This design comes from an exercise in tuning for small area and a short achievable clock period on the open sky130 flow, not from production work.
In this exercise RTL edits were held to simulation tests only and were not proved equivalent to the original.
Not every run is shown, and edits may drop behaviour that the tests do not exercise.

## flow/config.mk

```make
export PLATFORM = sky130hd
export DESIGN_NAME = processor
export DESIGN_NICKNAME = processor
export VERILOG_FILES = /design/flow/design.v
export SDC_FILE = /design/flow/constraint.sdc
export NUM_CORES = 4
export LEC_CHECK = 0
export CAP_MARGIN = 20
export CORE_MARGIN = 2
export CORE_UTILIZATION = 40
export SLEW_MARGIN = 20
```

## flow/constraint.sdc

```tcl
create_clock -name core_clock -period 42.0 [get_ports {clk}]
set_input_delay 8.4000 -clock core_clock [delete_from_list [all_inputs] [get_ports {clk}]]
set_output_delay 8.4000 -clock core_clock [all_outputs]
set_load 0.01 [all_outputs]
```

## flow/design.v

```verilog
module processor(clk, rst, i_dataValid, i_packet,
                 o_answer);
                 input clk; 
                 input rst;
                 input i_dataValid;
                 input [31:0] i_packet;
                 output reg [31:0] o_answer;
                 localparam p_initSum = 32'd50;
                 wire iw_direction;
                 wire [30:0] iw_val;
                 assign iw_direction = i_packet[31];
                 assign iw_val = i_packet[30:0];
                 reg signed [31:0] ir_counter;
                 reg signed [31:0] ir_newCounter;
                 reg [31:0] ir_zerosInStep;
                 reg signed [32:0] ir_numA, ir_numB;
                 always @(*) begin 
                    if (!iw_direction) begin
                        ir_newCounter = ir_counter - iw_val;
                        ir_numA = {ir_counter[31], ir_counter} - 33'sd1;
                        ir_numB = {ir_newCounter[31], ir_newCounter} - 33'sd1;
                        ir_zerosInStep = ((ir_numA - (ir_numA[32] ? 33'sd99 : 33'sd0)) / 33'sd100)
                                       - ((ir_numB - (ir_numB[32] ? 33'sd99 : 33'sd0)) / 33'sd100);
                    end else begin
                        ir_newCounter = ir_counter + iw_val;
                        ir_numA = {ir_newCounter[31], ir_newCounter};
                        ir_numB = {ir_counter[31], ir_counter};
                        ir_zerosInStep = ((ir_numA - (ir_numA[32] ? 33'sd99 : 33'sd0)) / 33'sd100)
                                       - ((ir_numB - (ir_numB[32] ? 33'sd99 : 33'sd0)) / 33'sd100);
                    end
                 end
                 always @(posedge clk) begin 
                    if (rst) begin 
                        ir_counter <= p_initSum;
                        o_answer <= 0;
                    end else if (i_dataValid) begin 
                        ir_counter <= ir_newCounter;
                        o_answer <= o_answer + ir_zerosInStep;
                    end
                 end
endmodule
```

## flow/run.sh

```bash
#!/bin/bash
# synth_recipe.tcl (not shown) runs the flow's synth.tcl, then flattens the netlist and writes it again
# the make line also repeats each setting of config.mk as NAME=value (left out here)
make -C /OpenROAD-flow-scripts/flow DESIGN_CONFIG=/design/flow/config.mk WORK_HOME=/design/flow/orfs CLKGATE_MAP_FILE= SYNTH_SCRIPT=/design/flow/synth_recipe.tcl finish
```

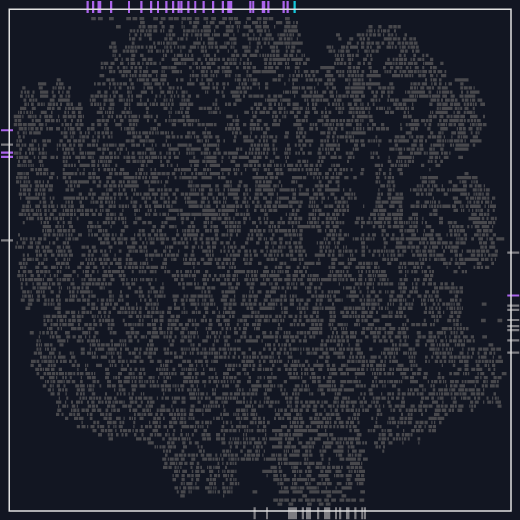
Run 1: pin placement
(1.5 px per µm) Pins as bars across the die edge, other pins in grey.
port	colour	pins	direction	edge
rst	cyan	1	input	top
i_packet	purple	32	input	28 top, 3 left, 1 right
all pins by edge	29 top, 24 bottom, 9 right, 5 left

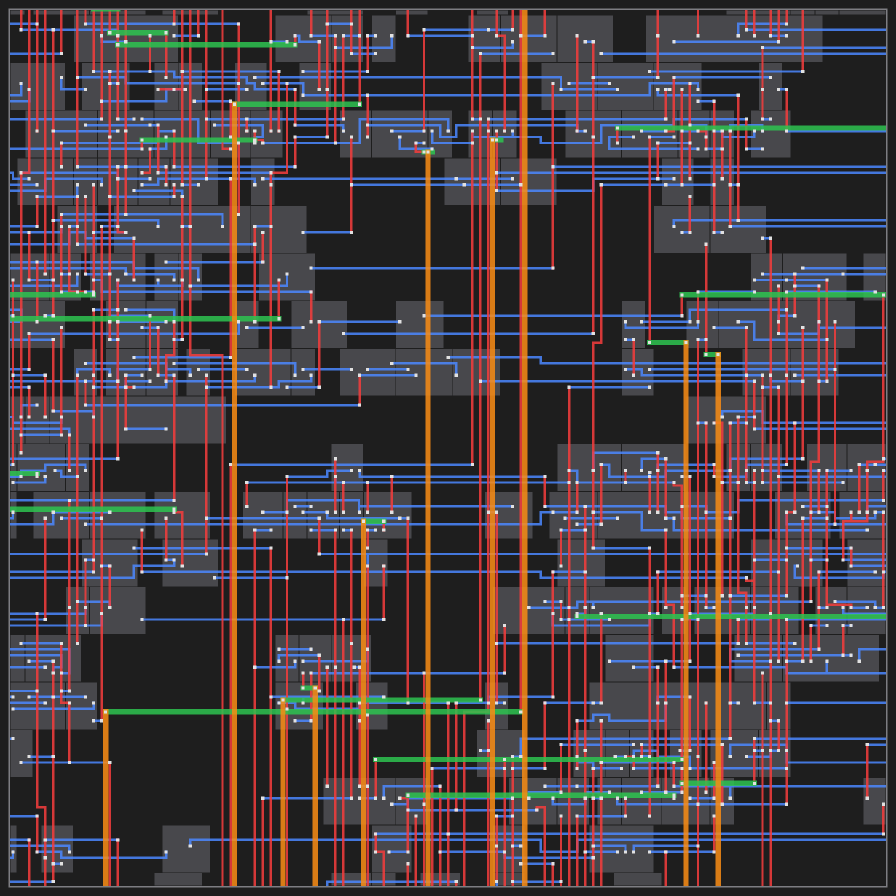
Run 1: a small window of the routed layout
Window x 225 to 275, y 225 to 275 µm. Cells in grey, sequential cells in the stronger grey; small squares are vias.
layer	colour
M3	green
M4	orange
M2	red
M1	blue
cells with their middle in the window	153
most frequent	nor2_1 (19), xnor2_1 (14), xor2_1 (14)
sequential cells in the window	0

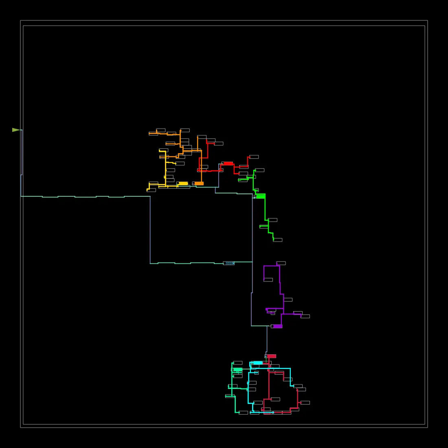
Run 1: the clock tree on the layout
number of levels the H-tree was split into: 3
number of buffers created by CTS: 9
clock sink total: 64
count of flip-flops and latches: 64
Root Buffer: sky130_fd_sc_hd__clkbuf_16

==> metrics.cfg, run 1 <==
[synth]
yosysSeqAreaShare = 0.0295
postSynthRegisterBits = 64
proportion_of_synthesized_area_in_mux_cells = 0.0387
synth-xor-area-share = 0.135
synthFlopType = sky130_fd_sc_hd__dfxtp_1
synth_area_um2 = 43400
post_synth_num_cell_types = 160
share_of_flip_flops_with_an_asynchronous_set_or_reset_after_synthesis = 0
synth_compound_gate_area_share = 0.395
synth_commonest_cells = sky130_fd_sc_hd__nor2_1, sky130_fd_sc_hd__nand2_1, sky130_fd_sc_hd__a21oi_1, sky130_fd_sc_hd__xnor2_1, sky130_fd_sc_hd__o21ai_0
synthDominantCellAreaShare = 0.0914
average_cell_area_after_synthesis_um2 = 6.75
ys_top_cells_by_area = sky130_fd_sc_hd__xnor2_1, sky130_fd_sc_hd__nor2_1, sky130_fd_sc_hd__ha_1
synth_top_cell_by_area = sky130_fd_sc_hd__xnor2_1
leading_cell_type_by_number_of_instances_after_synthesis = sky130_fd_sc_hd__nor2_1
synth_adder_area_share = 0.0630
synth_cells = 6434
largest_family_of_logic_cells_by_synthesized_area = compound AO/OA/AOI/OAI gates
synth_simple_gate_area_frac = 0.292
synth_edf_count = 0
synth-warning-count = 1

[routing]
vias = 51800
route.detailed.drc = 0
route.top_layer_used = met4
met3RoutedLength_um = 11800
routed_wl_um = 169000
drt_pre_antenna_iters = 8
wl_met1_um = 74400
drt-vias-per-instance = 6.49
remaining_antenna_violation_count_after_routing = 0
wl_met2_um = 73800
average_detailed_routed_wire_length_per_instance_um = 21.1
drt_first_iter_violations = 5159

[final_layout]
layout.cells.non_filler = 7980
share_of_cell_area_taken_by_multi_input_logic_gates = 0.853
n_fill_cell = 11200
non_clock_buffer_count = 363
antenna_diode_count = 2
layout.area.top_class = multi-input gates
final_util = 0.450
multi_input_comb_area_um2 = 41200
clock_tree_area_fraction = 0.00648
non_clock_buffer_area_share = 0.0596
area_delta_synth_final_pct = 11.2
layout.cells.most_common = sky130_fd_sc_hd__nor2_1
post-route-cell-area_um2 = 48300
largest_registers_ranked_by_flip_flop_count = ir_counter x32, o_answer x32
most-common-layout-cells = sky130_fd_sc_hd__nor2_1, sky130_fd_sc_hd__nand2_1, sky130_fd_sc_hd__xnor2_1
n_clock_buffer = 10
layout.area.seq_um2 = 1280
num-multi-input-gates = 5898
inverters_excl_clock = 234
post_route_cells_drive_above_1_share = 0.128
finish.net_count = 6798
seq_share = 0.0265

[critical_path]
critical_path_buf_inv_count = 14
worst_r2r_path_depth = 129
cp_data_arrival_time_ns = 40.35
crit_path_top_delay_cell = sky130_fd_sc_hd__xnor2_1
reg2reg_slack_ns = 7.22
r2r-end = o_answer[31]
critical-path-max-stage-delay_ns = 0.63
worstSetupEndpointType = register
critPathMaxFanout = 13
critical_path.endpoint = o_answer[31]
path_class = input port to register
worst-endpoint-required_ns = 42.29
worstSetupStartpoint = i_packet[8]
critPathTopFamily = compound AO/OA/AOI/OAI gates
critical_path_depth = 147
setup.worst_path.start_class = input port
critical_path.reg2reg.startpoint = ir_counter[0]

[clock_tree]
insertion_delay_ns = 0.36
cts-hold-fix-buffers = 0
cts_tree = built
postCtsResizedCells = 0
clk_pin_slew_ns = 0.06
number_of_buffers_between_clock_root_and_the_deepest_sink = 2
postCtsSetupRepairBufs = 0

[placement]
preCtsSetupSlack_ns = 0.641
placed_area_um2 = 46600
place_congestion = 1.04
hpwl_um = 137000
portBuffers = 66
placedCellCount = 7921

[floorplan]
placementRows = 120
fp.dieW_um = 333
fp.dieArea_um2 = 111000
die_h_um = 333
core_area_um2 = 107000
start_util = 0.404
taps = 1403
io_pins = 67

[grt]
grtUsageMet3 = 0.0314
grt_max_degree = 70
global_route.overflow_total = 0
grt.met2_usage = 0.445
number_of_antenna_violations_at_the_first_check_in_global_routing = 0
first_global_vias = 45700
global_route.peak_usage_layer = met2
use_met1 = 0.384
globalRouteTotalUtil = 0.283
grt_first_pass_wirelength_um = 258000

[sta]
worst_slew_pin_slew_ns = 1.13
finalWorstPathRequiredPeriod_ns = 40.06
hold-worst-slack_ns = 0.534
final-max-slew-violation-count = 0
setup_tns_ns = 0
worst_slew_margin_rel = 0.242
final.setup.worst_slack_ns = 1.94
final-hold-violation-count = 0
fin_skew_ns = 0.00846
fmax_ghz = 0.0250
timing.final.crit_share = 0.954
finalSetupViolations = 0

[min_path]
worstHoldPathType = register to register
worst_hold_path.endpoint = o_answer[9]
hold_start = o_answer[9]
hold-path-cell-count = 2

[flow_run]
max_cap_viol_count = 0

[status]
run_status = complete, no violations

## Run 2: files that changed since run 1, shown whole
==> flow/design.v <==
module processor(clk, rst, i_dataValid, i_packet, o_answer);
  input clk;
  input rst;
  input i_dataValid;
  input [31:0] i_packet;
  output reg [31:0] o_answer;
  reg [6:0] rf;
  reg f;
  wire g = i_dataValid & ~rst;             
  wire dir = i_packet[31];
  wire [30:0] v = i_packet[30:0] & {31{g}};
  wire [31:0] a = o_answer & {32{~rst}};
  wire [6:0] rneg = (rf == 7'd0) ? 7'd0 : 7'd100 - rf;
  wire [6:0] rin = (dir ^ f) ? rneg : rf;
  wire [9:0] c0 = v[11:2];
  wire [9:0] c1 = v[21:12];
  wire [8:0] c2 = v[30:22];
  wire [9:0] c1n = ~c1;
  wire [8:0] c2n = ~c2;
  wire [2:0] uq = v[1:0] + rin[1:0];
  wire cc = uq[2];
  wire ns_1, nc_2;
  fa uns_1 (.a(c0[1]), .b(c1n[1]), .c(c2[1]), .s(ns_1), .co(nc_2));
  wire ns_3, nc_4;
  ha uns_3 (.a(c0[2]), .b(c1n[2]), .s(ns_3), .co(nc_4));
  wire ns_5, nc_6;
  fa uns_5 (.a(c0[0]), .b(c1n[0]), .c(c2[0]), .s(ns_5), .co(nc_6));
  wire ns_7, nc_8;
  fa uns_7 (.a(ns_1), .b(rin[3]), .c(c0[8]), .s(ns_7), .co(nc_8));
  wire ns_9, nc_10;
  fa uns_9 (.a(c0[7]), .b(c1n[8]), .c(c1n[7]), .s(ns_9), .co(nc_10));
  wire ns_11, nc_12;
  fa uns_11 (.a(ns_3), .b(c2[2]), .c(rin[4]), .s(ns_11), .co(nc_12));
  wire ns_13, nc_14;
  fa uns_13 (.a(c0[9]), .b(c0[8]), .c(c1n[9]), .s(ns_13), .co(nc_14));
  wire ns_15, nc_16;
  ha uns_15 (.a(c1n[8]), .b(c2[8]), .s(ns_15), .co(nc_16));
  wire ns_17, nc_18;
  fa uns_17 (.a(c0[3]), .b(c1n[3]), .c(c2[3]), .s(ns_17), .co(nc_18));
  wire ns_19, nc_20;
  fa uns_19 (.a(rin[5]), .b(c0[9]), .c(c1n[9]), .s(ns_19), .co(nc_20));
  wire ns_21, nc_22;
  fa uns_21 (.a(ns_5), .b(rin[2]), .c(cc), .s(ns_21), .co(nc_22));
  wire ns_23, nc_24;
  fa uns_23 (.a(ns_7), .b(ns_9), .c(c2[8]), .s(ns_23), .co(nc_24));
  wire ns_25, nc_26;
  ha uns_25 (.a(c2[7]), .b(1'b1), .s(ns_25), .co(nc_26));
  wire ns_27, nc_28;
  fa uns_27 (.a(ns_11), .b(ns_13), .c(ns_15), .s(ns_27), .co(nc_28));
  wire ns_29, nc_30;
  fa uns_29 (.a(nc_2), .b(nc_8), .c(nc_10), .s(ns_29), .co(nc_30));
  wire ns_31, nc_32;
  fa uns_31 (.a(ns_17), .b(ns_19), .c(nc_4), .s(ns_31), .co(nc_32));
  wire ns_33, nc_34;
  fa uns_33 (.a(nc_12), .b(nc_14), .c(nc_16), .s(ns_33), .co(nc_34));
  wire ns_35, nc_36;
  fa uns_35 (.a(c0[4]), .b(c1n[4]), .c(c2[4]), .s(ns_35), .co(nc_36));
  wire ns_37, nc_38;
  fa uns_37 (.a(rin[6]), .b(nc_18), .c(nc_20), .s(ns_37), .co(nc_38));
  wire ns_39, nc_40;
  ha uns_39 (.a(c0[5]), .b(c1n[5]), .s(ns_39), .co(nc_40));
  wire ns_41, nc_42;
  ha uns_41 (.a(ns_21), .b(c0[7]), .s(ns_41), .co(nc_42));
  wire ns_43, nc_44;
  fa uns_43 (.a(ns_23), .b(ns_25), .c(nc_6), .s(ns_43), .co(nc_44));
  wire ns_45, nc_46;
  fa uns_45 (.a(ns_27), .b(ns_29), .c(nc_24), .s(ns_45), .co(nc_46));
  wire ns_47, nc_48;
  fa uns_47 (.a(ns_31), .b(ns_33), .c(nc_28), .s(ns_47), .co(nc_48));
  wire ns_49, nc_50;
  fa uns_49 (.a(ns_35), .b(ns_37), .c(nc_32), .s(ns_49), .co(nc_50));
  wire ns_51, nc_52;
  fa uns_51 (.a(ns_39), .b(c2[5]), .c(nc_36), .s(ns_51), .co(nc_52));
  wire ns_53, nc_54;
  fa uns_53 (.a(c0[6]), .b(c1n[6]), .c(c2[6]), .s(ns_53), .co(nc_54));
  wire ns_55, nc_56;
  ha uns_55 (.a(ns_41), .b(c1n[7]), .s(ns_55), .co(nc_56));
  wire ns_57, nc_58;
  fa uns_57 (.a(ns_43), .b(nc_22), .c(nc_42), .s(ns_57), .co(nc_58));
  wire ns_59, nc_60;
  fa uns_59 (.a(ns_45), .b(nc_26), .c(nc_44), .s(ns_59), .co(nc_60));
  wire ns_61, nc_62;
  fa uns_61 (.a(ns_47), .b(nc_30), .c(nc_46), .s(ns_61), .co(nc_62));
  wire ns_63, nc_64;
  fa uns_63 (.a(ns_49), .b(nc_34), .c(nc_48), .s(ns_63), .co(nc_64));
  wire ns_65, nc_66;
  fa uns_65 (.a(ns_51), .b(nc_38), .c(nc_50), .s(ns_65), .co(nc_66));
  wire ns_67, nc_68;
  fa uns_67 (.a(ns_53), .b(nc_40), .c(nc_52), .s(ns_67), .co(nc_68));
  wire [8:0] fp;
  wire ng_69 = ns_55 & c2[7];
  wire np_78 = ns_55 ^ c2[7];
  wire ng_70 = ns_57 & nc_56;
  wire np_79 = ns_57 ^ nc_56;
  wire ng_71 = ns_59 & nc_58;
  wire np_80 = ns_59 ^ nc_58;
  wire ng_72 = ns_61 & nc_60;
  wire np_81 = ns_61 ^ nc_60;
  wire ng_73 = ns_63 & nc_62;
  wire np_82 = ns_63 ^ nc_62;
  wire ng_74 = ns_65 & nc_64;
  wire np_83 = ns_65 ^ nc_64;
  wire ng_75 = ns_67 & nc_66;
  wire np_84 = ns_67 ^ nc_66;
  wire ng_76 = nc_54 & nc_68;
  wire np_85 = nc_54 ^ nc_68;
  wire ng_77 = 1'b0 & 1'b0;
  wire np_86 = 1'b0 ^ 1'b0;
  wire nG_87 = ng_70 | (np_79 & ng_69);
  wire nP_88 = np_79 & np_78;
  wire nG_89 = ng_72 | (np_81 & ng_71);
  wire nP_90 = np_81 & np_80;
  wire nG_91 = ng_74 | (np_83 & ng_73);
  wire nP_92 = np_83 & np_82;
  wire nG_93 = ng_76 | (np_85 & ng_75);
  wire nP_94 = np_85 & np_84;
  wire nG_95 = ng_71 | (np_80 & nG_87);
  wire nP_96 = np_80 & nP_88;
  wire nG_97 = nG_89 | (nP_90 & nG_87);
  wire nP_98 = nP_90 & nP_88;
  wire nG_99 = ng_75 | (np_84 & nG_91);
  wire nP_100 = np_84 & nP_92;
  wire nG_101 = nG_93 | (nP_94 & nG_91);
  wire nP_102 = nP_94 & nP_92;
  wire nG_103 = ng_73 | (np_82 & nG_97);
  wire nP_104 = np_82 & nP_98;
  wire nG_105 = nG_91 | (nP_92 & nG_97);
  wire nP_106 = nP_92 & nP_98;
  wire nG_107 = nG_99 | (nP_100 & nG_97);
  wire nP_108 = nP_100 & nP_98;
  wire nG_109 = nG_101 | (nP_102 & nG_97);
  wire nP_110 = nP_102 & nP_98;
  wire nG_111 = ng_77 | (np_86 & nG_109);
  wire nP_112 = np_86 & nP_110;
  assign fp[0] = np_78;
  assign fp[1] = np_79 ^ ng_69;
  assign fp[2] = np_80 ^ nG_87;
  assign fp[3] = np_81 ^ nG_95;
  assign fp[4] = np_82 ^ nG_97;
  assign fp[5] = np_83 ^ nG_103;
  assign fp[6] = np_84 ^ nG_105;
  assign fp[7] = np_85 ^ nG_107;
  assign fp[8] = np_86 ^ nG_109;
  wire [7:0] gg = {fp[8:5], 3'd0} - {4'd0, fp[8:5]} + {3'd0, fp[4:0]};
  wire [2:0] qg = gg / 8'd25;
  wire [4:0] rg = gg % 8'd25;
  wire [6:0] m = {rg, uq[1:0]};
  wire ns_113, nc_114;
  ha uns_113 (.a(a[2]), .b(c0[9]), .s(ns_113), .co(nc_114));
  wire ns_115, nc_116;
  ha uns_115 (.a(a[3]), .b(c0[8]), .s(ns_115), .co(nc_116));
  wire ns_117, nc_118;
  fa uns_117 (.a(a[0]), .b(c0[7]), .c(c1n[7]), .s(ns_117), .co(nc_118));
  wire ns_119, nc_120;
  fa uns_119 (.a(a[1]), .b(c0[8]), .c(c1n[8]), .s(ns_119), .co(nc_120));
  wire ns_121, nc_122;
  ha uns_121 (.a(c2[8]), .b(fp[6]), .s(ns_121), .co(nc_122));
  wire ns_123, nc_124;
  fa uns_123 (.a(ns_113), .b(c0[7]), .c(c1n[9]), .s(ns_123), .co(nc_124));
  wire ns_125, nc_126;
  fa uns_125 (.a(c1n[7]), .b(c2[7]), .c(fp[7]), .s(ns_125), .co(nc_126));
  wire ns_127, nc_128;
  ha uns_127 (.a(qg[2]), .b(c1[2]), .s(ns_127), .co(nc_128));
  wire ns_129, nc_130;
  fa uns_129 (.a(ns_115), .b(c1n[8]), .c(c2[8]), .s(ns_129), .co(nc_130));
  wire ns_131, nc_132;
  fa uns_131 (.a(fp[8]), .b(c1[3]), .c(c1[0]), .s(ns_131), .co(nc_132));
  wire ns_133, nc_134;
  fa uns_133 (.a(c2n[0]), .b(c2n[3]), .c(nc_114), .s(ns_133), .co(nc_134));
  wire ns_135, nc_136;
  fa uns_135 (.a(a[4]), .b(c0[9]), .c(c1n[9]), .s(ns_135), .co(nc_136));
  wire ns_137, nc_138;
  fa uns_137 (.a(c1[4]), .b(c1[1]), .c(c2n[1]), .s(ns_137), .co(nc_138));
  wire ns_139, nc_140;
  ha uns_139 (.a(c2n[4]), .b(nc_116), .s(ns_139), .co(nc_140));
  wire ns_141, nc_142;
  fa uns_141 (.a(a[5]), .b(c1[5]), .c(c1[2]), .s(ns_141), .co(nc_142));
  wire ns_143, nc_144;
  fa uns_143 (.a(c1[0]), .b(c2n[0]), .c(c2n[2]), .s(ns_143), .co(nc_144));
  wire ns_145, nc_146;
  fa uns_145 (.a(a[6]), .b(c1[6]), .c(c1[3]), .s(ns_145), .co(nc_146));
  wire ns_147, nc_148;
  ha uns_147 (.a(c1[1]), .b(c2n[1]), .s(ns_147), .co(nc_148));
  wire ns_149, nc_150;
  fa uns_149 (.a(a[7]), .b(c1[7]), .c(c1[4]), .s(ns_149), .co(nc_150));
  wire ns_151, nc_152;
  ha uns_151 (.a(c1[2]), .b(c2n[2]), .s(ns_151), .co(nc_152));
  wire ns_153, nc_154;
  fa uns_153 (.a(a[8]), .b(c1[8]), .c(c1[5]), .s(ns_153), .co(nc_154));
  wire ns_155, nc_156;
  ha uns_155 (.a(c1[3]), .b(c2n[3]), .s(ns_155), .co(nc_156));
  wire ns_157, nc_158;
  fa uns_157 (.a(a[9]), .b(c1[9]), .c(c1[6]), .s(ns_157), .co(nc_158));
  wire ns_159, nc_160;
  ha uns_159 (.a(c1[4]), .b(c2n[4]), .s(ns_159), .co(nc_160));
  wire ns_161, nc_162;
  fa uns_161 (.a(a[10]), .b(c1[7]), .c(c1[5]), .s(ns_161), .co(nc_162));
  wire ns_163, nc_164;
  ha uns_163 (.a(c2[0]), .b(c2n[5]), .s(ns_163), .co(nc_164));
  wire ns_165, nc_166;
  fa uns_165 (.a(a[11]), .b(c1[8]), .c(c1[6]), .s(ns_165), .co(nc_166));
  wire ns_167, nc_168;
  ha uns_167 (.a(c2[1]), .b(c2n[6]), .s(ns_167), .co(nc_168));
  wire ns_169, nc_170;
  ha uns_169 (.a(a[12]), .b(c1[9]), .s(ns_169), .co(nc_170));
  wire ns_171, nc_172;
  ha uns_171 (.a(a[13]), .b(c1[8]), .s(ns_171), .co(nc_172));
  wire ns_173, nc_174;
  fa uns_173 (.a(ns_117), .b(c2[7]), .c(fp[5]), .s(ns_173), .co(nc_174));
  wire ns_175, nc_176;
  fa uns_175 (.a(ns_119), .b(ns_121), .c(qg[1]), .s(ns_175), .co(nc_176));
  wire ns_177, nc_178;
  ha uns_177 (.a(c1[1]), .b(c2n[1]), .s(ns_177), .co(nc_178));
  wire ns_179, nc_180;
  fa uns_179 (.a(ns_123), .b(ns_125), .c(ns_127), .s(ns_179), .co(nc_180));
  wire ns_181, nc_182;
  fa uns_181 (.a(c2n[2]), .b(nc_120), .c(nc_122), .s(ns_181), .co(nc_182));
  wire ns_183, nc_184;
  fa uns_183 (.a(ns_129), .b(ns_131), .c(ns_133), .s(ns_183), .co(nc_184));
  wire ns_185, nc_186;
  fa uns_185 (.a(nc_124), .b(nc_126), .c(nc_128), .s(ns_185), .co(nc_186));
  wire ns_187, nc_188;
  fa uns_187 (.a(ns_135), .b(ns_137), .c(ns_139), .s(ns_187), .co(nc_188));
  wire ns_189, nc_190;
  fa uns_189 (.a(nc_130), .b(nc_132), .c(nc_134), .s(ns_189), .co(nc_190));
  wire ns_191, nc_192;
  fa uns_191 (.a(ns_141), .b(ns_143), .c(c2n[5]), .s(ns_191), .co(nc_192));
  wire ns_193, nc_194;
  fa uns_193 (.a(nc_136), .b(nc_138), .c(nc_140), .s(ns_193), .co(nc_194));
  wire ns_195, nc_196;
  fa uns_195 (.a(ns_145), .b(ns_147), .c(c2n[3]), .s(ns_195), .co(nc_196));
  wire ns_197, nc_198;
  fa uns_197 (.a(c2n[6]), .b(nc_142), .c(nc_144), .s(ns_197), .co(nc_198));
  wire ns_199, nc_200;
  fa uns_199 (.a(ns_149), .b(ns_151), .c(c2n[4]), .s(ns_199), .co(nc_200));
  wire ns_201, nc_202;
  fa uns_201 (.a(c2n[7]), .b(nc_146), .c(nc_148), .s(ns_201), .co(nc_202));
  wire ns_203, nc_204;
  fa uns_203 (.a(ns_153), .b(ns_155), .c(c2n[5]), .s(ns_203), .co(nc_204));
  wire ns_205, nc_206;
  fa uns_205 (.a(c2n[8]), .b(nc_150), .c(nc_152), .s(ns_205), .co(nc_206));
  wire ns_207, nc_208;
  fa uns_207 (.a(ns_157), .b(ns_159), .c(c2n[6]), .s(ns_207), .co(nc_208));
  wire ns_209, nc_210;
  fa uns_209 (.a(1'b1), .b(nc_154), .c(nc_156), .s(ns_209), .co(nc_210));
  wire ns_211, nc_212;
  fa uns_211 (.a(ns_161), .b(ns_163), .c(c2n[7]), .s(ns_211), .co(nc_212));
  wire ns_213, nc_214;
  fa uns_213 (.a(1'b1), .b(nc_158), .c(nc_160), .s(ns_213), .co(nc_214));
  wire ns_215, nc_216;
  fa uns_215 (.a(ns_165), .b(ns_167), .c(c2n[8]), .s(ns_215), .co(nc_216));
  wire ns_217, nc_218;
  fa uns_217 (.a(1'b1), .b(nc_162), .c(nc_164), .s(ns_217), .co(nc_218));
  wire ns_219, nc_220;
  fa uns_219 (.a(ns_169), .b(c1[7]), .c(c2[2]), .s(ns_219), .co(nc_220));
  wire ns_221, nc_222;
  fa uns_221 (.a(c2n[7]), .b(nc_166), .c(nc_168), .s(ns_221), .co(nc_222));
  wire ns_223, nc_224;
  fa uns_223 (.a(ns_171), .b(c2[0]), .c(c2[3]), .s(ns_223), .co(nc_224));
  wire ns_225, nc_226;
  fa uns_225 (.a(c2n[8]), .b(1'b1), .c(nc_170), .s(ns_225), .co(nc_226));
  wire ns_227, nc_228;
  fa uns_227 (.a(a[14]), .b(c1[9]), .c(c2[1]), .s(ns_227), .co(nc_228));
  wire ns_229, nc_230;
  ha uns_229 (.a(c2[4]), .b(nc_172), .s(ns_229), .co(nc_230));
  wire ns_231, nc_232;
  fa uns_231 (.a(a[15]), .b(c2[0]), .c(c2[2]), .s(ns_231), .co(nc_232));
  wire ns_233, nc_234;
  ha uns_233 (.a(c2[5]), .b(1'b1), .s(ns_233), .co(nc_234));
  wire ns_235, nc_236;
  fa uns_235 (.a(a[16]), .b(c2[1]), .c(c2[3]), .s(ns_235), .co(nc_236));
  wire ns_237, nc_238;
  ha uns_237 (.a(c2[6]), .b(1'b1), .s(ns_237), .co(nc_238));
  wire ns_239, nc_240;
  fa uns_239 (.a(a[17]), .b(c2[2]), .c(c2[4]), .s(ns_239), .co(nc_240));
  wire ns_241, nc_242;
  ha uns_241 (.a(c2[7]), .b(1'b1), .s(ns_241), .co(nc_242));
  wire ns_243, nc_244;
  fa uns_243 (.a(a[18]), .b(c2[3]), .c(c2[5]), .s(ns_243), .co(nc_244));
  wire ns_245, nc_246;
  ha uns_245 (.a(c2[8]), .b(1'b1), .s(ns_245), .co(nc_246));
  wire ns_247, nc_248;
  fa uns_247 (.a(a[19]), .b(c2[4]), .c(c2[6]), .s(ns_247), .co(nc_248));
  wire ns_249, nc_250;
  ha uns_249 (.a(a[20]), .b(c2[5]), .s(ns_249), .co(nc_250));
  wire ns_251, nc_252;
  ha uns_251 (.a(a[21]), .b(c2[6]), .s(ns_251), .co(nc_252));
  wire ns_253, nc_254;
  ha uns_253 (.a(ns_173), .b(qg[0]), .s(ns_253), .co(nc_254));
  wire ns_255, nc_256;
  fa uns_255 (.a(ns_175), .b(ns_177), .c(nc_118), .s(ns_255), .co(nc_256));
  wire ns_257, nc_258;
  fa uns_257 (.a(ns_179), .b(ns_181), .c(nc_176), .s(ns_257), .co(nc_258));
  wire ns_259, nc_260;
  fa uns_259 (.a(ns_183), .b(ns_185), .c(nc_180), .s(ns_259), .co(nc_260));
  wire ns_261, nc_262;
  fa uns_261 (.a(ns_187), .b(ns_189), .c(nc_184), .s(ns_261), .co(nc_262));
  wire ns_263, nc_264;
  fa uns_263 (.a(ns_191), .b(ns_193), .c(nc_188), .s(ns_263), .co(nc_264));
  wire ns_265, nc_266;
  fa uns_265 (.a(ns_195), .b(ns_197), .c(nc_192), .s(ns_265), .co(nc_266));
  wire ns_267, nc_268;
  fa uns_267 (.a(ns_199), .b(ns_201), .c(nc_196), .s(ns_267), .co(nc_268));
  wire ns_269, nc_270;
  fa uns_269 (.a(ns_203), .b(ns_205), .c(nc_200), .s(ns_269), .co(nc_270));
  wire ns_271, nc_272;
  fa uns_271 (.a(ns_207), .b(ns_209), .c(nc_204), .s(ns_271), .co(nc_272));
  wire ns_273, nc_274;
  fa uns_273 (.a(ns_211), .b(ns_213), .c(nc_208), .s(ns_273), .co(nc_274));
  wire ns_275, nc_276;
  fa uns_275 (.a(ns_215), .b(ns_217), .c(nc_212), .s(ns_275), .co(nc_276));
  wire ns_277, nc_278;
  fa uns_277 (.a(ns_219), .b(ns_221), .c(nc_216), .s(ns_277), .co(nc_278));
  wire ns_279, nc_280;
  fa uns_279 (.a(ns_223), .b(ns_225), .c(nc_220), .s(ns_279), .co(nc_280));
  wire ns_281, nc_282;
  fa uns_281 (.a(ns_227), .b(ns_229), .c(nc_224), .s(ns_281), .co(nc_282));
  wire ns_283, nc_284;
  fa uns_283 (.a(ns_231), .b(ns_233), .c(nc_228), .s(ns_283), .co(nc_284));
  wire ns_285, nc_286;
  fa uns_285 (.a(ns_235), .b(ns_237), .c(nc_232), .s(ns_285), .co(nc_286));
  wire ns_287, nc_288;
  fa uns_287 (.a(ns_239), .b(ns_241), .c(nc_236), .s(ns_287), .co(nc_288));
  wire ns_289, nc_290;
  fa uns_289 (.a(ns_243), .b(ns_245), .c(nc_240), .s(ns_289), .co(nc_290));
  wire ns_291, nc_292;
  fa uns_291 (.a(ns_247), .b(1'b1), .c(nc_244), .s(ns_291), .co(nc_292));
  wire ns_293, nc_294;
  fa uns_293 (.a(ns_249), .b(c2[7]), .c(1'b1), .s(ns_293), .co(nc_294));
  wire ns_295, nc_296;
  fa uns_295 (.a(ns_251), .b(c2[8]), .c(1'b1), .s(ns_295), .co(nc_296));
  wire ns_297, nc_298;
  fa uns_297 (.a(a[22]), .b(c2[7]), .c(1'b1), .s(ns_297), .co(nc_298));
  wire ns_299, nc_300;
  ha uns_299 (.a(a[23]), .b(c2[8]), .s(ns_299), .co(nc_300));
  wire ns_301, nc_302;
  ha uns_301 (.a(ns_253), .b(c1[0]), .s(ns_301), .co(nc_302));
  wire ns_303, nc_304;
  fa uns_303 (.a(ns_255), .b(nc_174), .c(nc_254), .s(ns_303), .co(nc_304));
  wire ns_305, nc_306;
  fa uns_305 (.a(ns_257), .b(nc_178), .c(nc_256), .s(ns_305), .co(nc_306));
  wire ns_307, nc_308;
  fa uns_307 (.a(ns_259), .b(nc_182), .c(nc_258), .s(ns_307), .co(nc_308));
  wire ns_309, nc_310;
  fa uns_309 (.a(ns_261), .b(nc_186), .c(nc_260), .s(ns_309), .co(nc_310));
  wire ns_311, nc_312;
  fa uns_311 (.a(ns_263), .b(nc_190), .c(nc_262), .s(ns_311), .co(nc_312));
  wire ns_313, nc_314;
  fa uns_313 (.a(ns_265), .b(nc_194), .c(nc_264), .s(ns_313), .co(nc_314));
  wire ns_315, nc_316;
  fa uns_315 (.a(ns_267), .b(nc_198), .c(nc_266), .s(ns_315), .co(nc_316));
  wire ns_317, nc_318;
  fa uns_317 (.a(ns_269), .b(nc_202), .c(nc_268), .s(ns_317), .co(nc_318));
  wire ns_319, nc_320;
  fa uns_319 (.a(ns_271), .b(nc_206), .c(nc_270), .s(ns_319), .co(nc_320));
  wire ns_321, nc_322;
  fa uns_321 (.a(ns_273), .b(nc_210), .c(nc_272), .s(ns_321), .co(nc_322));
  wire ns_323, nc_324;
  fa uns_323 (.a(ns_275), .b(nc_214), .c(nc_274), .s(ns_323), .co(nc_324));
  wire ns_325, nc_326;
  fa uns_325 (.a(ns_277), .b(nc_218), .c(nc_276), .s(ns_325), .co(nc_326));
  wire ns_327, nc_328;
  fa uns_327 (.a(ns_279), .b(nc_222), .c(nc_278), .s(ns_327), .co(nc_328));
  wire ns_329, nc_330;
  fa uns_329 (.a(ns_281), .b(nc_226), .c(nc_280), .s(ns_329), .co(nc_330));
  wire ns_331, nc_332;
  fa uns_331 (.a(ns_283), .b(nc_230), .c(nc_282), .s(ns_331), .co(nc_332));
  wire ns_333, nc_334;
  fa uns_333 (.a(ns_285), .b(nc_234), .c(nc_284), .s(ns_333), .co(nc_334));
  wire ns_335, nc_336;
  fa uns_335 (.a(ns_287), .b(nc_238), .c(nc_286), .s(ns_335), .co(nc_336));
  wire ns_337, nc_338;
  fa uns_337 (.a(ns_289), .b(nc_242), .c(nc_288), .s(ns_337), .co(nc_338));
  wire ns_339, nc_340;
  fa uns_339 (.a(ns_291), .b(nc_246), .c(nc_290), .s(ns_339), .co(nc_340));
  wire ns_341, nc_342;
  fa uns_341 (.a(ns_293), .b(nc_248), .c(nc_292), .s(ns_341), .co(nc_342));
  wire ns_343, nc_344;
  fa uns_343 (.a(ns_295), .b(nc_250), .c(nc_294), .s(ns_343), .co(nc_344));
  wire ns_345, nc_346;
  fa uns_345 (.a(ns_297), .b(nc_252), .c(nc_296), .s(ns_345), .co(nc_346));
  wire ns_347, nc_348;
  fa uns_347 (.a(ns_299), .b(1'b1), .c(nc_298), .s(ns_347), .co(nc_348));
  wire ns_349, nc_350;
  fa uns_349 (.a(a[24]), .b(1'b1), .c(nc_300), .s(ns_349), .co(nc_350));
  wire ns_351, nc_352;
  ha uns_351 (.a(a[25]), .b(1'b1), .s(ns_351), .co(nc_352));
  wire ns_353, nc_354;
  ha uns_353 (.a(a[26]), .b(1'b1), .s(ns_353), .co(nc_354));
  wire ns_355, nc_356;
  ha uns_355 (.a(a[27]), .b(1'b1), .s(ns_355), .co(nc_356));
  wire ns_357, nc_358;
  ha uns_357 (.a(a[28]), .b(1'b1), .s(ns_357), .co(nc_358));
  wire ns_359, nc_360;
  ha uns_359 (.a(a[29]), .b(1'b1), .s(ns_359), .co(nc_360));
  wire ns_361, nc_362;
  ha uns_361 (.a(a[30]), .b(1'b1), .s(ns_361), .co(nc_362));
  wire ns_363, nc_364;
  ha uns_363 (.a(a[31]), .b(1'b1), .s(ns_363), .co(nc_364));
  wire [31:0] sum;
  wire ng_365 = ns_301 & c2n[0];
  wire np_397 = ns_301 ^ c2n[0];
  wire ng_366 = ns_303 & nc_302;
  wire np_398 = ns_303 ^ nc_302;
  wire ng_367 = ns_305 & nc_304;
  wire np_399 = ns_305 ^ nc_304;
  wire ng_368 = ns_307 & nc_306;
  wire np_400 = ns_307 ^ nc_306;
  wire ng_369 = ns_309 & nc_308;
  wire np_401 = ns_309 ^ nc_308;
  wire ng_370 = ns_311 & nc_310;
  wire np_402 = ns_311 ^ nc_310;
  wire ng_371 = ns_313 & nc_312;
  wire np_403 = ns_313 ^ nc_312;
  wire ng_372 = ns_315 & nc_314;
  wire np_404 = ns_315 ^ nc_314;
  wire ng_373 = ns_317 & nc_316;
  wire np_405 = ns_317 ^ nc_316;
  wire ng_374 = ns_319 & nc_318;
  wire np_406 = ns_319 ^ nc_318;
  wire ng_375 = ns_321 & nc_320;
  wire np_407 = ns_321 ^ nc_320;
  wire ng_376 = ns_323 & nc_322;
  wire np_408 = ns_323 ^ nc_322;
  wire ng_377 = ns_325 & nc_324;
  wire np_409 = ns_325 ^ nc_324;
  wire ng_378 = ns_327 & nc_326;
  wire np_410 = ns_327 ^ nc_326;
  wire ng_379 = ns_329 & nc_328;
  wire np_411 = ns_329 ^ nc_328;
  wire ng_380 = ns_331 & nc_330;
  wire np_412 = ns_331 ^ nc_330;
  wire ng_381 = ns_333 & nc_332;
  wire np_413 = ns_333 ^ nc_332;
  wire ng_382 = ns_335 & nc_334;
  wire np_414 = ns_335 ^ nc_334;
  wire ng_383 = ns_337 & nc_336;
  wire np_415 = ns_337 ^ nc_336;
  wire ng_384 = ns_339 & nc_338;
  wire np_416 = ns_339 ^ nc_338;
  wire ng_385 = ns_341 & nc_340;
  wire np_417 = ns_341 ^ nc_340;
  wire ng_386 = ns_343 & nc_342;
  wire np_418 = ns_343 ^ nc_342;
  wire ng_387 = ns_345 & nc_344;
  wire np_419 = ns_345 ^ nc_344;
  wire ng_388 = ns_347 & nc_346;
  wire np_420 = ns_347 ^ nc_346;
  wire ng_389 = ns_349 & nc_348;
  wire np_421 = ns_349 ^ nc_348;
  wire ng_390 = ns_351 & nc_350;
  wire np_422 = ns_351 ^ nc_350;
  wire ng_391 = ns_353 & nc_352;
  wire np_423 = ns_353 ^ nc_352;
  wire ng_392 = ns_355 & nc_354;
  wire np_424 = ns_355 ^ nc_354;
  wire ng_393 = ns_357 & nc_356;
  wire np_425 = ns_357 ^ nc_356;
  wire ng_394 = ns_359 & nc_358;
  wire np_426 = ns_359 ^ nc_358;
  wire ng_395 = ns_361 & nc_360;
  wire np_427 = ns_361 ^ nc_360;
  wire ng_396 = ns_363 & nc_362;
  wire np_428 = ns_363 ^ nc_362;
  wire nG_429 = ng_366 | (np_398 & ng_365);
  wire nP_430 = np_398 & np_397;
  wire nG_431 = ng_368 | (np_400 & ng_367);
  wire nP_432 = np_400 & np_399;
  wire nG_433 = ng_370 | (np_402 & ng_369);
  wire nP_434 = np_402 & np_401;
  wire nG_435 = ng_372 | (np_404 & ng_371);
  wire nP_436 = np_404 & np_403;
  wire nG_437 = ng_374 | (np_406 & ng_373);
  wire nP_438 = np_406 & np_405;
  wire nG_439 = ng_376 | (np_408 & ng_375);
  wire nP_440 = np_408 & np_407;
  wire nG_441 = ng_378 | (np_410 & ng_377);
  wire nP_442 = np_410 & np_409;
  wire nG_443 = ng_380 | (np_412 & ng_379);
  wire nP_444 = np_412 & np_411;
  wire nG_445 = ng_382 | (np_414 & ng_381);
  wire nP_446 = np_414 & np_413;
  wire nG_447 = ng_384 | (np_416 & ng_383);
  wire nP_448 = np_416 & np_415;
  wire nG_449 = ng_386 | (np_418 & ng_385);
  wire nP_450 = np_418 & np_417;
  wire nG_451 = ng_388 | (np_420 & ng_387);
  wire nP_452 = np_420 & np_419;
  wire nG_453 = ng_390 | (np_422 & ng_389);
  wire nP_454 = np_422 & np_421;
  wire nG_455 = ng_392 | (np_424 & ng_391);
  wire nP_456 = np_424 & np_423;
  wire nG_457 = ng_394 | (np_426 & ng_393);
  wire nP_458 = np_426 & np_425;
  wire nG_459 = ng_396 | (np_428 & ng_395);
  wire nP_460 = np_428 & np_427;
  wire nG_461 = ng_367 | (np_399 & nG_429);
  wire nP_462 = np_399 & nP_430;
  wire nG_463 = nG_431 | (nP_432 & nG_429);
  wire nP_464 = nP_432 & nP_430;
  wire nG_465 = ng_371 | (np_403 & nG_433);
  wire nP_466 = np_403 & nP_434;
  wire nG_467 = nG_435 | (nP_436 & nG_433);
  wire nP_468 = nP_436 & nP_434;
  wire nG_469 = ng_375 | (np_407 & nG_437);
  wire nP_470 = np_407 & nP_438;
  wire nG_471 = nG_439 | (nP_440 & nG_437);
  wire nP_472 = nP_440 & nP_438;
  wire nG_473 = ng_379 | (np_411 & nG_441);
  wire nP_474 = np_411 & nP_442;
  wire nG_475 = nG_443 | (nP_444 & nG_441);
  wire nP_476 = nP_444 & nP_442;
  wire nG_477 = ng_383 | (np_415 & nG_445);
  wire nP_478 = np_415 & nP_446;
  wire nG_479 = nG_447 | (nP_448 & nG_445);
  wire nP_480 = nP_448 & nP_446;
  wire nG_481 = ng_387 | (np_419 & nG_449);
  wire nP_482 = np_419 & nP_450;
  wire nG_483 = nG_451 | (nP_452 & nG_449);
  wire nP_484 = nP_452 & nP_450;
  wire nG_485 = ng_391 | (np_423 & nG_453);
  wire nP_486 = np_423 & nP_454;
  wire nG_487 = nG_455 | (nP_456 & nG_453);
  wire nP_488 = nP_456 & nP_454;
  wire nG_489 = ng_395 | (np_427 & nG_457);
  wire nP_490 = np_427 & nP_458;
  wire nG_491 = nG_459 | (nP_460 & nG_457);
  wire nP_492 = nP_460 & nP_458;
  wire nG_493 = ng_369 | (np_401 & nG_463);
  wire nP_494 = np_401 & nP_464;
  wire nG_495 = nG_433 | (nP_434 & nG_463);
  wire nP_496 = nP_434 & nP_464;
  wire nG_497 = nG_465 | (nP_466 & nG_463);
  wire nP_498 = nP_466 & nP_464;
  wire nG_499 = nG_467 | (nP_468 & nG_463);
  wire nP_500 = nP_468 & nP_464;
  wire nG_501 = ng_377 | (np_409 & nG_471);
  wire nP_502 = np_409 & nP_472;
  wire nG_503 = nG_441 | (nP_442 & nG_471);
  wire nP_504 = nP_442 & nP_472;
  wire nG_505 = nG_473 | (nP_474 & nG_471);
  wire nP_506 = nP_474 & nP_472;
  wire nG_507 = nG_475 | (nP_476 & nG_471);
  wire nP_508 = nP_476 & nP_472;
  wire nG_509 = ng_385 | (np_417 & nG_479);
  wire nP_510 = np_417 & nP_480;
  wire nG_511 = nG_449 | (nP_450 & nG_479);
  wire nP_512 = nP_450 & nP_480;
  wire nG_513 = nG_481 | (nP_482 & nG_479);
  wire nP_514 = nP_482 & nP_480;
  wire nG_515 = nG_483 | (nP_484 & nG_479);
  wire nP_516 = nP_484 & nP_480;
  wire nG_517 = ng_393 | (np_425 & nG_487);
  wire nP_518 = np_425 & nP_488;
  wire nG_519 = nG_457 | (nP_458 & nG_487);
  wire nP_520 = nP_458 & nP_488;
  wire nG_521 = nG_489 | (nP_490 & nG_487);
  wire nP_522 = nP_490 & nP_488;
  wire nG_523 = nG_491 | (nP_492 & nG_487);
  wire nP_524 = nP_492 & nP_488;
  wire nG_525 = ng_373 | (np_405 & nG_499);
  wire nP_526 = np_405 & nP_500;
  wire nG_527 = nG_437 | (nP_438 & nG_499);
  wire nP_528 = nP_438 & nP_500;
  wire nG_529 = nG_469 | (nP_470 & nG_499);
  wire nP_530 = nP_470 & nP_500;
  wire nG_531 = nG_471 | (nP_472 & nG_499);
  wire nP_532 = nP_472 & nP_500;
  wire nG_533 = nG_501 | (nP_502 & nG_499);
  wire nP_534 = nP_502 & nP_500;
  wire nG_535 = nG_503 | (nP_504 & nG_499);
  wire nP_536 = nP_504 & nP_500;
  wire nG_537 = nG_505 | (nP_506 & nG_499);
  wire nP_538 = nP_506 & nP_500;
  wire nG_539 = nG_507 | (nP_508 & nG_499);
  wire nP_540 = nP_508 & nP_500;
  wire nG_541 = ng_389 | (np_421 & nG_515);
  wire nP_542 = np_421 & nP_516;
  wire nG_543 = nG_453 | (nP_454 & nG_515);
  wire nP_544 = nP_454 & nP_516;
  wire nG_545 = nG_485 | (nP_486 & nG_515);
  wire nP_546 = nP_486 & nP_516;
  wire nG_547 = nG_487 | (nP_488 & nG_515);
  wire nP_548 = nP_488 & nP_516;
  wire nG_549 = nG_517 | (nP_518 & nG_515);
  wire nP_550 = nP_518 & nP_516;
  wire nG_551 = nG_519 | (nP_520 & nG_515);
  wire nP_552 = nP_520 & nP_516;
  wire nG_553 = nG_521 | (nP_522 & nG_515);
  wire nP_554 = nP_522 & nP_516;
  wire nG_555 = nG_523 | (nP_524 & nG_515);
  wire nP_556 = nP_524 & nP_516;
  wire nG_557 = ng_381 | (np_413 & nG_539);
  wire nP_558 = np_413 & nP_540;
  wire nG_559 = nG_445 | (nP_446 & nG_539);
  wire nP_560 = nP_446 & nP_540;
  wire nG_561 = nG_477 | (nP_478 & nG_539);
  wire nP_562 = nP_478 & nP_540;
  wire nG_563 = nG_479 | (nP_480 & nG_539);
  wire nP_564 = nP_480 & nP_540;
  wire nG_565 = nG_509 | (nP_510 & nG_539);
  wire nP_566 = nP_510 & nP_540;
  wire nG_567 = nG_511 | (nP_512 & nG_539);
  wire nP_568 = nP_512 & nP_540;
  wire nG_569 = nG_513 | (nP_514 & nG_539);
  wire nP_570 = nP_514 & nP_540;
  wire nG_571 = nG_515 | (nP_516 & nG_539);
  wire nP_572 = nP_516 & nP_540;
  wire nG_573 = nG_541 | (nP_542 & nG_539);
  wire nP_574 = nP_542 & nP_540;
  wire nG_575 = nG_543 | (nP_544 & nG_539);
  wire nP_576 = nP_544 & nP_540;
  wire nG_577 = nG_545 | (nP_546 & nG_539);
  wire nP_578 = nP_546 & nP_540;
  wire nG_579 = nG_547 | (nP_548 & nG_539);
  wire nP_580 = nP_548 & nP_540;
  wire nG_581 = nG_549 | (nP_550 & nG_539);
  wire nP_582 = nP_550 & nP_540;
  wire nG_583 = nG_551 | (nP_552 & nG_539);
  wire nP_584 = nP_552 & nP_540;
  wire nG_585 = nG_553 | (nP_554 & nG_539);
  wire nP_586 = nP_554 & nP_540;
  wire nG_587 = nG_555 | (nP_556 & nG_539);
  wire nP_588 = nP_556 & nP_540;
  assign sum[0] = np_397;
  assign sum[1] = np_398 ^ ng_365;
  assign sum[2] = np_399 ^ nG_429;
  assign sum[3] = np_400 ^ nG_461;
  assign sum[4] = np_401 ^ nG_463;
  assign sum[5] = np_402 ^ nG_493;
  assign sum[6] = np_403 ^ nG_495;
  assign sum[7] = np_404 ^ nG_497;
  assign sum[8] = np_405 ^ nG_499;
  assign sum[9] = np_406 ^ nG_525;
  assign sum[10] = np_407 ^ nG_527;
  assign sum[11] = np_408 ^ nG_529;
  assign sum[12] = np_409 ^ nG_531;
  assign sum[13] = np_410 ^ nG_533;
  assign sum[14] = np_411 ^ nG_535;
  assign sum[15] = np_412 ^ nG_537;
  assign sum[16] = np_413 ^ nG_539;
  assign sum[17] = np_414 ^ nG_557;
  assign sum[18] = np_415 ^ nG_559;
  assign sum[19] = np_416 ^ nG_561;
  assign sum[20] = np_417 ^ nG_563;
  assign sum[21] = np_418 ^ nG_565;
  assign sum[22] = np_419 ^ nG_567;
  assign sum[23] = np_420 ^ nG_569;
  assign sum[24] = np_421 ^ nG_571;
  assign sum[25] = np_422 ^ nG_573;
  assign sum[26] = np_423 ^ nG_575;
  assign sum[27] = np_424 ^ nG_577;
  assign sum[28] = np_425 ^ nG_579;
  assign sum[29] = np_426 ^ nG_581;
  assign sum[30] = np_427 ^ nG_583;
  assign sum[31] = np_428 ^ nG_585;
  always @(posedge clk) begin
    o_answer <= sum;
    rf <= rst ? 7'd50 : m;
    f <= dir;
  end
endmodule
module fa(input a, input b, input c, output s, output co);
  assign s = a ^ b ^ c;
  assign co = (a & b) | (a & c) | (b & c);
endmodule
module ha(input a, input b, output s, output co);
  assign s = a ^ b;
  assign co = a & b;
endmodule
==> flow/config.mk <==
export PLATFORM = sky130hd
export DESIGN_NAME = processor
export DESIGN_NICKNAME = processor
export VERILOG_FILES = /design/flow/design.v
export SDC_FILE = /design/flow/constraint.sdc
export NUM_CORES = 4
export LEC_CHECK = 0
export CAP_MARGIN = 20
export CORE_MARGIN = 2
export CORE_UTILIZATION = 60
export SLEW_MARGIN = 20
export SYNTH_HIERARCHICAL = 1
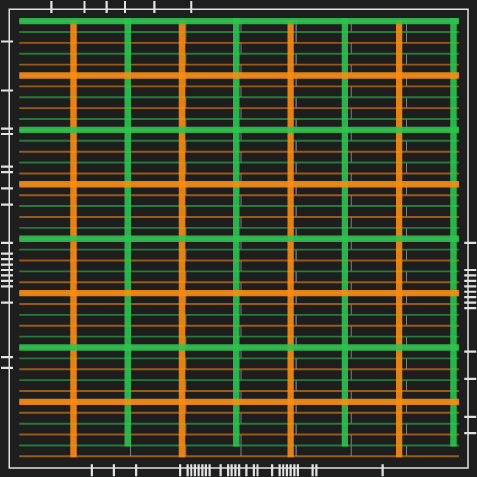
Run 2: power grid
(4 px per µm) Pins as bars on the die edge. Tap cells in grey.
net	colour
VDD	green
VSS	orange
tap cells	147
met4 straps	8
met1 rails	41
rows	40
signal pins	67
horizontal die dimension: 114 µm
area of the core: 12000 µm²
Die Height: 114 µm

==> metrics.cfg, run 2 <==
[status]
run_status = complete, no violations

[clock_tree]
cts_max_level = 2  ; -1
cts-hold-fix-buffers = 0  ; unchanged
postCtsSetupRepairBufs = 0  ; unchanged
tritoncts.num_buffers = 5  ; -4
cts_tree = built

[placement]
place_congestion = 0.889  ; -14%
placedCellCount = 929  ; -88%
placed_area_um2 = 8180  ; -82%
preCtsSetupSlack_ns = 18.52  ; +17.88 ns

[synth]
ys_top_cells_by_area = sky130_fd_sc_hd__fa_1, sky130_fd_sc_hd__ha_1, sky130_fd_sc_hd__dfxtp_1
average_cell_area_after_synthesis_um2 = 10.3  ; +53%
synth_compound_gate_area_share = 0.124  ; -0.271
leading_cell_type_by_number_of_instances_after_synthesis = sky130_fd_sc_hd__fa_1
synth_simple_gate_area_frac = 0.143  ; -0.149

[sta]
final-hold-violation-count = 0  ; unchanged
final-max-slew-violation-count = 0  ; unchanged
hold-worst-slack_ns = 0.867  ; +0.332 ns
fin_skew_ns = 0.00692  ; -0.00154 ns
worst_slew_pin_slew_ns = 0.939  ; -0.190 ns
setup_tns_ns = 0  ; unchanged
fmax_ghz = 0.0431  ; +73%
finalWorstPathRequiredPeriod_ns = 23.19  ; -16.87 ns

[grt]
grt.met2_usage = 0.461  ; +0.0159
grt_max_degree = 39  ; -44%
global_route.overflow_total = 0  ; unchanged
number_of_antenna_violations_at_the_first_check_in_global_routing = 0  ; unchanged
global_route.peak_usage_layer = met2

[critical_path]
reg2reg_slack_ns = 27.42  ; +20.20 ns
worst-endpoint-required_ns = 42.19  ; -0.10 ns
worst_r2r_path_depth = 52  ; -60%
worstSetupEndpointType = register
critPathMaxFanout = 38  ; +25
critical_path_buf_inv_count = 7  ; -7
setup.worst_path.start_class = input port
critical_path.reg2reg.startpoint = f
critical-path-max-stage-delay_ns = 0.78  ; +0.15 ns

[final_layout]
layout.cells.most_common = sky130_fd_sc_hd__fa_1
antenna_diode_count = 0  ; -2
final_util = 0.696  ; +0.247
n_clock_buffer = 5  ; -5
area_delta_synth_final_pct = 14.1
multi_input_comb_area_um2 = 6250  ; -85%
layout.area.top_class = multi-input gates
post_route_cells_drive_above_1_share = 0.0519  ; -0.0757
non_clock_buffer_count = 68  ; -81%
most-common-layout-cells = sky130_fd_sc_hd__fa_1, sky130_fd_sc_hd__ha_1, sky130_fd_sc_hd__inv_1
n_fill_cell = 932  ; -92%
finish.net_count = 1047  ; -85%
seq_cell_count = 40  ; -38%
non_clock_buffer_area_share = 0.0811  ; +0.0215

[min_path]
hold_start = rf[0]
worst_hold_path.endpoint = rf[0]

[routing]
routed_wl_um = 16400  ; -90%
route.top_layer_used = met4
wl_met2_um = 7920  ; -89%
drt-vias-per-instance = 5.67  ; -13%
met3RoutedLength_um = 813  ; -93%
drt_first_iter_violations = 312  ; -94%
route.detailed.drc = 0  ; unchanged
remaining_antenna_violation_count_after_routing = 0  ; unchanged

[floorplan]
fp.dieArea_um2 = 13100  ; -88%
io_pins = 67  ; unchanged

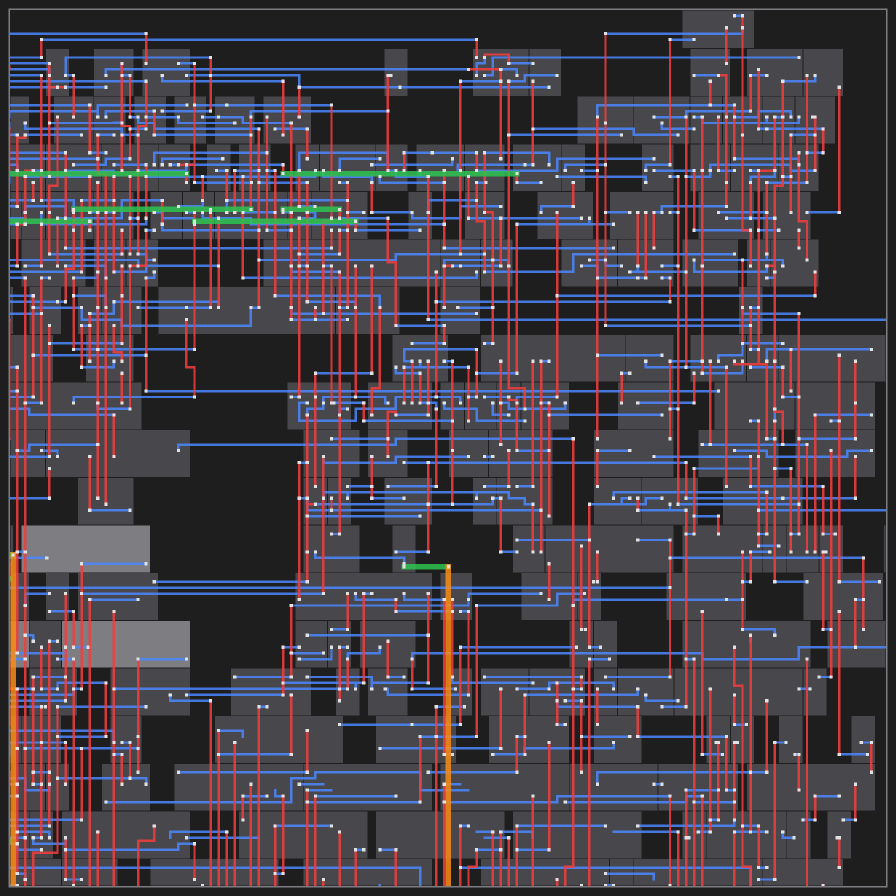
Run 2: a small window of the routed layout
Window x 61 to 111, y 61 to 111 µm. Cells in grey, sequential cells in the stronger grey; small squares are vias.
layer	colour
M3	green
M2	red
M1	blue
M4	orange
netlist names of flops here include	rf (2)
cells with their middle in the window	182
sequential cells in the window	2
most frequent	ha_1 (19), fa_1 (17), inv_1 (16)

--- run 3: outline of the changes from run 2 ---
flow/design.v: 670 -> 855 lines; modules unchanged: 2
  processor: edited, 662 -> 838 lines
  ao21: new, 3 lines
  an2: new, 3 lines
  xr2: new, 3 lines
==> module an2 as of run 3 <==
module an2(input a, input b, output y);
  assign y = a & b;
endmodule
==> module xr2 as of run 3 <==
module xr2(input a, input b, output y);
  assign y = a ^ b;
endmodule
==> module ao21 as of run 3 <==
module ao21(input a, input b, input c, output y);
  assign y = a | (b & c);
endmodule
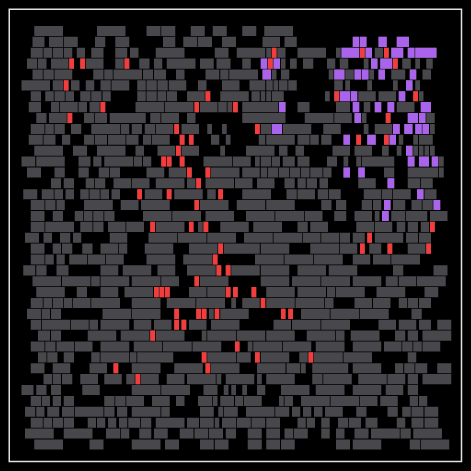
Run 3: gate-type map
(4 px per µm)
family	colour	cells	most used
aoi and oai cells	purple	50	a21oi_1
inv cells	red	70	inv_1

==> metrics.cfg, run 3 <==
[critical_path]
path_class = input port to register
cp_data_arrival_time_ns = 17.68
critPathMaxFanout = 40  ; +5.3%
critPathTopFamily = adder cells
critical_path_buf_inv_count = 4  ; -3
setup.worst_path.start_class = input port
worst-endpoint-required_ns = 42.23  ; +0.04 ns
worstSetupStartpoint = rst
worstSetupEndpointType = register
critical_path.endpoint = o_answer[31]
crit_path_top_delay_cell = sky130_fd_sc_hd__a21o_1
reg2reg_slack_ns = 33.94  ; +6.52 ns
worst_r2r_path_depth = 29  ; -44%
critical_path_depth = 28
critical-path-max-stage-delay_ns = 0.86  ; +0.08 ns
critical_path.reg2reg.startpoint = f
r2r-end = o_answer[31]

[final_layout]
multi_input_comb_area_um2 = 5950  ; -4.8%
post-route-cell-area_um2 = 8050
most-common-layout-cells = sky130_fd_sc_hd__fa_1, sky130_fd_sc_hd__ha_1, sky130_fd_sc_hd__a21o_1
post_route_cells_drive_above_1_share = 0.0296  ; -0.0223
layout.area.seq_um2 = 801
n_fill_cell = 921  ; -1.2%
non_clock_buffer_area_share = 0.0849  ; +0.00380
inverters_excl_clock = 70
largest_register = o_answer
seq_share = 0.0995
finish.net_count = 1017  ; -2.9%
share_of_cell_area_taken_by_multi_input_logic_gates = 0.740
num-multi-input-gates = 591
clock_tree_area_fraction = 0.0208
layout.cells.most_common = sky130_fd_sc_hd__fa_1
layout.area.top_class = multi-input gates
seq_cell_count = 40  ; unchanged
n_clock_buffer = 5  ; unchanged
largest_registers_ranked_by_flip_flop_count = o_answer x32, rf x7, f x1
layout.cells.non_filler = 921
area_delta_synth_final_pct = 13.5
non_clock_buffer_count = 69  ; +1.5%
largest_register_ff_count = 32
antenna_diode_count = 0  ; unchanged
final_util = 0.702  ; +0.00524

[clock_tree]
postCtsResizedCells = 0
cts_tree = built
postCtsSetupRepairBufs = 0  ; unchanged
clk_pin_slew_ns = 0.06
number_of_buffers_between_clock_root_and_the_deepest_sink = 2
cts-hold-fix-buffers = 0  ; unchanged
insertion_delay_ns = 0.30
cts_max_level = 2  ; unchanged
cts_sinks = 40
tritoncts.num_buffers = 5  ; unchanged

[sta]
fmax_ghz = 0.0573  ; +33%
hold-worst-slack_ns = 0.662  ; -0.205 ns
final-max-slew-violation-count = 0  ; unchanged
unrepaired_setup_endpoints_after_global_routing = false
setup_tns_ns = 0  ; unchanged
worst_slew_margin_rel = 0.315
finalSetupViolations = 0
final.setup.worst_slack_ns = 24.55
finalWorstPathRequiredPeriod_ns = 17.45  ; -5.74 ns
worst_slew_pin_slew_ns = 1.02  ; +0.0836 ns
final-hold-violation-count = 0  ; unchanged
fin_skew_ns = 0.00673  ; -0.000185 ns

[floorplan]
start_util = 0.618
taps = 143
fp.dieArea_um2 = 12700  ; -2.8%
placementRows = 39
core_area_um2 = 11500  ; -4.1%
io_pins = 67  ; unchanged

[routing]
average_detailed_routed_wire_length_per_instance_um = 17.6
wl_met2_um = 7830  ; -1.1%
route.top_layer_used = met4
routed_wl_um = 16200  ; -1.5%
drt-vias-per-instance = 5.60  ; -1.2%
route.detailed.drc = 0  ; unchanged
drt_first_iter_violations = 330  ; +5.8%
met3RoutedLength_um = 616  ; -24%
remaining_antenna_violation_count_after_routing = 0  ; unchanged

[synth]
synth_edf_count = 0
synth_cells = 717
leading_cell_type_by_number_of_instances_after_synthesis = sky130_fd_sc_hd__fa_1
post_synth_num_cell_types = 46
proportion_of_synthesized_area_in_mux_cells = 0.0111
synth_compound_gate_area_share = 0.145  ; +0.0210
synth-warning-count = 7
synth_simple_gate_area_frac = 0.145  ; +0.00216
synth_top_cell_by_area = sky130_fd_sc_hd__fa_1
ys_top_cells_by_area = sky130_fd_sc_hd__fa_1, sky130_fd_sc_hd__ha_1, sky130_fd_sc_hd__dfxtp_1
largest_family_of_logic_cells_by_synthesized_area = adder cells
synth_area_um2 = 7090
synth_adder_area_share = 0.477
average_cell_area_after_synthesis_um2 = 9.89  ; -4.1%
share_of_flip_flops_with_an_asynchronous_set_or_reset_after_synthesis = 0
postSynthRegisterBits = 40
synthDominantCellAreaShare = 0.308

[grt]
grt_first_pass_wirelength_um = 27400
grtUsageMet3 = 0.0455
globalRouteTotalUtil = 0.275
global_route.peak_usage_layer = met2
first_global_vias = 5605
number_of_antenna_violations_at_the_first_check_in_global_routing = 0  ; unchanged
grt.met2_usage = 0.462  ; +0.00156
grt_max_degree = 41  ; +5.1%
global_route.overflow_total = 0  ; unchanged

[min_path]
hold-path-cell-count = 3
worstHoldPathType = register to register
worst_hold_path.endpoint = o_answer[31]
hold_start = o_answer[31]

[placement]
placed_area_um2 = 7880  ; -3.7%
place_congestion = 0.884  ; -0.52%
preCtsSetupSlack_ns = 24.35  ; +5.83 ns
placedCellCount = 913  ; -1.7%

[status]
run_status = complete, no violations

[flow_run]
max_cap_viol_count = 0

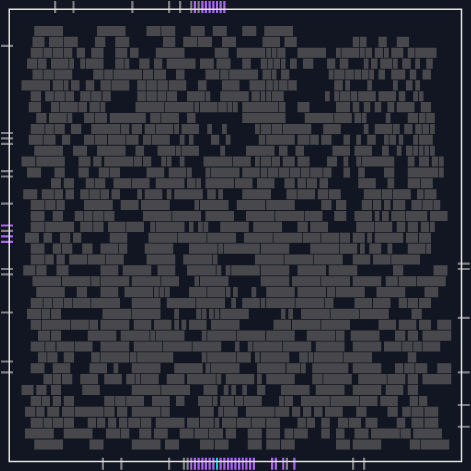
Run 3: pin placement
(4 px per µm) Pins as bars across the die edge, other pins in grey.
port	colour	pins	direction	edge
i_packet	purple	32	input	21 bottom, 8 top, 3 left
rst	cyan	1	input	bottom
all pins by edge	30 bottom, 16 left, 15 top, 6 right
Port-buffer cells: 66
horizontal die dimension: 113 µm
Die Height: 113 µm

==> run 4: changes to the inputs <==
==> flow/flow/run.sh (new file) <==
#!/bin/bash
# Standard layout, with plain buf_1 cells (instead of the default delay buffers) as the
# buffers that every input and output port gets.
set -euo pipefail
export BUFFER_PORTS_ARGS="-buffer_cell sky130_fd_sc_hd__buf_1"
bash standard.sh > standard.log 2>&1
==> flow/standard.sh (new file) <==
#!/bin/bash
# synth_recipe.tcl (not shown) runs the flow's synth.tcl, then flattens the netlist and writes it again
# the make line also repeats each setting of config.mk as NAME=value (left out here)
make -C /OpenROAD-flow-scripts/flow DESIGN_CONFIG=/design/flow/config.mk WORK_HOME=/design/flow/orfs CLKGATE_MAP_FILE= SYNTH_SCRIPT=/design/flow/synth_recipe.tcl "${@:-finish}"
removed: flow/run.sh
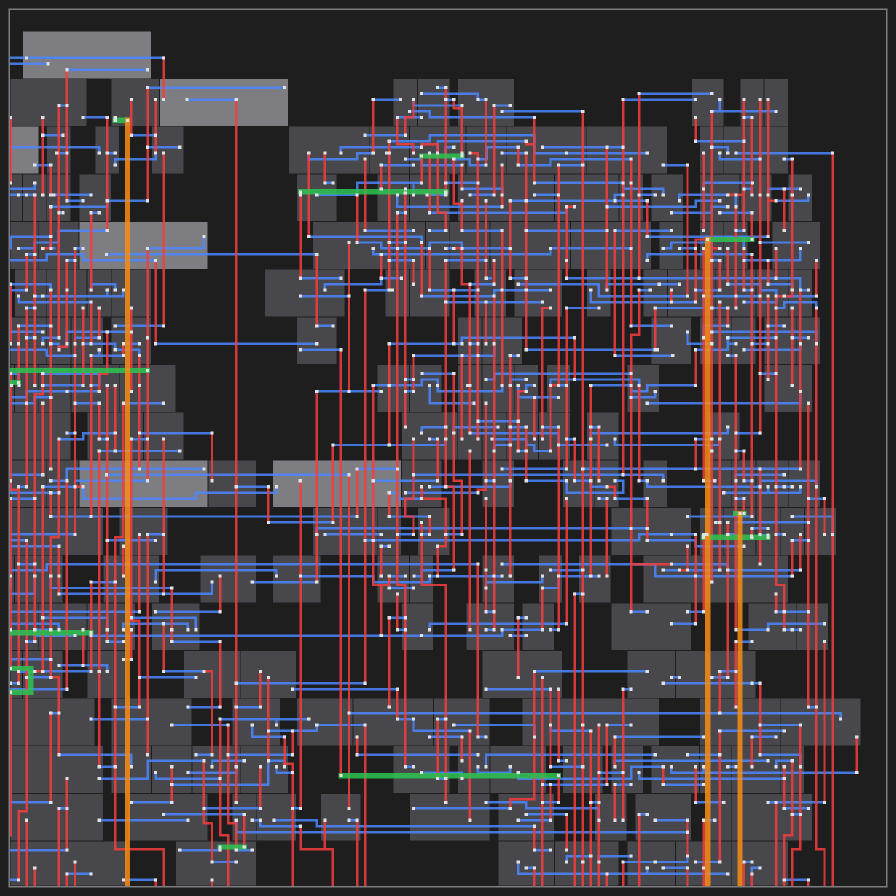
Run 4: a small window of the routed layout
Window x 60 to 110, y 60 to 110 µm. Cells in grey, sequential cells in the stronger grey; small squares are vias.
layer	colour
M1	blue
M4	orange
M3	green
M2	red
cells with their middle in the window	187
netlist names of flops here include	rf (5)
most frequent	a21oi_1 (21), ha_1 (19), nor2_1 (16)
sequential cells in the window	5

==> metrics.cfg, run 4 <==
[final_layout]
seq_share = 0.105  ; +0.00533
finish.net_count = 1017  ; unchanged
antenna_diode_count = 0  ; unchanged
post-route-cell-area_um2 = 7640  ; -5.1%
most-common-layout-cells = sky130_fd_sc_hd__fa_1, sky130_fd_sc_hd__ha_1, sky130_fd_sc_hd__a21o_1
area_delta_synth_final_pct = 7.73
share_of_cell_area_taken_by_multi_input_logic_gates = 0.779  ; +0.0396
layout.cells.most_common = sky130_fd_sc_hd__fa_1
largest_register_ff_count = 32  ; unchanged
largest_registers_ranked_by_flip_flop_count = o_answer x32, rf x7, f x1
clock_tree_area_fraction = 0.0224  ; +0.00161
n_fill_cell = 959  ; +4.1%
post_route_cells_drive_above_1_share = 0.0296  ; unchanged
layout.cells.non_filler = 921  ; unchanged
n_clock_buffer = 5  ; unchanged
non_clock_buffer_count = 69  ; unchanged
multi_input_comb_area_um2 = 5950  ; unchanged
inverters_excl_clock = 70  ; unchanged
layout.area.top_class = multi-input gates
num-multi-input-gates = 591  ; unchanged
largest_register = o_answer
final_util = 0.666  ; -0.0357

[critical_path]
critical-path-max-stage-delay_ns = 0.83  ; -0.03 ns
critical_path.endpoint = o_answer[11]
critPathTopFamily = adder cells
r2r-end = o_answer[11]
worstSetupStartpoint = rst
critical_path_depth = 28  ; unchanged
setup.worst_path.start_class = input port
cp_data_arrival_time_ns = 17.17  ; -0.51 ns
worstSetupEndpointType = register
crit_path_top_delay_cell = sky130_fd_sc_hd__a21o_1
critPathMaxFanout = 40  ; unchanged
critical_path.reg2reg.startpoint = f
worst-endpoint-required_ns = 42.23  ; about the same
worst_r2r_path_depth = 26  ; -10%
critical_path_buf_inv_count = 4  ; unchanged
path_class = input port to register

[synth]
postSynthRegisterBits = 40  ; unchanged
synth_adder_area_share = 0.477  ; unchanged
synth_top_cell_by_area = sky130_fd_sc_hd__fa_1
synthDominantCellAreaShare = 0.308  ; unchanged
share_of_flip_flops_with_an_asynchronous_set_or_reset_after_synthesis = 0  ; unchanged
average_cell_area_after_synthesis_um2 = 9.89  ; unchanged
leading_cell_type_by_number_of_instances_after_synthesis = sky130_fd_sc_hd__fa_1
synth_edf_count = 0  ; unchanged
synth-warning-count = 7  ; unchanged
yosysSeqAreaShare = 0.113
post_synth_num_cell_types = 46  ; unchanged
synth_compound_gate_area_share = 0.145  ; unchanged
synth_simple_gate_area_frac = 0.145  ; unchanged
synth_area_um2 = 7090  ; unchanged
proportion_of_synthesized_area_in_mux_cells = 0.0111  ; unchanged
largest_family_of_logic_cells_by_synthesized_area = adder cells
ys_top_cells_by_area = sky130_fd_sc_hd__fa_1, sky130_fd_sc_hd__ha_1, sky130_fd_sc_hd__dfxtp_1
synth_cells = 717  ; unchanged

[flow_run]
max_cap_viol_count = 0  ; unchanged

[grt]
global_route.peak_usage_layer = met2
grtUsageMet3 = 0.0466  ; +0.00107
grt_max_degree = 41  ; unchanged
grt_first_pass_wirelength_um = 27100  ; -1.2%
grt.met2_usage = 0.459  ; -0.00279
globalRouteTotalUtil = 0.272  ; -0.00255
use_met1 = 0.360
global_route.overflow_total = 0  ; unchanged
first_global_vias = 5469  ; -2.4%

[routing]
route.top_layer_used = met4
routed_wl_um = 15900  ; -1.7%
wl_met1_um = 7050
vias = 5094
drt-vias-per-instance = 5.53  ; -1.3%
route.detailed.drc = 0  ; unchanged
average_detailed_routed_wire_length_per_instance_um = 17.3  ; -1.7%
met3RoutedLength_um = 609  ; -1.1%

[placement]
preCtsSetupSlack_ns = 24.72  ; +0.371 ns
placedCellCount = 913  ; unchanged
place_congestion = 0.936  ; +5.9%
portBuffers = 66  ; unchanged
placed_area_um2 = 7460  ; -5.2%

[floorplan]
taps = 143  ; unchanged
die_h_um = 113  ; unchanged
placementRows = 39  ; unchanged
core_area_um2 = 11500  ; unchanged
fp.dieArea_um2 = 12700  ; unchanged
io_pins = 67  ; unchanged
start_util = 0.618  ; unchanged
fp.dieW_um = 113  ; unchanged

[sta]
setup_tns_ns = 0  ; unchanged
final-max-slew-violation-count = 0  ; unchanged
final-hold-violation-count = 0  ; unchanged
hold-worst-slack_ns = 0.614  ; -0.0481 ns
fmax_ghz = 0.0590  ; +3.0%
final.setup.worst_slack_ns = 25.06  ; +0.513 ns
worst_slew_pin_slew_ns = 0.995  ; -0.0281 ns
fin_skew_ns = 0.0123  ; +0.00557 ns
finalSetupViolations = 0  ; unchanged
finalWorstPathRequiredPeriod_ns = 16.94  ; -0.513 ns
worst_slew_margin_rel = 0.334  ; +0.0188
unrepaired_setup_endpoints_after_global_routing = false

[min_path]
worst_hold_path.endpoint = o_answer[31]
worstHoldPathType = register to register
hold-path-cell-count = 3  ; unchanged

[status]
run_status = complete, no violations

[clock_tree]
insertion_delay_ns = 0.30  ; about the same
number_of_buffers_between_clock_root_and_the_deepest_sink = 2  ; unchanged
clk_pin_slew_ns = 0.07  ; about the same
cts_tree = built
postCtsSetupRepairBufs = 0  ; unchanged
postCtsResizedCells = 0  ; unchanged
cts-hold-fix-buffers = 0  ; unchanged

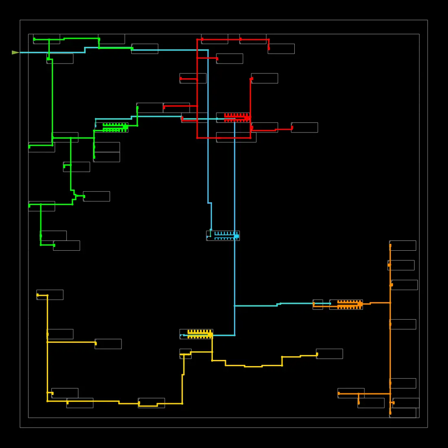
Run 4: the clock tree on the layout
number of levels the H-tree was split into: 2
count of flip-flops and latches: 40
clock sink total: 40
number of buffers created by CTS: 5

==> run 5: changes to the inputs <==
==> flow/flow/run.sh (replaced) <==
#!/bin/bash
# Standard layout, with plain buf_1 cells as the buffers that every input and output port gets,
# and timing repair asked to keep 28 ns of setup slack (a 14 ns path) so that the resizer
# buffers and sizes the critical path instead of leaving minimum-size gates on it.
set -euo pipefail
export BUFFER_PORTS_ARGS="-buffer_cell sky130_fd_sc_hd__buf_1"
export SETUP_SLACK_MARGIN=28
bash standard.sh > standard.log 2>&1
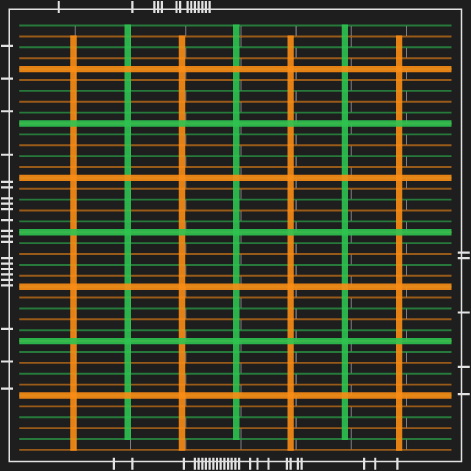
Run 5: power grid
(4 px per µm) Pins as bars on the die edge. Tap cells in grey.
net	colour
VSS	orange
VDD	green
rows	39
met1 rails	40
area of the core: 11500 µm²

==> metrics.cfg, run 5 <==
[status]
run_status = complete, no violations

[synth]
proportion_of_synthesized_area_in_mux_cells = 0.0111  ; unchanged
synth_area_um2 = 7090  ; unchanged
synthFlopType = sky130_fd_sc_hd__dfxtp_1
synth_commonest_cells = sky130_fd_sc_hd__fa_1, sky130_fd_sc_hd__ha_1, sky130_fd_sc_hd__a21o_1, sky130_fd_sc_hd__inv_1, sky130_fd_sc_hd__and2_1
ys_top_cells_by_area = sky130_fd_sc_hd__fa_1, sky130_fd_sc_hd__ha_1, sky130_fd_sc_hd__dfxtp_1
synth_cells = 717  ; unchanged
leading_cell_type_by_number_of_instances_after_synthesis = sky130_fd_sc_hd__fa_1
post_synth_num_cell_types = 46  ; unchanged
synth_compound_gate_area_share = 0.145  ; unchanged
postSynthRegisterBits = 40  ; unchanged
average_cell_area_after_synthesis_um2 = 9.89  ; unchanged
synth_top_cell_by_area = sky130_fd_sc_hd__fa_1
largest_family_of_logic_cells_by_synthesized_area = adder cells
synth_edf_count = 0  ; unchanged
share_of_flip_flops_with_an_asynchronous_set_or_reset_after_synthesis = 0  ; unchanged
yosysSeqAreaShare = 0.113  ; unchanged
synth_adder_area_share = 0.477  ; unchanged
synth-warning-count = 7  ; unchanged
synthDominantCellAreaShare = 0.308  ; unchanged
synth_simple_gate_area_frac = 0.145  ; unchanged

[critical_path]
critical_path_buf_inv_count = 7  ; +3
critPathMaxFanout = 7  ; -83%
worstSetupEndpointType = register
critPathTopFamily = adder cells
cp_data_arrival_time_ns = 14.58  ; -2.59 ns
critical_path_depth = 31  ; +11%
worst-endpoint-required_ns = 42.19  ; -0.04 ns
crit_path_top_delay_cell = sky130_fd_sc_hd__fa_2
critical_path.reg2reg.startpoint = rf[0]
worstSetupStartpoint = rst
r2r-end = o_answer[9]
path_class = input port to register
worst_r2r_path_depth = 27  ; +3.8%
setup.worst_path.start_class = input port
reg2reg_slack_ns = 35.58
critical_path.endpoint = o_answer[9]
critical-path-max-stage-delay_ns = 0.57  ; -0.26 ns

[routing]
wl_met2_um = 9610
route.detailed.drc = 0  ; unchanged
drt_pre_antenna_iters = 5
average_detailed_routed_wire_length_per_instance_um = 20.0  ; +16%
vias = 5736  ; +13%
met3RoutedLength_um = 1340  ; +120%
routed_wl_um = 19800  ; +25%
remaining_antenna_violation_count_after_routing = 0
wl_met1_um = 8030  ; +14%
drt-vias-per-instance = 5.78  ; +4.4%
route.top_layer_used = met4
drt_first_iter_violations = 334

[final_layout]
multi_input_comb_area_um2 = 6600  ; +11%
layout.area.top_class = multi-input gates
layout.cells.most_common = sky130_fd_sc_hd__fa_1
clock_tree_area_fraction = 0.0190  ; -0.00341
largest_register = o_answer
largest_registers_ranked_by_flip_flop_count = o_answer x32, rf x7, f x1
layout.cells.non_filler = 993  ; +7.8%
finish.net_count = 1089  ; +7.1%
num-multi-input-gates = 596  ; +0.85%
antenna_diode_count = 0  ; unchanged
most-common-layout-cells = sky130_fd_sc_hd__fa_1, sky130_fd_sc_hd__a21o_1, sky130_fd_sc_hd__ha_1
inverters_excl_clock = 70  ; unchanged
non_clock_buffer_area_share = 0.108
post-route-cell-area_um2 = 9010  ; +18%
seq_cell_count = 40  ; unchanged
largest_register_ff_count = 32  ; unchanged
non_clock_buffer_count = 136  ; +97%
share_of_cell_area_taken_by_multi_input_logic_gates = 0.732  ; -0.0472
post_route_cells_drive_above_1_share = 0.215  ; +0.186
area_delta_synth_final_pct = 27.1
final_util = 0.785  ; +0.119
n_fill_cell = 757  ; -21%
seq_share = 0.0889  ; -0.0160
n_clock_buffer = 5  ; unchanged
layout.area.seq_um2 = 801

[sta]
unrepaired_setup_endpoints_after_global_routing = true
final-hold-violation-count = 0  ; unchanged
timing.final.crit_share = 0.343
worst_slew_margin_rel = 0.637  ; +0.303
hold-worst-slack_ns = 0.636  ; +0.0225 ns
fmax_ghz = 0.0695  ; +18%
finalSetupViolations = 0  ; unchanged
worst_slew_pin_slew_ns = 0.544  ; -0.450 ns
setup_tns_ns = 0  ; unchanged
fin_skew_ns = 0.00905  ; -0.00325 ns
final.setup.worst_slack_ns = 27.61  ; +2.55 ns
finalWorstPathRequiredPeriod_ns = 14.39  ; -2.55 ns
final-max-slew-violation-count = 0  ; unchanged

[placement]
placedCellCount = 912  ; -0.11%
place_congestion = 0.907  ; -3.1%
preCtsSetupSlack_ns = 25.96  ; +1.24 ns
placed_area_um2 = 7760  ; +3.9%
portBuffers = 66  ; unchanged

[grt]
grtUsageMet3 = 0.0728  ; +0.0262
globalRouteTotalUtil = 0.327  ; +0.0549
first_global_vias = 6024  ; +10%
global_route.peak_usage_layer = met2
use_met1 = 0.426  ; +0.0655
grt_max_degree = 30  ; -27%
grt_first_pass_wirelength_um = 31800  ; +17%
global_route.overflow_total = 0  ; unchanged
grt.met2_usage = 0.538  ; +0.0786

[clock_tree]
number_of_buffers_between_clock_root_and_the_deepest_sink = 2  ; unchanged
tritoncts.num_buffers = 5  ; unchanged
cts_max_level = 2  ; unchanged
cts_sinks = 40  ; unchanged
postCtsResizedCells = 67  ; +67
cts-hold-fix-buffers = 0  ; unchanged
postCtsSetupRepairBufs = 47  ; +47
root_buffer = sky130_fd_sc_hd__clkbuf_16
cts_tree = built
insertion_delay_ns = 0.31  ; about the same
clk_pin_slew_ns = 0.07  ; about the same

[floorplan]
start_util = 0.618  ; unchanged
fp.dieArea_um2 = 12700  ; unchanged
die_h_um = 113  ; unchanged
io_pins = 67  ; unchanged
placementRows = 39  ; unchanged
taps = 143  ; unchanged
fp.dieW_um = 113  ; unchanged

[min_path]
hold_start = o_answer[31]
worstHoldPathType = register to register
worst_hold_path.endpoint = o_answer[31]
hold-path-cell-count = 3  ; unchanged

[flow_run]
max_cap_viol_count = 0  ; unchanged

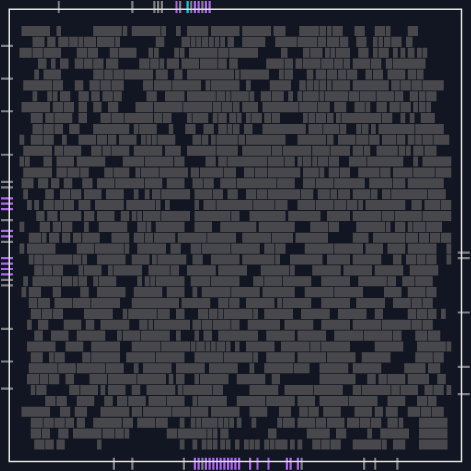
Run 5: pin placement
(4 px per µm) Pins as bars across the die edge, other pins in grey.
port	colour	pins	direction	edge
i_packet	purple	32	input	18 bottom, 9 left, 5 top
rst	cyan	1	input	top

==> run 6: changes to the inputs <==
--- a/flow/design.v
+++ b/flow/design.v
@@ -8,6 +8,10 @@
   reg f;
-  wire g = i_dataValid & ~rst;             
   wire dir = i_packet[31];
-  wire [30:0] v = i_packet[30:0] & {31{g}};
-  wire [31:0] a = o_answer & {32{~rst}};
+  wire [30:0] v;
+  gate8 ug0 (.d(i_packet[7:0]), .vld(i_dataValid), .rst(rst), .q(v[7:0]));
+  gate8 ug1 (.d(i_packet[15:8]), .vld(i_dataValid), .rst(rst), .q(v[15:8]));
+  gate8 ug2 (.d(i_packet[23:16]), .vld(i_dataValid), .rst(rst), .q(v[23:16]));
+  gate8 ug3 (.d({1'b0, i_packet[30:24]}), .vld(i_dataValid), .rst(rst), .q({nc_unused, v[30:24]}));
+  wire nc_unused;
+  wire [31:0] a = o_answer;
   wire [6:0] rneg = (rf == 7'd0) ? 7'd0 : 7'd100 - rf;
@@ -162,38 +166,4 @@
   wire [8:0] fp = {nG_101, no_109, no_108, no_107, no_106, no_105, no_104, no_103, np_64};
-  wire [4:0] fF = fp[8:4];
-  reg [4:0] qf, rr, th;
-  always @(*) begin
-    case (fF)
-      5'd0: begin qf = 5'd0; rr = 5'd0; th = 5'd25; end
-      5'd1: begin qf = 5'd0; rr = 5'd16; th = 5'd9; end
-      5'd2: begin qf = 5'd1; rr = 5'd7; th = 5'd18; end
-      5'd3: begin qf = 5'd1; rr = 5'd23; th = 5'd2; end
-      5'd4: begin qf = 5'd2; rr = 5'd14; th = 5'd11; end
-      5'd5: begin qf = 5'd3; rr = 5'd5; th = 5'd20; end
-      5'd6: begin qf = 5'd3; rr = 5'd21; th = 5'd4; end
-      5'd7: begin qf = 5'd4; rr = 5'd12; th = 5'd13; end
-      5'd8: begin qf = 5'd5; rr = 5'd3; th = 5'd22; end
-      5'd9: begin qf = 5'd5; rr = 5'd19; th = 5'd6; end
-      5'd10: begin qf = 5'd6; rr = 5'd10; th = 5'd15; end
-      5'd11: begin qf = 5'd7; rr = 5'd1; th = 5'd24; end
-      5'd12: begin qf = 5'd7; rr = 5'd17; th = 5'd8; end
-      5'd13: begin qf = 5'd8; rr = 5'd8; th = 5'd17; end
-      5'd14: begin qf = 5'd8; rr = 5'd24; th = 5'd1; end
-      5'd15: begin qf = 5'd9; rr = 5'd15; th = 5'd10; end
-      5'd16: begin qf = 5'd10; rr = 5'd6; th = 5'd19; end
-      5'd17: begin qf = 5'd10; rr = 5'd22; th = 5'd3; end
-      5'd18: begin qf = 5'd11; rr = 5'd13; th = 5'd12; end
-      5'd19: begin qf = 5'd12; rr = 5'd4; th = 5'd21; end
-      5'd20: begin qf = 5'd12; rr = 5'd20; th = 5'd5; end
-      5'd21: begin qf = 5'd13; rr = 5'd11; th = 5'd14; end
-      5'd22: begin qf = 5'd14; rr = 5'd2; th = 5'd23; end
-      5'd23: begin qf = 5'd14; rr = 5'd18; th = 5'd7; end
-      5'd24: begin qf = 5'd15; rr = 5'd9; th = 5'd16; end
-      5'd25: begin qf = 5'd16; rr = 5'd0; th = 5'd25; end
-      5'd26: begin qf = 5'd16; rr = 5'd16; th = 5'd9; end
-      5'd27: begin qf = 5'd17; rr = 5'd7; th = 5'd18; end
-      5'd28: begin qf = 5'd17; rr = 5'd23; th = 5'd2; end
-      default: begin qf = 5'd0; rr = 5'd0; th = 5'd0; end
-    endcase
-  end
+  wire [4:0] qf, rr, th;
+  ftab utab (.f(fp[8:4]), .qf(qf), .rr(rr), .th(th));
   wire [5:0] s = {1'b0, rr} + {2'b0, fp[3:0]};
@@ -833,3 +803,3 @@
   always @(posedge clk) begin
-    o_answer <= sum;
+    o_answer <= rst ? 32'd0 : sum;
     rf <= rst ? 7'd50 : m;
@@ -838,2 +808,23 @@
 endmodule
+module ftab(input [4:0] f, output [4:0] qf, output [4:0] rr, output [4:0] th);
+  assign qf[0] = (f == 5'd2) | (f == 5'd3) | (f == 5'd5) | (f == 5'd6) | (f == 5'd8) | (f == 5'd9) | (f == 5'd11) | (f == 5'd12) | (f == 5'd15) | (f == 5'd18) | (f == 5'd21) | (f == 5'd24) | (f == 5'd27) | (f == 5'd28) | (f == 5'd30) | (f == 5'd31);
+  assign qf[1] = (f == 5'd4) | (f == 5'd5) | (f == 5'd6) | (f == 5'd10) | (f == 5'd11) | (f == 5'd12) | (f == 5'd16) | (f == 5'd17) | (f == 5'd18) | (f == 5'd22) | (f == 5'd23) | (f == 5'd24) | (f == 5'd29) | (f == 5'd30) | (f == 5'd31);
+  assign qf[2] = (f == 5'd7) | (f == 5'd8) | (f == 5'd9) | (f == 5'd10) | (f == 5'd11) | (f == 5'd12) | (f == 5'd19) | (f == 5'd20) | (f == 5'd21) | (f == 5'd22) | (f == 5'd23) | (f == 5'd24);
+  assign qf[3] = (f == 5'd13) | (f == 5'd14) | (f == 5'd15) | (f == 5'd16) | (f == 5'd17) | (f == 5'd18) | (f == 5'd19) | (f == 5'd20) | (f == 5'd21) | (f == 5'd22) | (f == 5'd23) | (f == 5'd24);
+  assign qf[4] = (f == 5'd25) | (f == 5'd26) | (f == 5'd27) | (f == 5'd28) | (f == 5'd29) | (f == 5'd30) | (f == 5'd31);
+  assign rr[0] = (f == 5'd2) | (f == 5'd3) | (f == 5'd5) | (f == 5'd6) | (f == 5'd8) | (f == 5'd9) | (f == 5'd11) | (f == 5'd12) | (f == 5'd15) | (f == 5'd18) | (f == 5'd21) | (f == 5'd24) | (f == 5'd27) | (f == 5'd28) | (f == 5'd30) | (f == 5'd31);
+  assign rr[1] = (f == 5'd2) | (f == 5'd3) | (f == 5'd4) | (f == 5'd8) | (f == 5'd9) | (f == 5'd10) | (f == 5'd15) | (f == 5'd16) | (f == 5'd17) | (f == 5'd21) | (f == 5'd22) | (f == 5'd23) | (f == 5'd27) | (f == 5'd28) | (f == 5'd29);
+  assign rr[2] = (f == 5'd2) | (f == 5'd3) | (f == 5'd4) | (f == 5'd5) | (f == 5'd6) | (f == 5'd7) | (f == 5'd15) | (f == 5'd16) | (f == 5'd17) | (f == 5'd18) | (f == 5'd19) | (f == 5'd20) | (f == 5'd27) | (f == 5'd28) | (f == 5'd29) | (f == 5'd30) | (f == 5'd31);
+  assign rr[3] = (f == 5'd4) | (f == 5'd7) | (f == 5'd10) | (f == 5'd13) | (f == 5'd14) | (f == 5'd15) | (f == 5'd18) | (f == 5'd21) | (f == 5'd24) | (f == 5'd29);
+  assign rr[4] = (f == 5'd1) | (f == 5'd3) | (f == 5'd6) | (f == 5'd9) | (f == 5'd12) | (f == 5'd14) | (f == 5'd17) | (f == 5'd20) | (f == 5'd23) | (f == 5'd26) | (f == 5'd28) | (f == 5'd31);
+  assign th[0] = (f == 5'd0) | (f == 5'd1) | (f == 5'd4) | (f == 5'd7) | (f == 5'd10) | (f == 5'd13) | (f == 5'd14) | (f == 5'd16) | (f == 5'd17) | (f == 5'd19) | (f == 5'd20) | (f == 5'd22) | (f == 5'd23) | (f == 5'd25) | (f == 5'd26) | (f == 5'd29);
+  assign th[1] = (f == 5'd2) | (f == 5'd3) | (f == 5'd4) | (f == 5'd8) | (f == 5'd9) | (f == 5'd10) | (f == 5'd15) | (f == 5'd16) | (f == 5'd17) | (f == 5'd21) | (f == 5'd22) | (f == 5'd23) | (f == 5'd27) | (f == 5'd28) | (f == 5'd29);
+  assign th[2] = (f == 5'd5) | (f == 5'd6) | (f == 5'd7) | (f == 5'd8) | (f == 5'd9) | (f == 5'd10) | (f == 5'd18) | (f == 5'd19) | (f == 5'd20) | (f == 5'd21) | (f == 5'd22) | (f == 5'd23) | (f == 5'd30) | (f == 5'd31);
+  assign th[3] = (f == 5'd0) | (f == 5'd1) | (f == 5'd4) | (f == 5'd7) | (f == 5'd10) | (f == 5'd11) | (f == 5'd12) | (f == 5'd15) | (f == 5'd18) | (f == 5'd21) | (f == 5'd25) | (f == 5'd26) | (f == 5'd29);
+  assign th[4] = (f == 5'd0) | (f == 5'd2) | (f == 5'd5) | (f == 5'd8) | (f == 5'd11) | (f == 5'd13) | (f == 5'd16) | (f == 5'd19) | (f == 5'd22) | (f == 5'd24) | (f == 5'd25) | (f == 5'd27) | (f == 5'd30);
+endmodule
+module gate8(input [7:0] d, input vld, input rst, output [7:0] q);
+  wire g = vld & ~rst;
+  assign q = d & {8{g}};
+endmodule
 module fa(input a, input b, input c, output s, output co);
==> flow/flow/run.sh (replaced) <==
#!/bin/bash
# Standard layout, with plain buf_1 cells (instead of the default delay buffers) as the
# buffers that every input and output port gets.
set -euo pipefail
export BUFFER_PORTS_ARGS="-buffer_cell sky130_fd_sc_hd__buf_1"
bash standard.sh > standard.log 2>&1
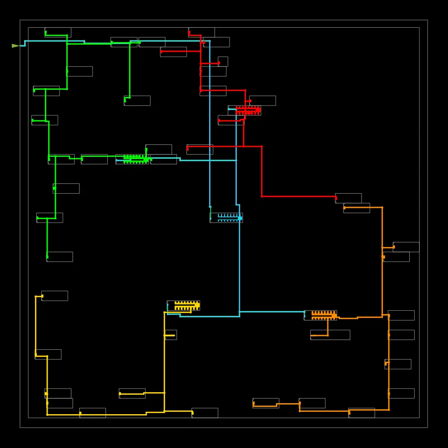
Run 6: the clock tree on the layout

==> metrics.cfg, run 6 <==
[final_layout]
num-multi-input-gates = 578  ; -3.0%
layout.area.top_class = multi-input gates
layout.area.seq_um2 = 801  ; unchanged
antenna_diode_count = 0  ; unchanged
multi_input_comb_area_um2 = 6000  ; -9.0%
final_util = 0.653  ; -0.132
non_clock_buffer_area_share = 0.0370  ; -0.0705
n_clock_buffer = 5  ; unchanged
finish.net_count = 1008  ; -7.4%
area_delta_synth_final_pct = 7.43
post-route-cell-area_um2 = 7740  ; -14%
inverters_excl_clock = 80  ; +14%
largest_register = o_answer
largest_register_ff_count = 32  ; unchanged

[grt]
grtUsageMet3 = 0.0409  ; -0.0319
globalRouteTotalUtil = 0.272  ; -0.0548
global_route.peak_usage_layer = met2
grt_first_pass_wirelength_um = 27600  ; -13%
use_met1 = 0.379  ; -0.0463
global_route.overflow_total = 0  ; unchanged

[critical_path]
critPathMaxFanout = 31  ; +24
worst-endpoint-required_ns = 42.23  ; +0.04 ns
path_class = input port to register
reg2reg_slack_ns = 34.11  ; -1.47 ns
critical_path.reg2reg.startpoint = f
worstSetupEndpointType = register
cp_data_arrival_time_ns = 16.44  ; +1.86 ns
r2r-end = o_answer[19]
setup.worst_path.start_class = input port
crit_path_top_delay_cell = sky130_fd_sc_hd__a21o_1

[synth]
synth_area_um2 = 7210  ; +1.7%
synth-warning-count = 7  ; unchanged
average_cell_area_after_synthesis_um2 = 10.1  ; +1.7%
synth_cells = 717  ; unchanged

[floorplan]
taps = 147  ; +2.8%
fp.dieW_um = 114  ; +0.82%
start_util = 0.608  ; -0.0103
io_pins = 67  ; unchanged
placementRows = 40  ; +2.6%

[clock_tree]
postCtsSetupRepairBufs = 0  ; -100%
cts-hold-fix-buffers = 0  ; unchanged
cts_sinks = 40  ; unchanged
number_of_buffers_between_clock_root_and_the_deepest_sink = 2  ; unchanged
clk_pin_slew_ns = 0.07  ; about the same
root_buffer = sky130_fd_sc_hd__clkbuf_16
cts_tree = built
insertion_delay_ns = 0.30  ; about the same

[routing]
vias = 5160  ; -10%
wl_met1_um = 7480  ; -6.8%
route.detailed.drc = 0  ; unchanged
met3RoutedLength_um = 480  ; -64%
remaining_antenna_violation_count_after_routing = 0  ; unchanged
drt_first_iter_violations = 295  ; -12%
routed_wl_um = 16000  ; -20%

[sta]
worst_slew_margin_rel = 0.286  ; -0.351
timing.final.crit_share = 0.386  ; +0.0432
final-max-slew-violation-count = 0  ; unchanged
setup_tns_ns = 0  ; unchanged
final.setup.worst_slack_ns = 25.80  ; -1.81 ns
fin_skew_ns = 0.00391  ; -0.00514 ns
worst_slew_pin_slew_ns = 1.07  ; +0.526 ns
unrepaired_setup_endpoints_after_global_routing = false
fmax_ghz = 0.0617  ; -11%
finalWorstPathRequiredPeriod_ns = 16.20  ; +1.81 ns
finalSetupViolations = 0  ; unchanged

[placement]
placed_area_um2 = 7570  ; -2.4%
place_congestion = 0.841  ; -7.3%
placedCellCount = 916  ; +0.44%

[status]
run_status = complete, no violations

[min_path]
hold-path-cell-count = 4  ; +1
hold_start = o_answer[31]
worstHoldPathType = register to register
worst_hold_path.endpoint = o_answer[31]

[flow_run]
max_cap_viol_count = 0  ; unchanged

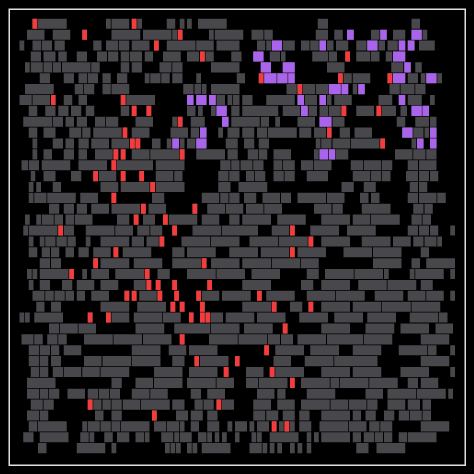
Run 6: gate-type map
(4 px per µm)
family	colour	cells
inv cells	red	80
aoi and oai cells	purple	42
filler-free cell count of the finished design: 924
share of cell area taken by multi-input logic gates: 0.775
leading cell type in the layout, fill and taps excluded: sky130_fd_sc_hd__fa_1

## Run 7: large edit since run 6, in outline
flow/design.v: 846 -> 823 lines; modules unchanged: 6
  processor: edited, 808 -> 789 lines
  ftab: edited, 17 -> 7 lines
  xn2: new, 3 lines
  or2m: new, 3 lines
==> module xn2 as of run 7 <==
module xn2(input a, input b, output y);
  assign y = ~(a ^ b);
endmodule
==> module ftab as of run 7 <==
module ftab(input [4:0] f, output [4:0] rr);
  assign rr[0] = (f == 5'd2) | (f == 5'd3) | (f == 5'd5) | (f == 5'd6) | (f == 5'd8) | (f == 5'd9) | (f == 5'd11) | (f == 5'd12) | (f == 5'd15) | (f == 5'd18) | (f == 5'd21) | (f == 5'd24) | (f == 5'd27) | (f == 5'd28) | (f == 5'd30) | (f == 5'd31);
  assign rr[1] = (f == 5'd2) | (f == 5'd3) | (f == 5'd4) | (f == 5'd8) | (f == 5'd9) | (f == 5'd10) | (f == 5'd15) | (f == 5'd16) | (f == 5'd17) | (f == 5'd21) | (f == 5'd22) | (f == 5'd23) | (f == 5'd27) | (f == 5'd28) | (f == 5'd29);
  assign rr[2] = (f == 5'd2) | (f == 5'd3) | (f == 5'd4) | (f == 5'd5) | (f == 5'd6) | (f == 5'd7) | (f == 5'd15) | (f == 5'd16) | (f == 5'd17) | (f == 5'd18) | (f == 5'd19) | (f == 5'd20) | (f == 5'd27) | (f == 5'd28) | (f == 5'd29) | (f == 5'd30) | (f == 5'd31);
  assign rr[3] = (f == 5'd4) | (f == 5'd7) | (f == 5'd10) | (f == 5'd13) | (f == 5'd14) | (f == 5'd15) | (f == 5'd18) | (f == 5'd21) | (f == 5'd24) | (f == 5'd29);
  assign rr[4] = (f == 5'd1) | (f == 5'd3) | (f == 5'd6) | (f == 5'd9) | (f == 5'd12) | (f == 5'd14) | (f == 5'd17) | (f == 5'd20) | (f == 5'd23) | (f == 5'd26) | (f == 5'd28) | (f == 5'd31);
endmodule
==> module or2m as of run 7 <==
module or2m(input a, input b, output y);
  assign y = a | b;
endmodule
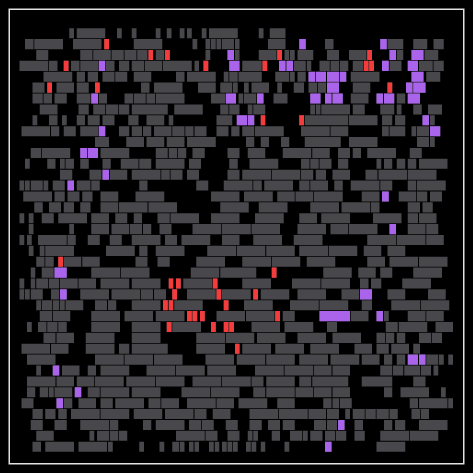
Run 7: gate-type map
(4 px per µm)
family	colour	cells	most used
inv cells	red	35	inv_1
aoi and oai cells	purple	51	a21oi_1
share of cell area taken by multi-input logic gates: 0.789
filler-free cell count of the finished design: 841

==> metrics.cfg, run 7 <==
[status]
run_status = complete, no violations

[sta]
worst_slew_margin_rel = 0.562  ; +0.276
final-max-slew-violation-count = 0  ; unchanged
fmax_ghz = 0.0641  ; +3.9%
final.setup.worst_slack_ns = 26.41  ; +0.610 ns
hold-worst-slack_ns = 0.735
worst_slew_pin_slew_ns = 0.656  ; -0.414 ns
unrepaired_setup_endpoints_after_global_routing = false
setup_tns_ns = 0  ; unchanged
final-hold-violation-count = 0
finalSetupViolations = 0  ; unchanged
fin_skew_ns = 0.0105  ; +0.00659 ns
finalWorstPathRequiredPeriod_ns = 15.59  ; -0.610 ns
timing.final.crit_share = 0.371  ; -0.0145

[critical_path]
critical_path_buf_inv_count = 1
r2r-end = o_answer[31]
cp_data_arrival_time_ns = 15.77  ; -0.67 ns
worstSetupStartpoint = i_packet[31]
worst_r2r_path_depth = 33
worst-endpoint-required_ns = 42.18  ; -0.05 ns
critical_path.endpoint = o_answer[31]
critical_path.reg2reg.startpoint = fpr[5]
worstSetupEndpointType = register
worst_path_most_repeated_cell = sky130_fd_sc_hd__fa_1
setup.worst_path.start_class = input port
critical-path-max-stage-delay_ns = 0.51
reg2reg_slack_ns = 31.81  ; -2.30 ns
critPathTopFamily = adder cells
crit_path_top_delay_cell = sky130_fd_sc_hd__fa_1
critPathMaxFanout = 8  ; -74%
path_class = input port to register
critical_path_depth = 25

[clock_tree]
insertion_delay_ns = 0.31  ; about the same
clk_pin_slew_ns = 0.07  ; about the same
cts_tree = built
tritoncts.num_buffers = 5
cts_sinks = 44  ; +10%
cts-hold-fix-buffers = 0  ; unchanged
postCtsSetupRepairBufs = 0  ; unchanged
cts_max_level = 2
number_of_buffers_between_clock_root_and_the_deepest_sink = 2  ; unchanged
root_buffer = sky130_fd_sc_hd__clkbuf_16
postCtsResizedCells = 0

[routing]
wl_met2_um = 7580
route.top_layer_used = met4
average_detailed_routed_wire_length_per_instance_um = 19.0
vias = 4914  ; -4.8%
wl_met1_um = 7350  ; -1.7%
drt_first_iter_violations = 253  ; -14%
drt_pre_antenna_iters = 15
route.detailed.drc = 0  ; unchanged
drt-vias-per-instance = 5.84
routed_wl_um = 16000  ; +0.13%
remaining_antenna_violation_count_after_routing = 0  ; unchanged
met3RoutedLength_um = 797  ; +66%

[synth]
average_cell_area_after_synthesis_um2 = 11.3  ; +13%
synth_cells = 633  ; -12%
synth-warning-count = 7  ; unchanged
synth_area_um2 = 7160  ; -0.66%

[floorplan]
fp.dieW_um = 113  ; -0.32%
taps = 143  ; -2.7%
fp.dieArea_um2 = 12800
placementRows = 39  ; -2.5%
core_area_um2 = 11500
io_pins = 67  ; unchanged
die_h_um = 113
start_util = 0.622  ; +0.0141

[min_path]
hold-path-cell-count = 3  ; -1
worstHoldPathType = register to register
hold_start = uqr[0]
worst_hold_path.endpoint = uqr[0]

[flow_run]
max_cap_viol_count = 0  ; unchanged

[final_layout]
num-multi-input-gates = 543  ; -6.1%
largest_register_ff_count = 32  ; unchanged
finish.net_count = 942  ; -6.5%
non_clock_buffer_count = 68
n_fill_cell = 927
antenna_diode_count = 0  ; unchanged
layout.area.seq_um2 = 881  ; +10%
most-common-layout-cells = sky130_fd_sc_hd__fa_1, sky130_fd_sc_hd__ha_1, sky130_fd_sc_hd__buf_1
area_delta_synth_final_pct = 7.46  ; about the same
post-route-cell-area_um2 = 7700  ; -0.63%
final_util = 0.668  ; +0.0153
multi_input_comb_area_um2 = 6070  ; +1.1%
inverters_excl_clock = 35  ; -56%
layout.cells.most_common = sky130_fd_sc_hd__fa_1
largest_registers_ranked_by_flip_flop_count = o_answer x32, fpr x9, uqr x2
post_route_cells_drive_above_1_share = 0.0516
n_clock_buffer = 5  ; unchanged
seq_share = 0.114
largest_register = o_answer
clock_tree_area_fraction = 0.0223
layout.area.top_class = multi-input gates
seq_cell_count = 44
non_clock_buffer_area_share = 0.0343  ; -0.00269

[placement]
preCtsSetupSlack_ns = 26.07
placedCellCount = 833  ; -9.1%
placed_area_um2 = 7520  ; -0.64%
place_congestion = 0.888  ; +5.6%
hpwl_um = 13500
portBuffers = 66

[grt]
global_route.overflow_total = 0  ; unchanged
grt_first_pass_wirelength_um = 26900  ; -2.5%
first_global_vias = 5247
number_of_antenna_violations_at_the_first_check_in_global_routing = 0
grt.met2_usage = 0.449
grtUsageMet3 = 0.0605  ; +0.0196
grt_max_degree = 55
globalRouteTotalUtil = 0.274  ; +0.00167
use_met1 = 0.377  ; -0.00192
global_route.peak_usage_layer = met2

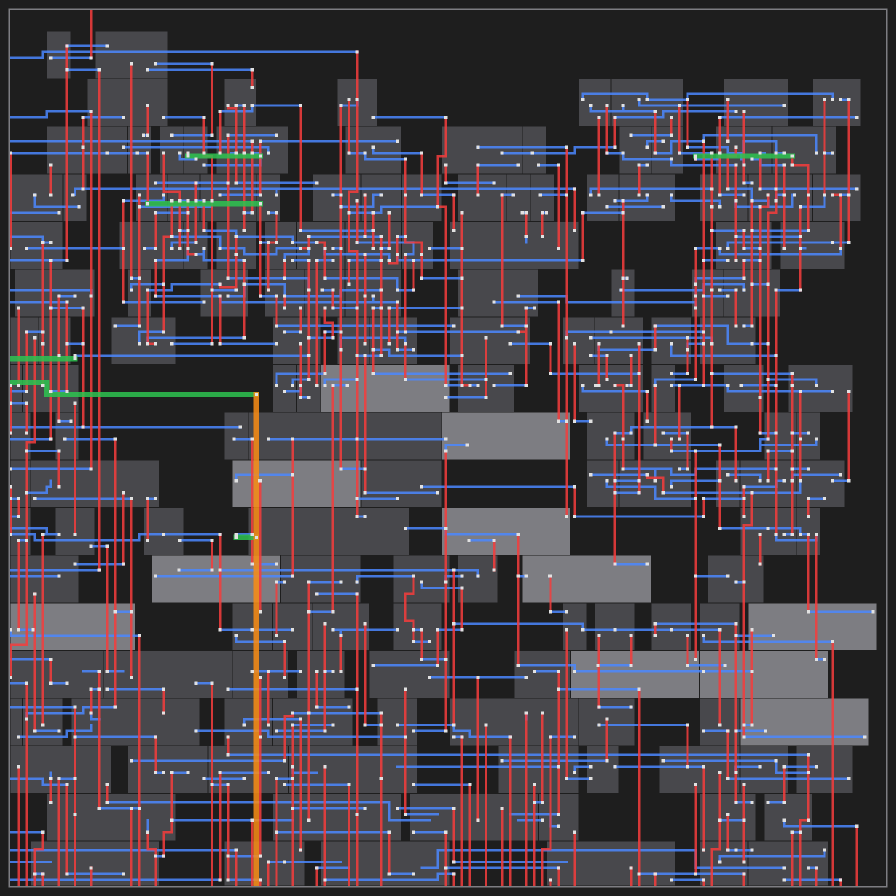
Run 7: a small window of the routed layout
Window x 60 to 110, y 60 to 110 µm. Cells in grey, sequential cells in the stronger grey; small squares are vias.
layer	colour
M1	blue
M4	orange
M2	red
M3	green
cells with their middle in the window	159
most frequent	ha_1 (17), fa_1 (14), dfxtp_1 (11)
sequential cells in the window	11
netlist names of flops here include	fpr (9), uqr (2)

==> run 8: changes to the inputs <==
==> flow/flow/run.sh (replaced) <==
#!/bin/bash
# Standard layout, with plain buf_1 cells as the buffers that every input and output port gets,
# and timing repair asked to keep 27 ns of setup slack (a 15 ns path) so that the resizer
# buffers and sizes the critical path instead of leaving minimum-size gates on it.
set -euo pipefail
export BUFFER_PORTS_ARGS="-buffer_cell sky130_fd_sc_hd__buf_1"
export SETUP_SLACK_MARGIN=27
bash standard.sh > standard.log 2>&1
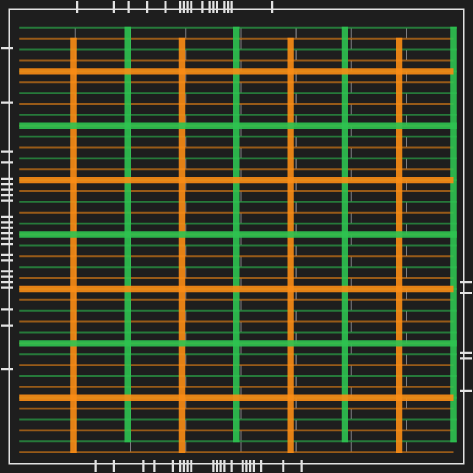
Run 8: power grid
(4 px per µm) Pins as bars on the die edge. Tap cells in grey.
net	colour
VDD	green
VSS	orange
met5 straps	7
signal pins	67
met4 straps	8
tap cells	143

==> metrics.cfg, run 8 <==
[critical_path]
critPathMaxFanout = 3  ; -5
critical_path_buf_inv_count = 1  ; unchanged
path_class = input port to register
worst_r2r_path_depth = 33  ; unchanged
worstSetupStartpoint = i_packet[31]
setup.worst_path.start_class = input port
critical-path-max-stage-delay_ns = 0.57  ; +0.06 ns
worstSetupEndpointType = register
crit_path_top_delay_cell = sky130_fd_sc_hd__fa_1
critical_path.reg2reg.startpoint = fpr[5]
worst-endpoint-required_ns = 42.20  ; +0.02 ns
worst_path_most_repeated_cell = sky130_fd_sc_hd__ha_4
cp_data_arrival_time_ns = 15.03  ; -0.74 ns
reg2reg_slack_ns = 32.24  ; +0.43 ns
critical_path.endpoint = o_answer[31]
critPathTopFamily = adder cells
critical_path_depth = 25  ; unchanged
r2r-end = o_answer[31]

[min_path]
worst_hold_path.endpoint = o_answer[31]
hold-path-cell-count = 4  ; +1
worstHoldPathType = register to register
hold_start = o_answer[31]

[placement]
place_congestion = 0.906  ; +2.0%
hpwl_um = 13600  ; +0.71%
placed_area_um2 = 7520  ; unchanged
placedCellCount = 832  ; -0.12%
preCtsSetupSlack_ns = 25.89  ; -0.183 ns
portBuffers = 66  ; unchanged

[routing]
route.detailed.drc = 0  ; unchanged
drt_pre_antenna_iters = 21  ; +6
met3RoutedLength_um = 818  ; +2.6%
wl_met1_um = 7510  ; +2.1%
routed_wl_um = 16500  ; +3.2%
vias = 4978  ; +1.3%
remaining_antenna_violation_count_after_routing = 0  ; unchanged
drt-vias-per-instance = 5.84  ; -0.12%
drt_first_iter_violations = 204  ; -19%
average_detailed_routed_wire_length_per_instance_um = 19.3  ; +1.8%
route.top_layer_used = met4
wl_met2_um = 7960  ; +5.0%

[final_layout]
clock_tree_area_fraction = 0.0215  ; -0.000789
post-route-cell-area_um2 = 7980  ; +3.7%
largest_register = o_answer
antenna_diode_count = 0  ; unchanged
n_fill_cell = 897  ; -3.2%
inverters_excl_clock = 35  ; unchanged
post_route_cells_drive_above_1_share = 0.107  ; +0.0555
non_clock_buffer_count = 80  ; +18%
num-multi-input-gates = 543  ; unchanged
non_clock_buffer_area_share = 0.0524  ; +0.0181
seq_cell_count = 44  ; unchanged
largest_registers_ranked_by_flip_flop_count = o_answer x32, fpr x9, uqr x2
layout.area.seq_um2 = 881  ; unchanged
area_delta_synth_final_pct = 11.4
layout.cells.non_filler = 853  ; +1.4%
layout.cells.most_common = sky130_fd_sc_hd__fa_1
seq_share = 0.110  ; -0.00406
share_of_cell_area_taken_by_multi_input_logic_gates = 0.777  ; -0.0118
multi_input_comb_area_um2 = 6200  ; +2.1%
final_util = 0.693  ; +0.0246
finish.net_count = 954  ; +1.3%
layout.area.top_class = multi-input gates
largest_register_ff_count = 32  ; unchanged
most-common-layout-cells = sky130_fd_sc_hd__fa_1, sky130_fd_sc_hd__ha_1, sky130_fd_sc_hd__buf_1
n_clock_buffer = 5  ; unchanged

[grt]
grt_max_degree = 44  ; -20%
use_met1 = 0.389  ; +0.0116
global_route.peak_usage_layer = met2
grt_first_pass_wirelength_um = 27300  ; +1.7%
number_of_antenna_violations_at_the_first_check_in_global_routing = 0  ; unchanged
grtUsageMet3 = 0.0525  ; -0.00803
global_route.overflow_total = 0  ; unchanged
first_global_vias = 5333  ; +1.6%
grt.met2_usage = 0.454  ; +0.00519
globalRouteTotalUtil = 0.276  ; +0.00211

[sta]
worst_slew_margin_rel = 0.589  ; +0.0269
finalSetupViolations = 0  ; unchanged
final.setup.worst_slack_ns = 27.17  ; +0.762 ns
worst_slew_pin_slew_ns = 0.616  ; -0.0395 ns
fin_skew_ns = 0.00611  ; -0.00438 ns
fmax_ghz = 0.0674  ; +5.1%
setup_tns_ns = 0  ; unchanged
final-hold-violation-count = 0  ; unchanged
hold-worst-slack_ns = 0.704  ; -0.0312 ns
final-max-slew-violation-count = 0  ; unchanged
finalWorstPathRequiredPeriod_ns = 14.83  ; -0.762 ns
timing.final.crit_share = 0.353  ; -0.0181
unrepaired_setup_endpoints_after_global_routing = true

[floorplan]
start_util = 0.622  ; unchanged
taps = 143  ; unchanged
io_pins = 67  ; unchanged
placementRows = 39  ; unchanged
core_area_um2 = 11500  ; unchanged
fp.dieArea_um2 = 12800  ; unchanged

[clock_tree]
cts-hold-fix-buffers = 0  ; unchanged
postCtsResizedCells = 17  ; +17
cts_max_level = 2  ; unchanged
cts_sinks = 44  ; unchanged
cts_tree = built
tritoncts.num_buffers = 5  ; unchanged
clk_pin_slew_ns = 0.07  ; about the same
postCtsSetupRepairBufs = 3  ; +3
number_of_buffers_between_clock_root_and_the_deepest_sink = 2  ; unchanged
insertion_delay_ns = 0.31  ; about the same
root_buffer = sky130_fd_sc_hd__clkbuf_16

[synth]
synth_cells = 633  ; unchanged
synth_area_um2 = 7160  ; unchanged
synth-warning-count = 7  ; unchanged
average_cell_area_after_synthesis_um2 = 11.3  ; unchanged

[status]
run_status = complete, no violations

[flow_run]
max_cap_viol_count = 0  ; unchanged

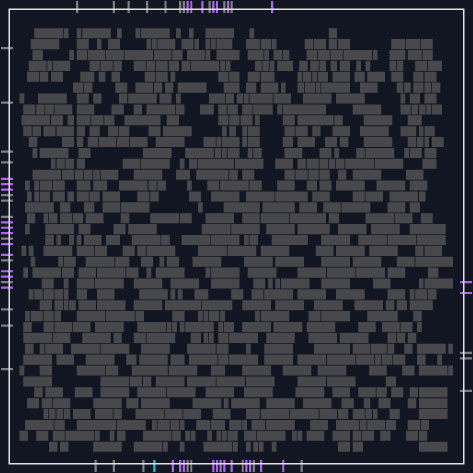
Run 8: pin placement
(4 px per µm) Pins as bars across the die edge, other pins in grey.
port	colour	pins	direction	edge
rst	cyan	1	input	bottom
i_packet	purple	32	input	12 bottom, 11 left, 7 top, 2 right
all pins by edge	24 left, 21 bottom, 17 top, 5 right
Die Height: 113 µm
horizontal die dimension: 113 µm

==> run 9: changes to the inputs <==
--- a/flow/design.v
+++ b/flow/design.v
@@ -6,4 +6,3 @@
   output reg [31:0] o_answer;
-  reg [8:0] fpr;
-  reg [1:0] uqr;
+  reg [6:0] rf;
   reg f;
@@ -11,15 +10,17 @@
   wire [30:0] v;
-  gate8 ug0 (.d(i_packet[7:0]), .vld(i_dataValid), .rst(rst), .q(v[7:0]));
-  gate8 ug1 (.d(i_packet[15:8]), .vld(i_dataValid), .rst(rst), .q(v[15:8]));
-  gate8 ug2 (.d(i_packet[23:16]), .vld(i_dataValid), .rst(rst), .q(v[23:16]));
-  gate8 ug3 (.d({1'b0, i_packet[30:24]}), .vld(i_dataValid), .rst(rst), .q({nc_unused, v[30:24]}));
+  wire [3:0] g;
+  gctl uc0 (.vld(i_dataValid), .rst(rst), .g(g[0]));
+  gctl uc1 (.vld(i_dataValid), .rst(rst), .g(g[1]));
+  gctl uc2 (.vld(i_dataValid), .rst(rst), .g(g[2]));
+  gctl uc3 (.vld(i_dataValid), .rst(rst), .g(g[3]));
+  gate8 ug0 (.d(i_packet[7:0]), .g(g[0]), .q(v[7:0]));
+  gate8 ug1 (.d(i_packet[15:8]), .g(g[1]), .q(v[15:8]));
+  gate8 ug2 (.d(i_packet[23:16]), .g(g[2]), .q(v[23:16]));
+  gate8 ug3 (.d({1'b0, i_packet[30:24]}), .g(g[3]), .q({nc_unused, v[30:24]}));
   wire nc_unused;
   wire [31:0] a = o_answer;
-  wire [4:0] rr;
-  ftab utab (.f(fpr[8:4]), .rr(rr));
-  wire [5:0] s = {1'b0, rr} + {2'b0, fpr[3:0]};
-  wire [4:0] ry = (s >= 6'd25) ? s[4:0] + 5'd7 : s[4:0];
-  wire [6:0] rf = {ry, uqr};
   wire [6:0] rneg = (rf == 7'd0) ? 7'd0 : 7'd100 - rf;
-  wire [6:0] rin = (dir ^ f) ? rneg : rf;
+  wire [6:0] rin1 = f ? rf : rneg;        
+  wire [6:0] rin0 = f ? rneg : rf;        
+  wire [6:0] rin = dir ? rin1 : rin0;
   wire [9:0] c0 = v[11:2];
@@ -149,2 +150,7 @@
   wire [8:0] fp = {nG_101, no_109, no_108, no_107, no_106, no_105, no_104, no_103, np_64};
+  wire [4:0] rr;
+  ftab utab (.f(fp[8:4]), .rr(rr));
+  wire [5:0] s = {1'b0, rr} + {2'b0, fp[3:0]};
+  wire [4:0] ry = (s >= 6'd25) ? s[4:0] + 5'd7 : s[4:0];
+  wire [6:0] m = {ry, uq[1:0]};
   wire ns_110, nc_111;
@@ -784,4 +790,3 @@
     o_answer <= rst ? 32'd0 : sum;
-    fpr <= rst ? 9'd12 : fp;               
-    uqr <= rst ? 2'd2 : uq[1:0];
+    rf <= rst ? 7'd50 : m;
     f <= dir;
@@ -796,4 +801,6 @@
 endmodule
-module gate8(input [7:0] d, input vld, input rst, output [7:0] q);
-  wire g = vld & ~rst;
+module gctl(input vld, input rst, output g);
+  assign g = vld & ~rst;
+endmodule
+module gate8(input [7:0] d, input g, output [7:0] q);
   assign q = d & {8{g}};
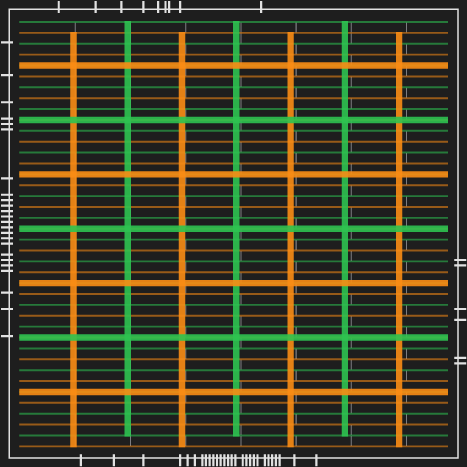
Run 9: power grid
(4 px per µm) Pins as bars on the die edge. Tap cells in grey.
net	colour
VDD	green
VSS	orange
signal pins	67
tap cells	143
area of the core: 11400 µm²
Die Height: 112 µm
horizontal die dimension: 112 µm

==> metrics.cfg, run 9 <==
[routing]
remaining_antenna_violation_count_after_routing = 0  ; unchanged
route.top_layer_used = met4
average_detailed_routed_wire_length_per_instance_um = 18.5  ; -4.1%
wl_met1_um = 7270  ; -3.2%
vias = 5016  ; +0.76%
routed_wl_um = 16200  ; -2.0%
drt_pre_antenna_iters = 6  ; -71%

[critical_path]
critical_path_buf_inv_count = 6  ; +5
worst_r2r_path_depth = 30  ; -9.1%
path_class = input port to register
critical_path.reg2reg.startpoint = rf[4]
critPathMaxFanout = 8  ; +5
worst-endpoint-required_ns = 42.19  ; about the same
critical_path_depth = 29  ; +16%
critPathTopFamily = adder cells
r2r-end = rf[2]
cp_data_arrival_time_ns = 15.03  ; about the same
worstSetupEndpointType = register

[final_layout]
seq_share = 0.101  ; -0.00923
layout.area.seq_um2 = 801  ; -9.1%
largest_register = o_answer
largest_register_ff_count = 32  ; unchanged
most-common-layout-cells = sky130_fd_sc_hd__fa_1, sky130_fd_sc_hd__ha_1, sky130_fd_sc_hd__buf_1
final_util = 0.696  ; +0.00331
non_clock_buffer_count = 89  ; +11%
clock_tree_area_fraction = 0.0188  ; -0.00267
post_route_cells_drive_above_1_share = 0.128  ; +0.0205

[min_path]
hold_start = o_answer[31]
hold-path-cell-count = 4  ; unchanged
worst_hold_path.endpoint = o_answer[31]
worstHoldPathType = register to register

[clock_tree]
root_buffer = sky130_fd_sc_hd__clkbuf_16
number_of_buffers_between_clock_root_and_the_deepest_sink = 2  ; unchanged
cts_sinks = 40  ; -9.1%
insertion_delay_ns = 0.30  ; about the same
postCtsSetupRepairBufs = 9  ; +6
cts-hold-fix-buffers = 0  ; unchanged
postCtsResizedCells = 30  ; +13

[synth]
synth_cells = 644  ; +1.7%
synth-warning-count = 7  ; unchanged

[sta]
fin_skew_ns = 0.0132  ; +0.00704 ns
final.setup.worst_slack_ns = 27.15  ; -0.0159 ns
timing.final.crit_share = 0.353  ; +0.000379
final-max-slew-violation-count = 0  ; unchanged
worst_slew_margin_rel = 0.411  ; -0.178
worst_slew_pin_slew_ns = 0.880  ; +0.263 ns
unrepaired_setup_endpoints_after_global_routing = false
fmax_ghz = 0.0674  ; -0.11%
hold-worst-slack_ns = 0.709  ; +0.00500 ns

[grt]
number_of_antenna_violations_at_the_first_check_in_global_routing = 0  ; unchanged
globalRouteTotalUtil = 0.269  ; -0.00773
use_met1 = 0.368  ; -0.0208
grt.met2_usage = 0.438  ; -0.0163

[status]
run_status = complete, no violations

[placement]
placedCellCount = 842  ; +1.2%
portBuffers = 66  ; unchanged
preCtsSetupSlack_ns = 25.40  ; -0.486 ns
hpwl_um = 13100  ; -3.2%

[floorplan]
taps = 143  ; unchanged
placementRows = 39  ; unchanged
start_util = 0.613  ; -0.00861

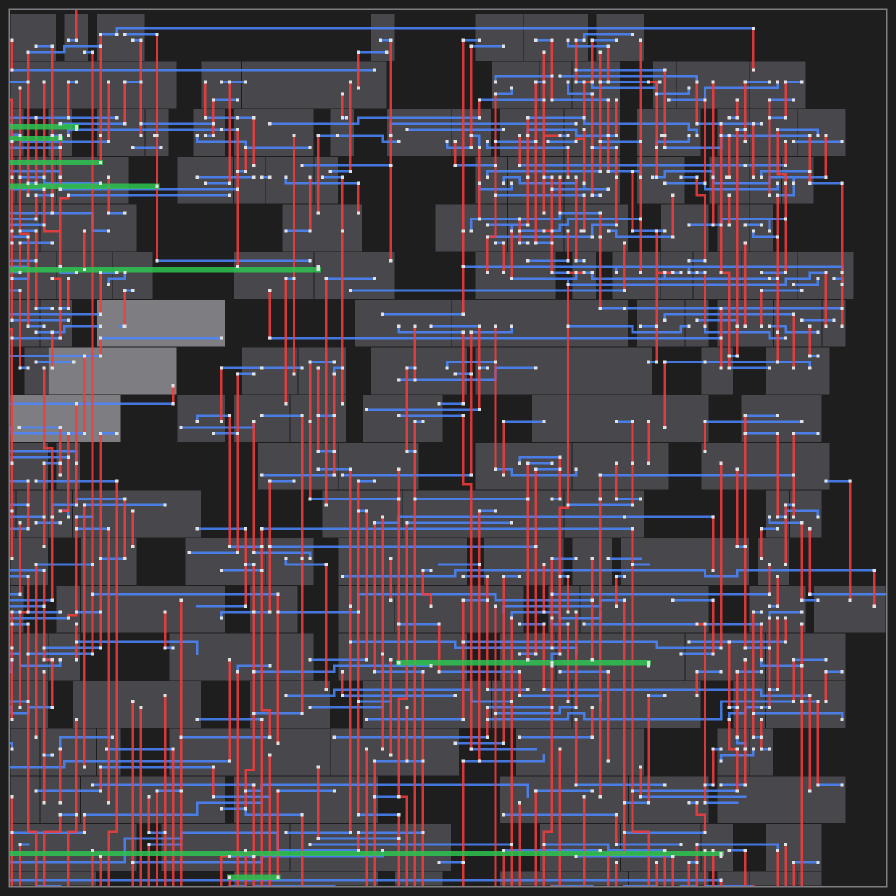
Run 9: a small window of the routed layout
Window x 59 to 109, y 59 to 109 µm. Cells in grey, sequential cells in the stronger grey; small squares are vias.
layer	colour
M3	green
M2	red
M1	blue
sequential cells in the window	3
most frequent	ha_1 (21), fa_1 (17)
cells with their middle in the window	160
netlist names of flops here include	rf (3)


## Gallery

Pin placement.
(4 px per µm) Pins as bars across the die edge, other pins in grey.
picture 1
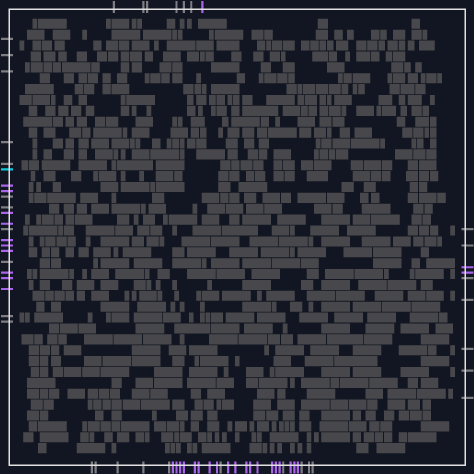
picture 2
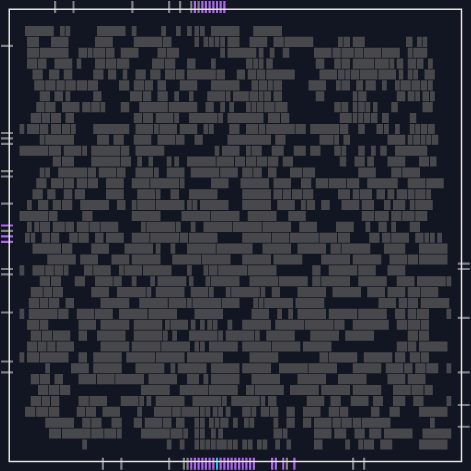
picture 3
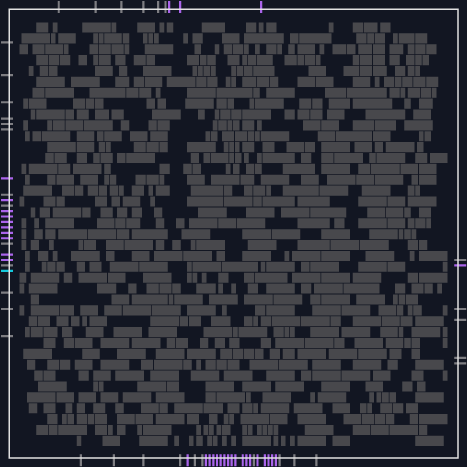
picture 4
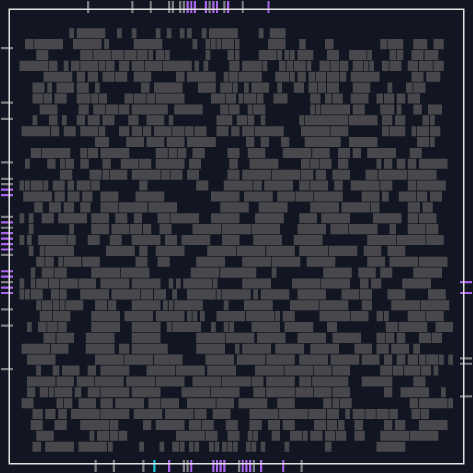
picture 5
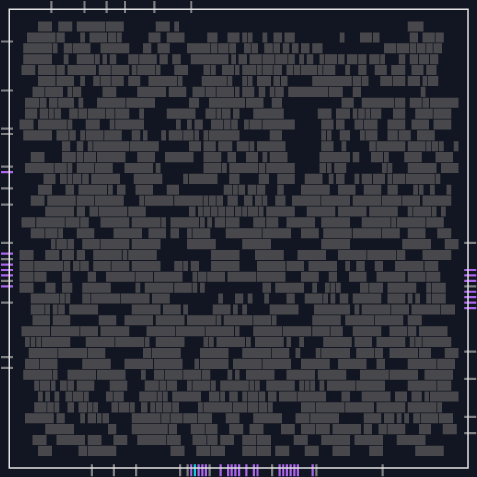
Picture 3 comes from run 9.
Picture 2 comes from run 4.
Picture 1 comes from run 6.
Picture 5 comes from run 2.
Picture 4 comes from run 7.

Key to picture 4:
port	colour	pins	direction	edge
rst	cyan	1	input	bottom
i_packet	purple	32	input	11 bottom, 11 left, 8 top, 2 right

what the ideal ports hide:
Ports are ideal in the flow. The routed layouts listed here were re-timed in OpenROAD. Step 1 sets driving cells, clkbuf_16 on the clock port and buf_2 on the other inputs (assumed; they add their load-dependent delay and slew). Step 2 times the ports against the registers' clock, not the clock port: input delays grow and output delays shrink by t, the midpoint of the rising clock arrivals with the driver on. Three values: ideal, step 1, step 2; two values: the first two.
| run | t, ns | setup slack, ns | slew at the worst register clock pin (ns) | pins driven straight from the clock port |
|---|---|---|---|---|
| run 1 | 0.428 | 1.937 / 1.980 / 1.552 | 0.07 / 0.07 | 1 |
| run 2 | 0.343 | 18.805 / 18.823 / 18.481 | 0.07 / 0.07 | 1 |
| run 3 | 0.340 | 24.548 / 24.568 / 24.229 | 0.06 / 0.06 | 1 |
| run 4 | 0.338 | 25.060 / 25.079 / 24.741 | 0.07 / 0.07 | 1 |
| run 5 | 0.346 | 27.613 / 27.615 / 27.270 | 0.07 / 0.07 | 1 |
| run 6 | 0.337 | 25.799 / 25.809 / 25.472 | 0.07 / 0.07 | 1 |
| run 7 | 0.349 | 26.409 / 26.426 / 26.077 | 0.07 / 0.07 | 1 |
| run 8 | 0.342 | 27.171 / 27.175 / 26.833 | 0.07 / 0.07 | 1 |
| run 9 | 0.339 | 27.155 / 27.179 / 26.840 | 0.07 / 0.07 | 1 |
After both steps every run listed still meets setup and hold. The setup slack of run 1, which loses most, moves by +0.043 ns with the drivers and by -0.385 ns with both steps.
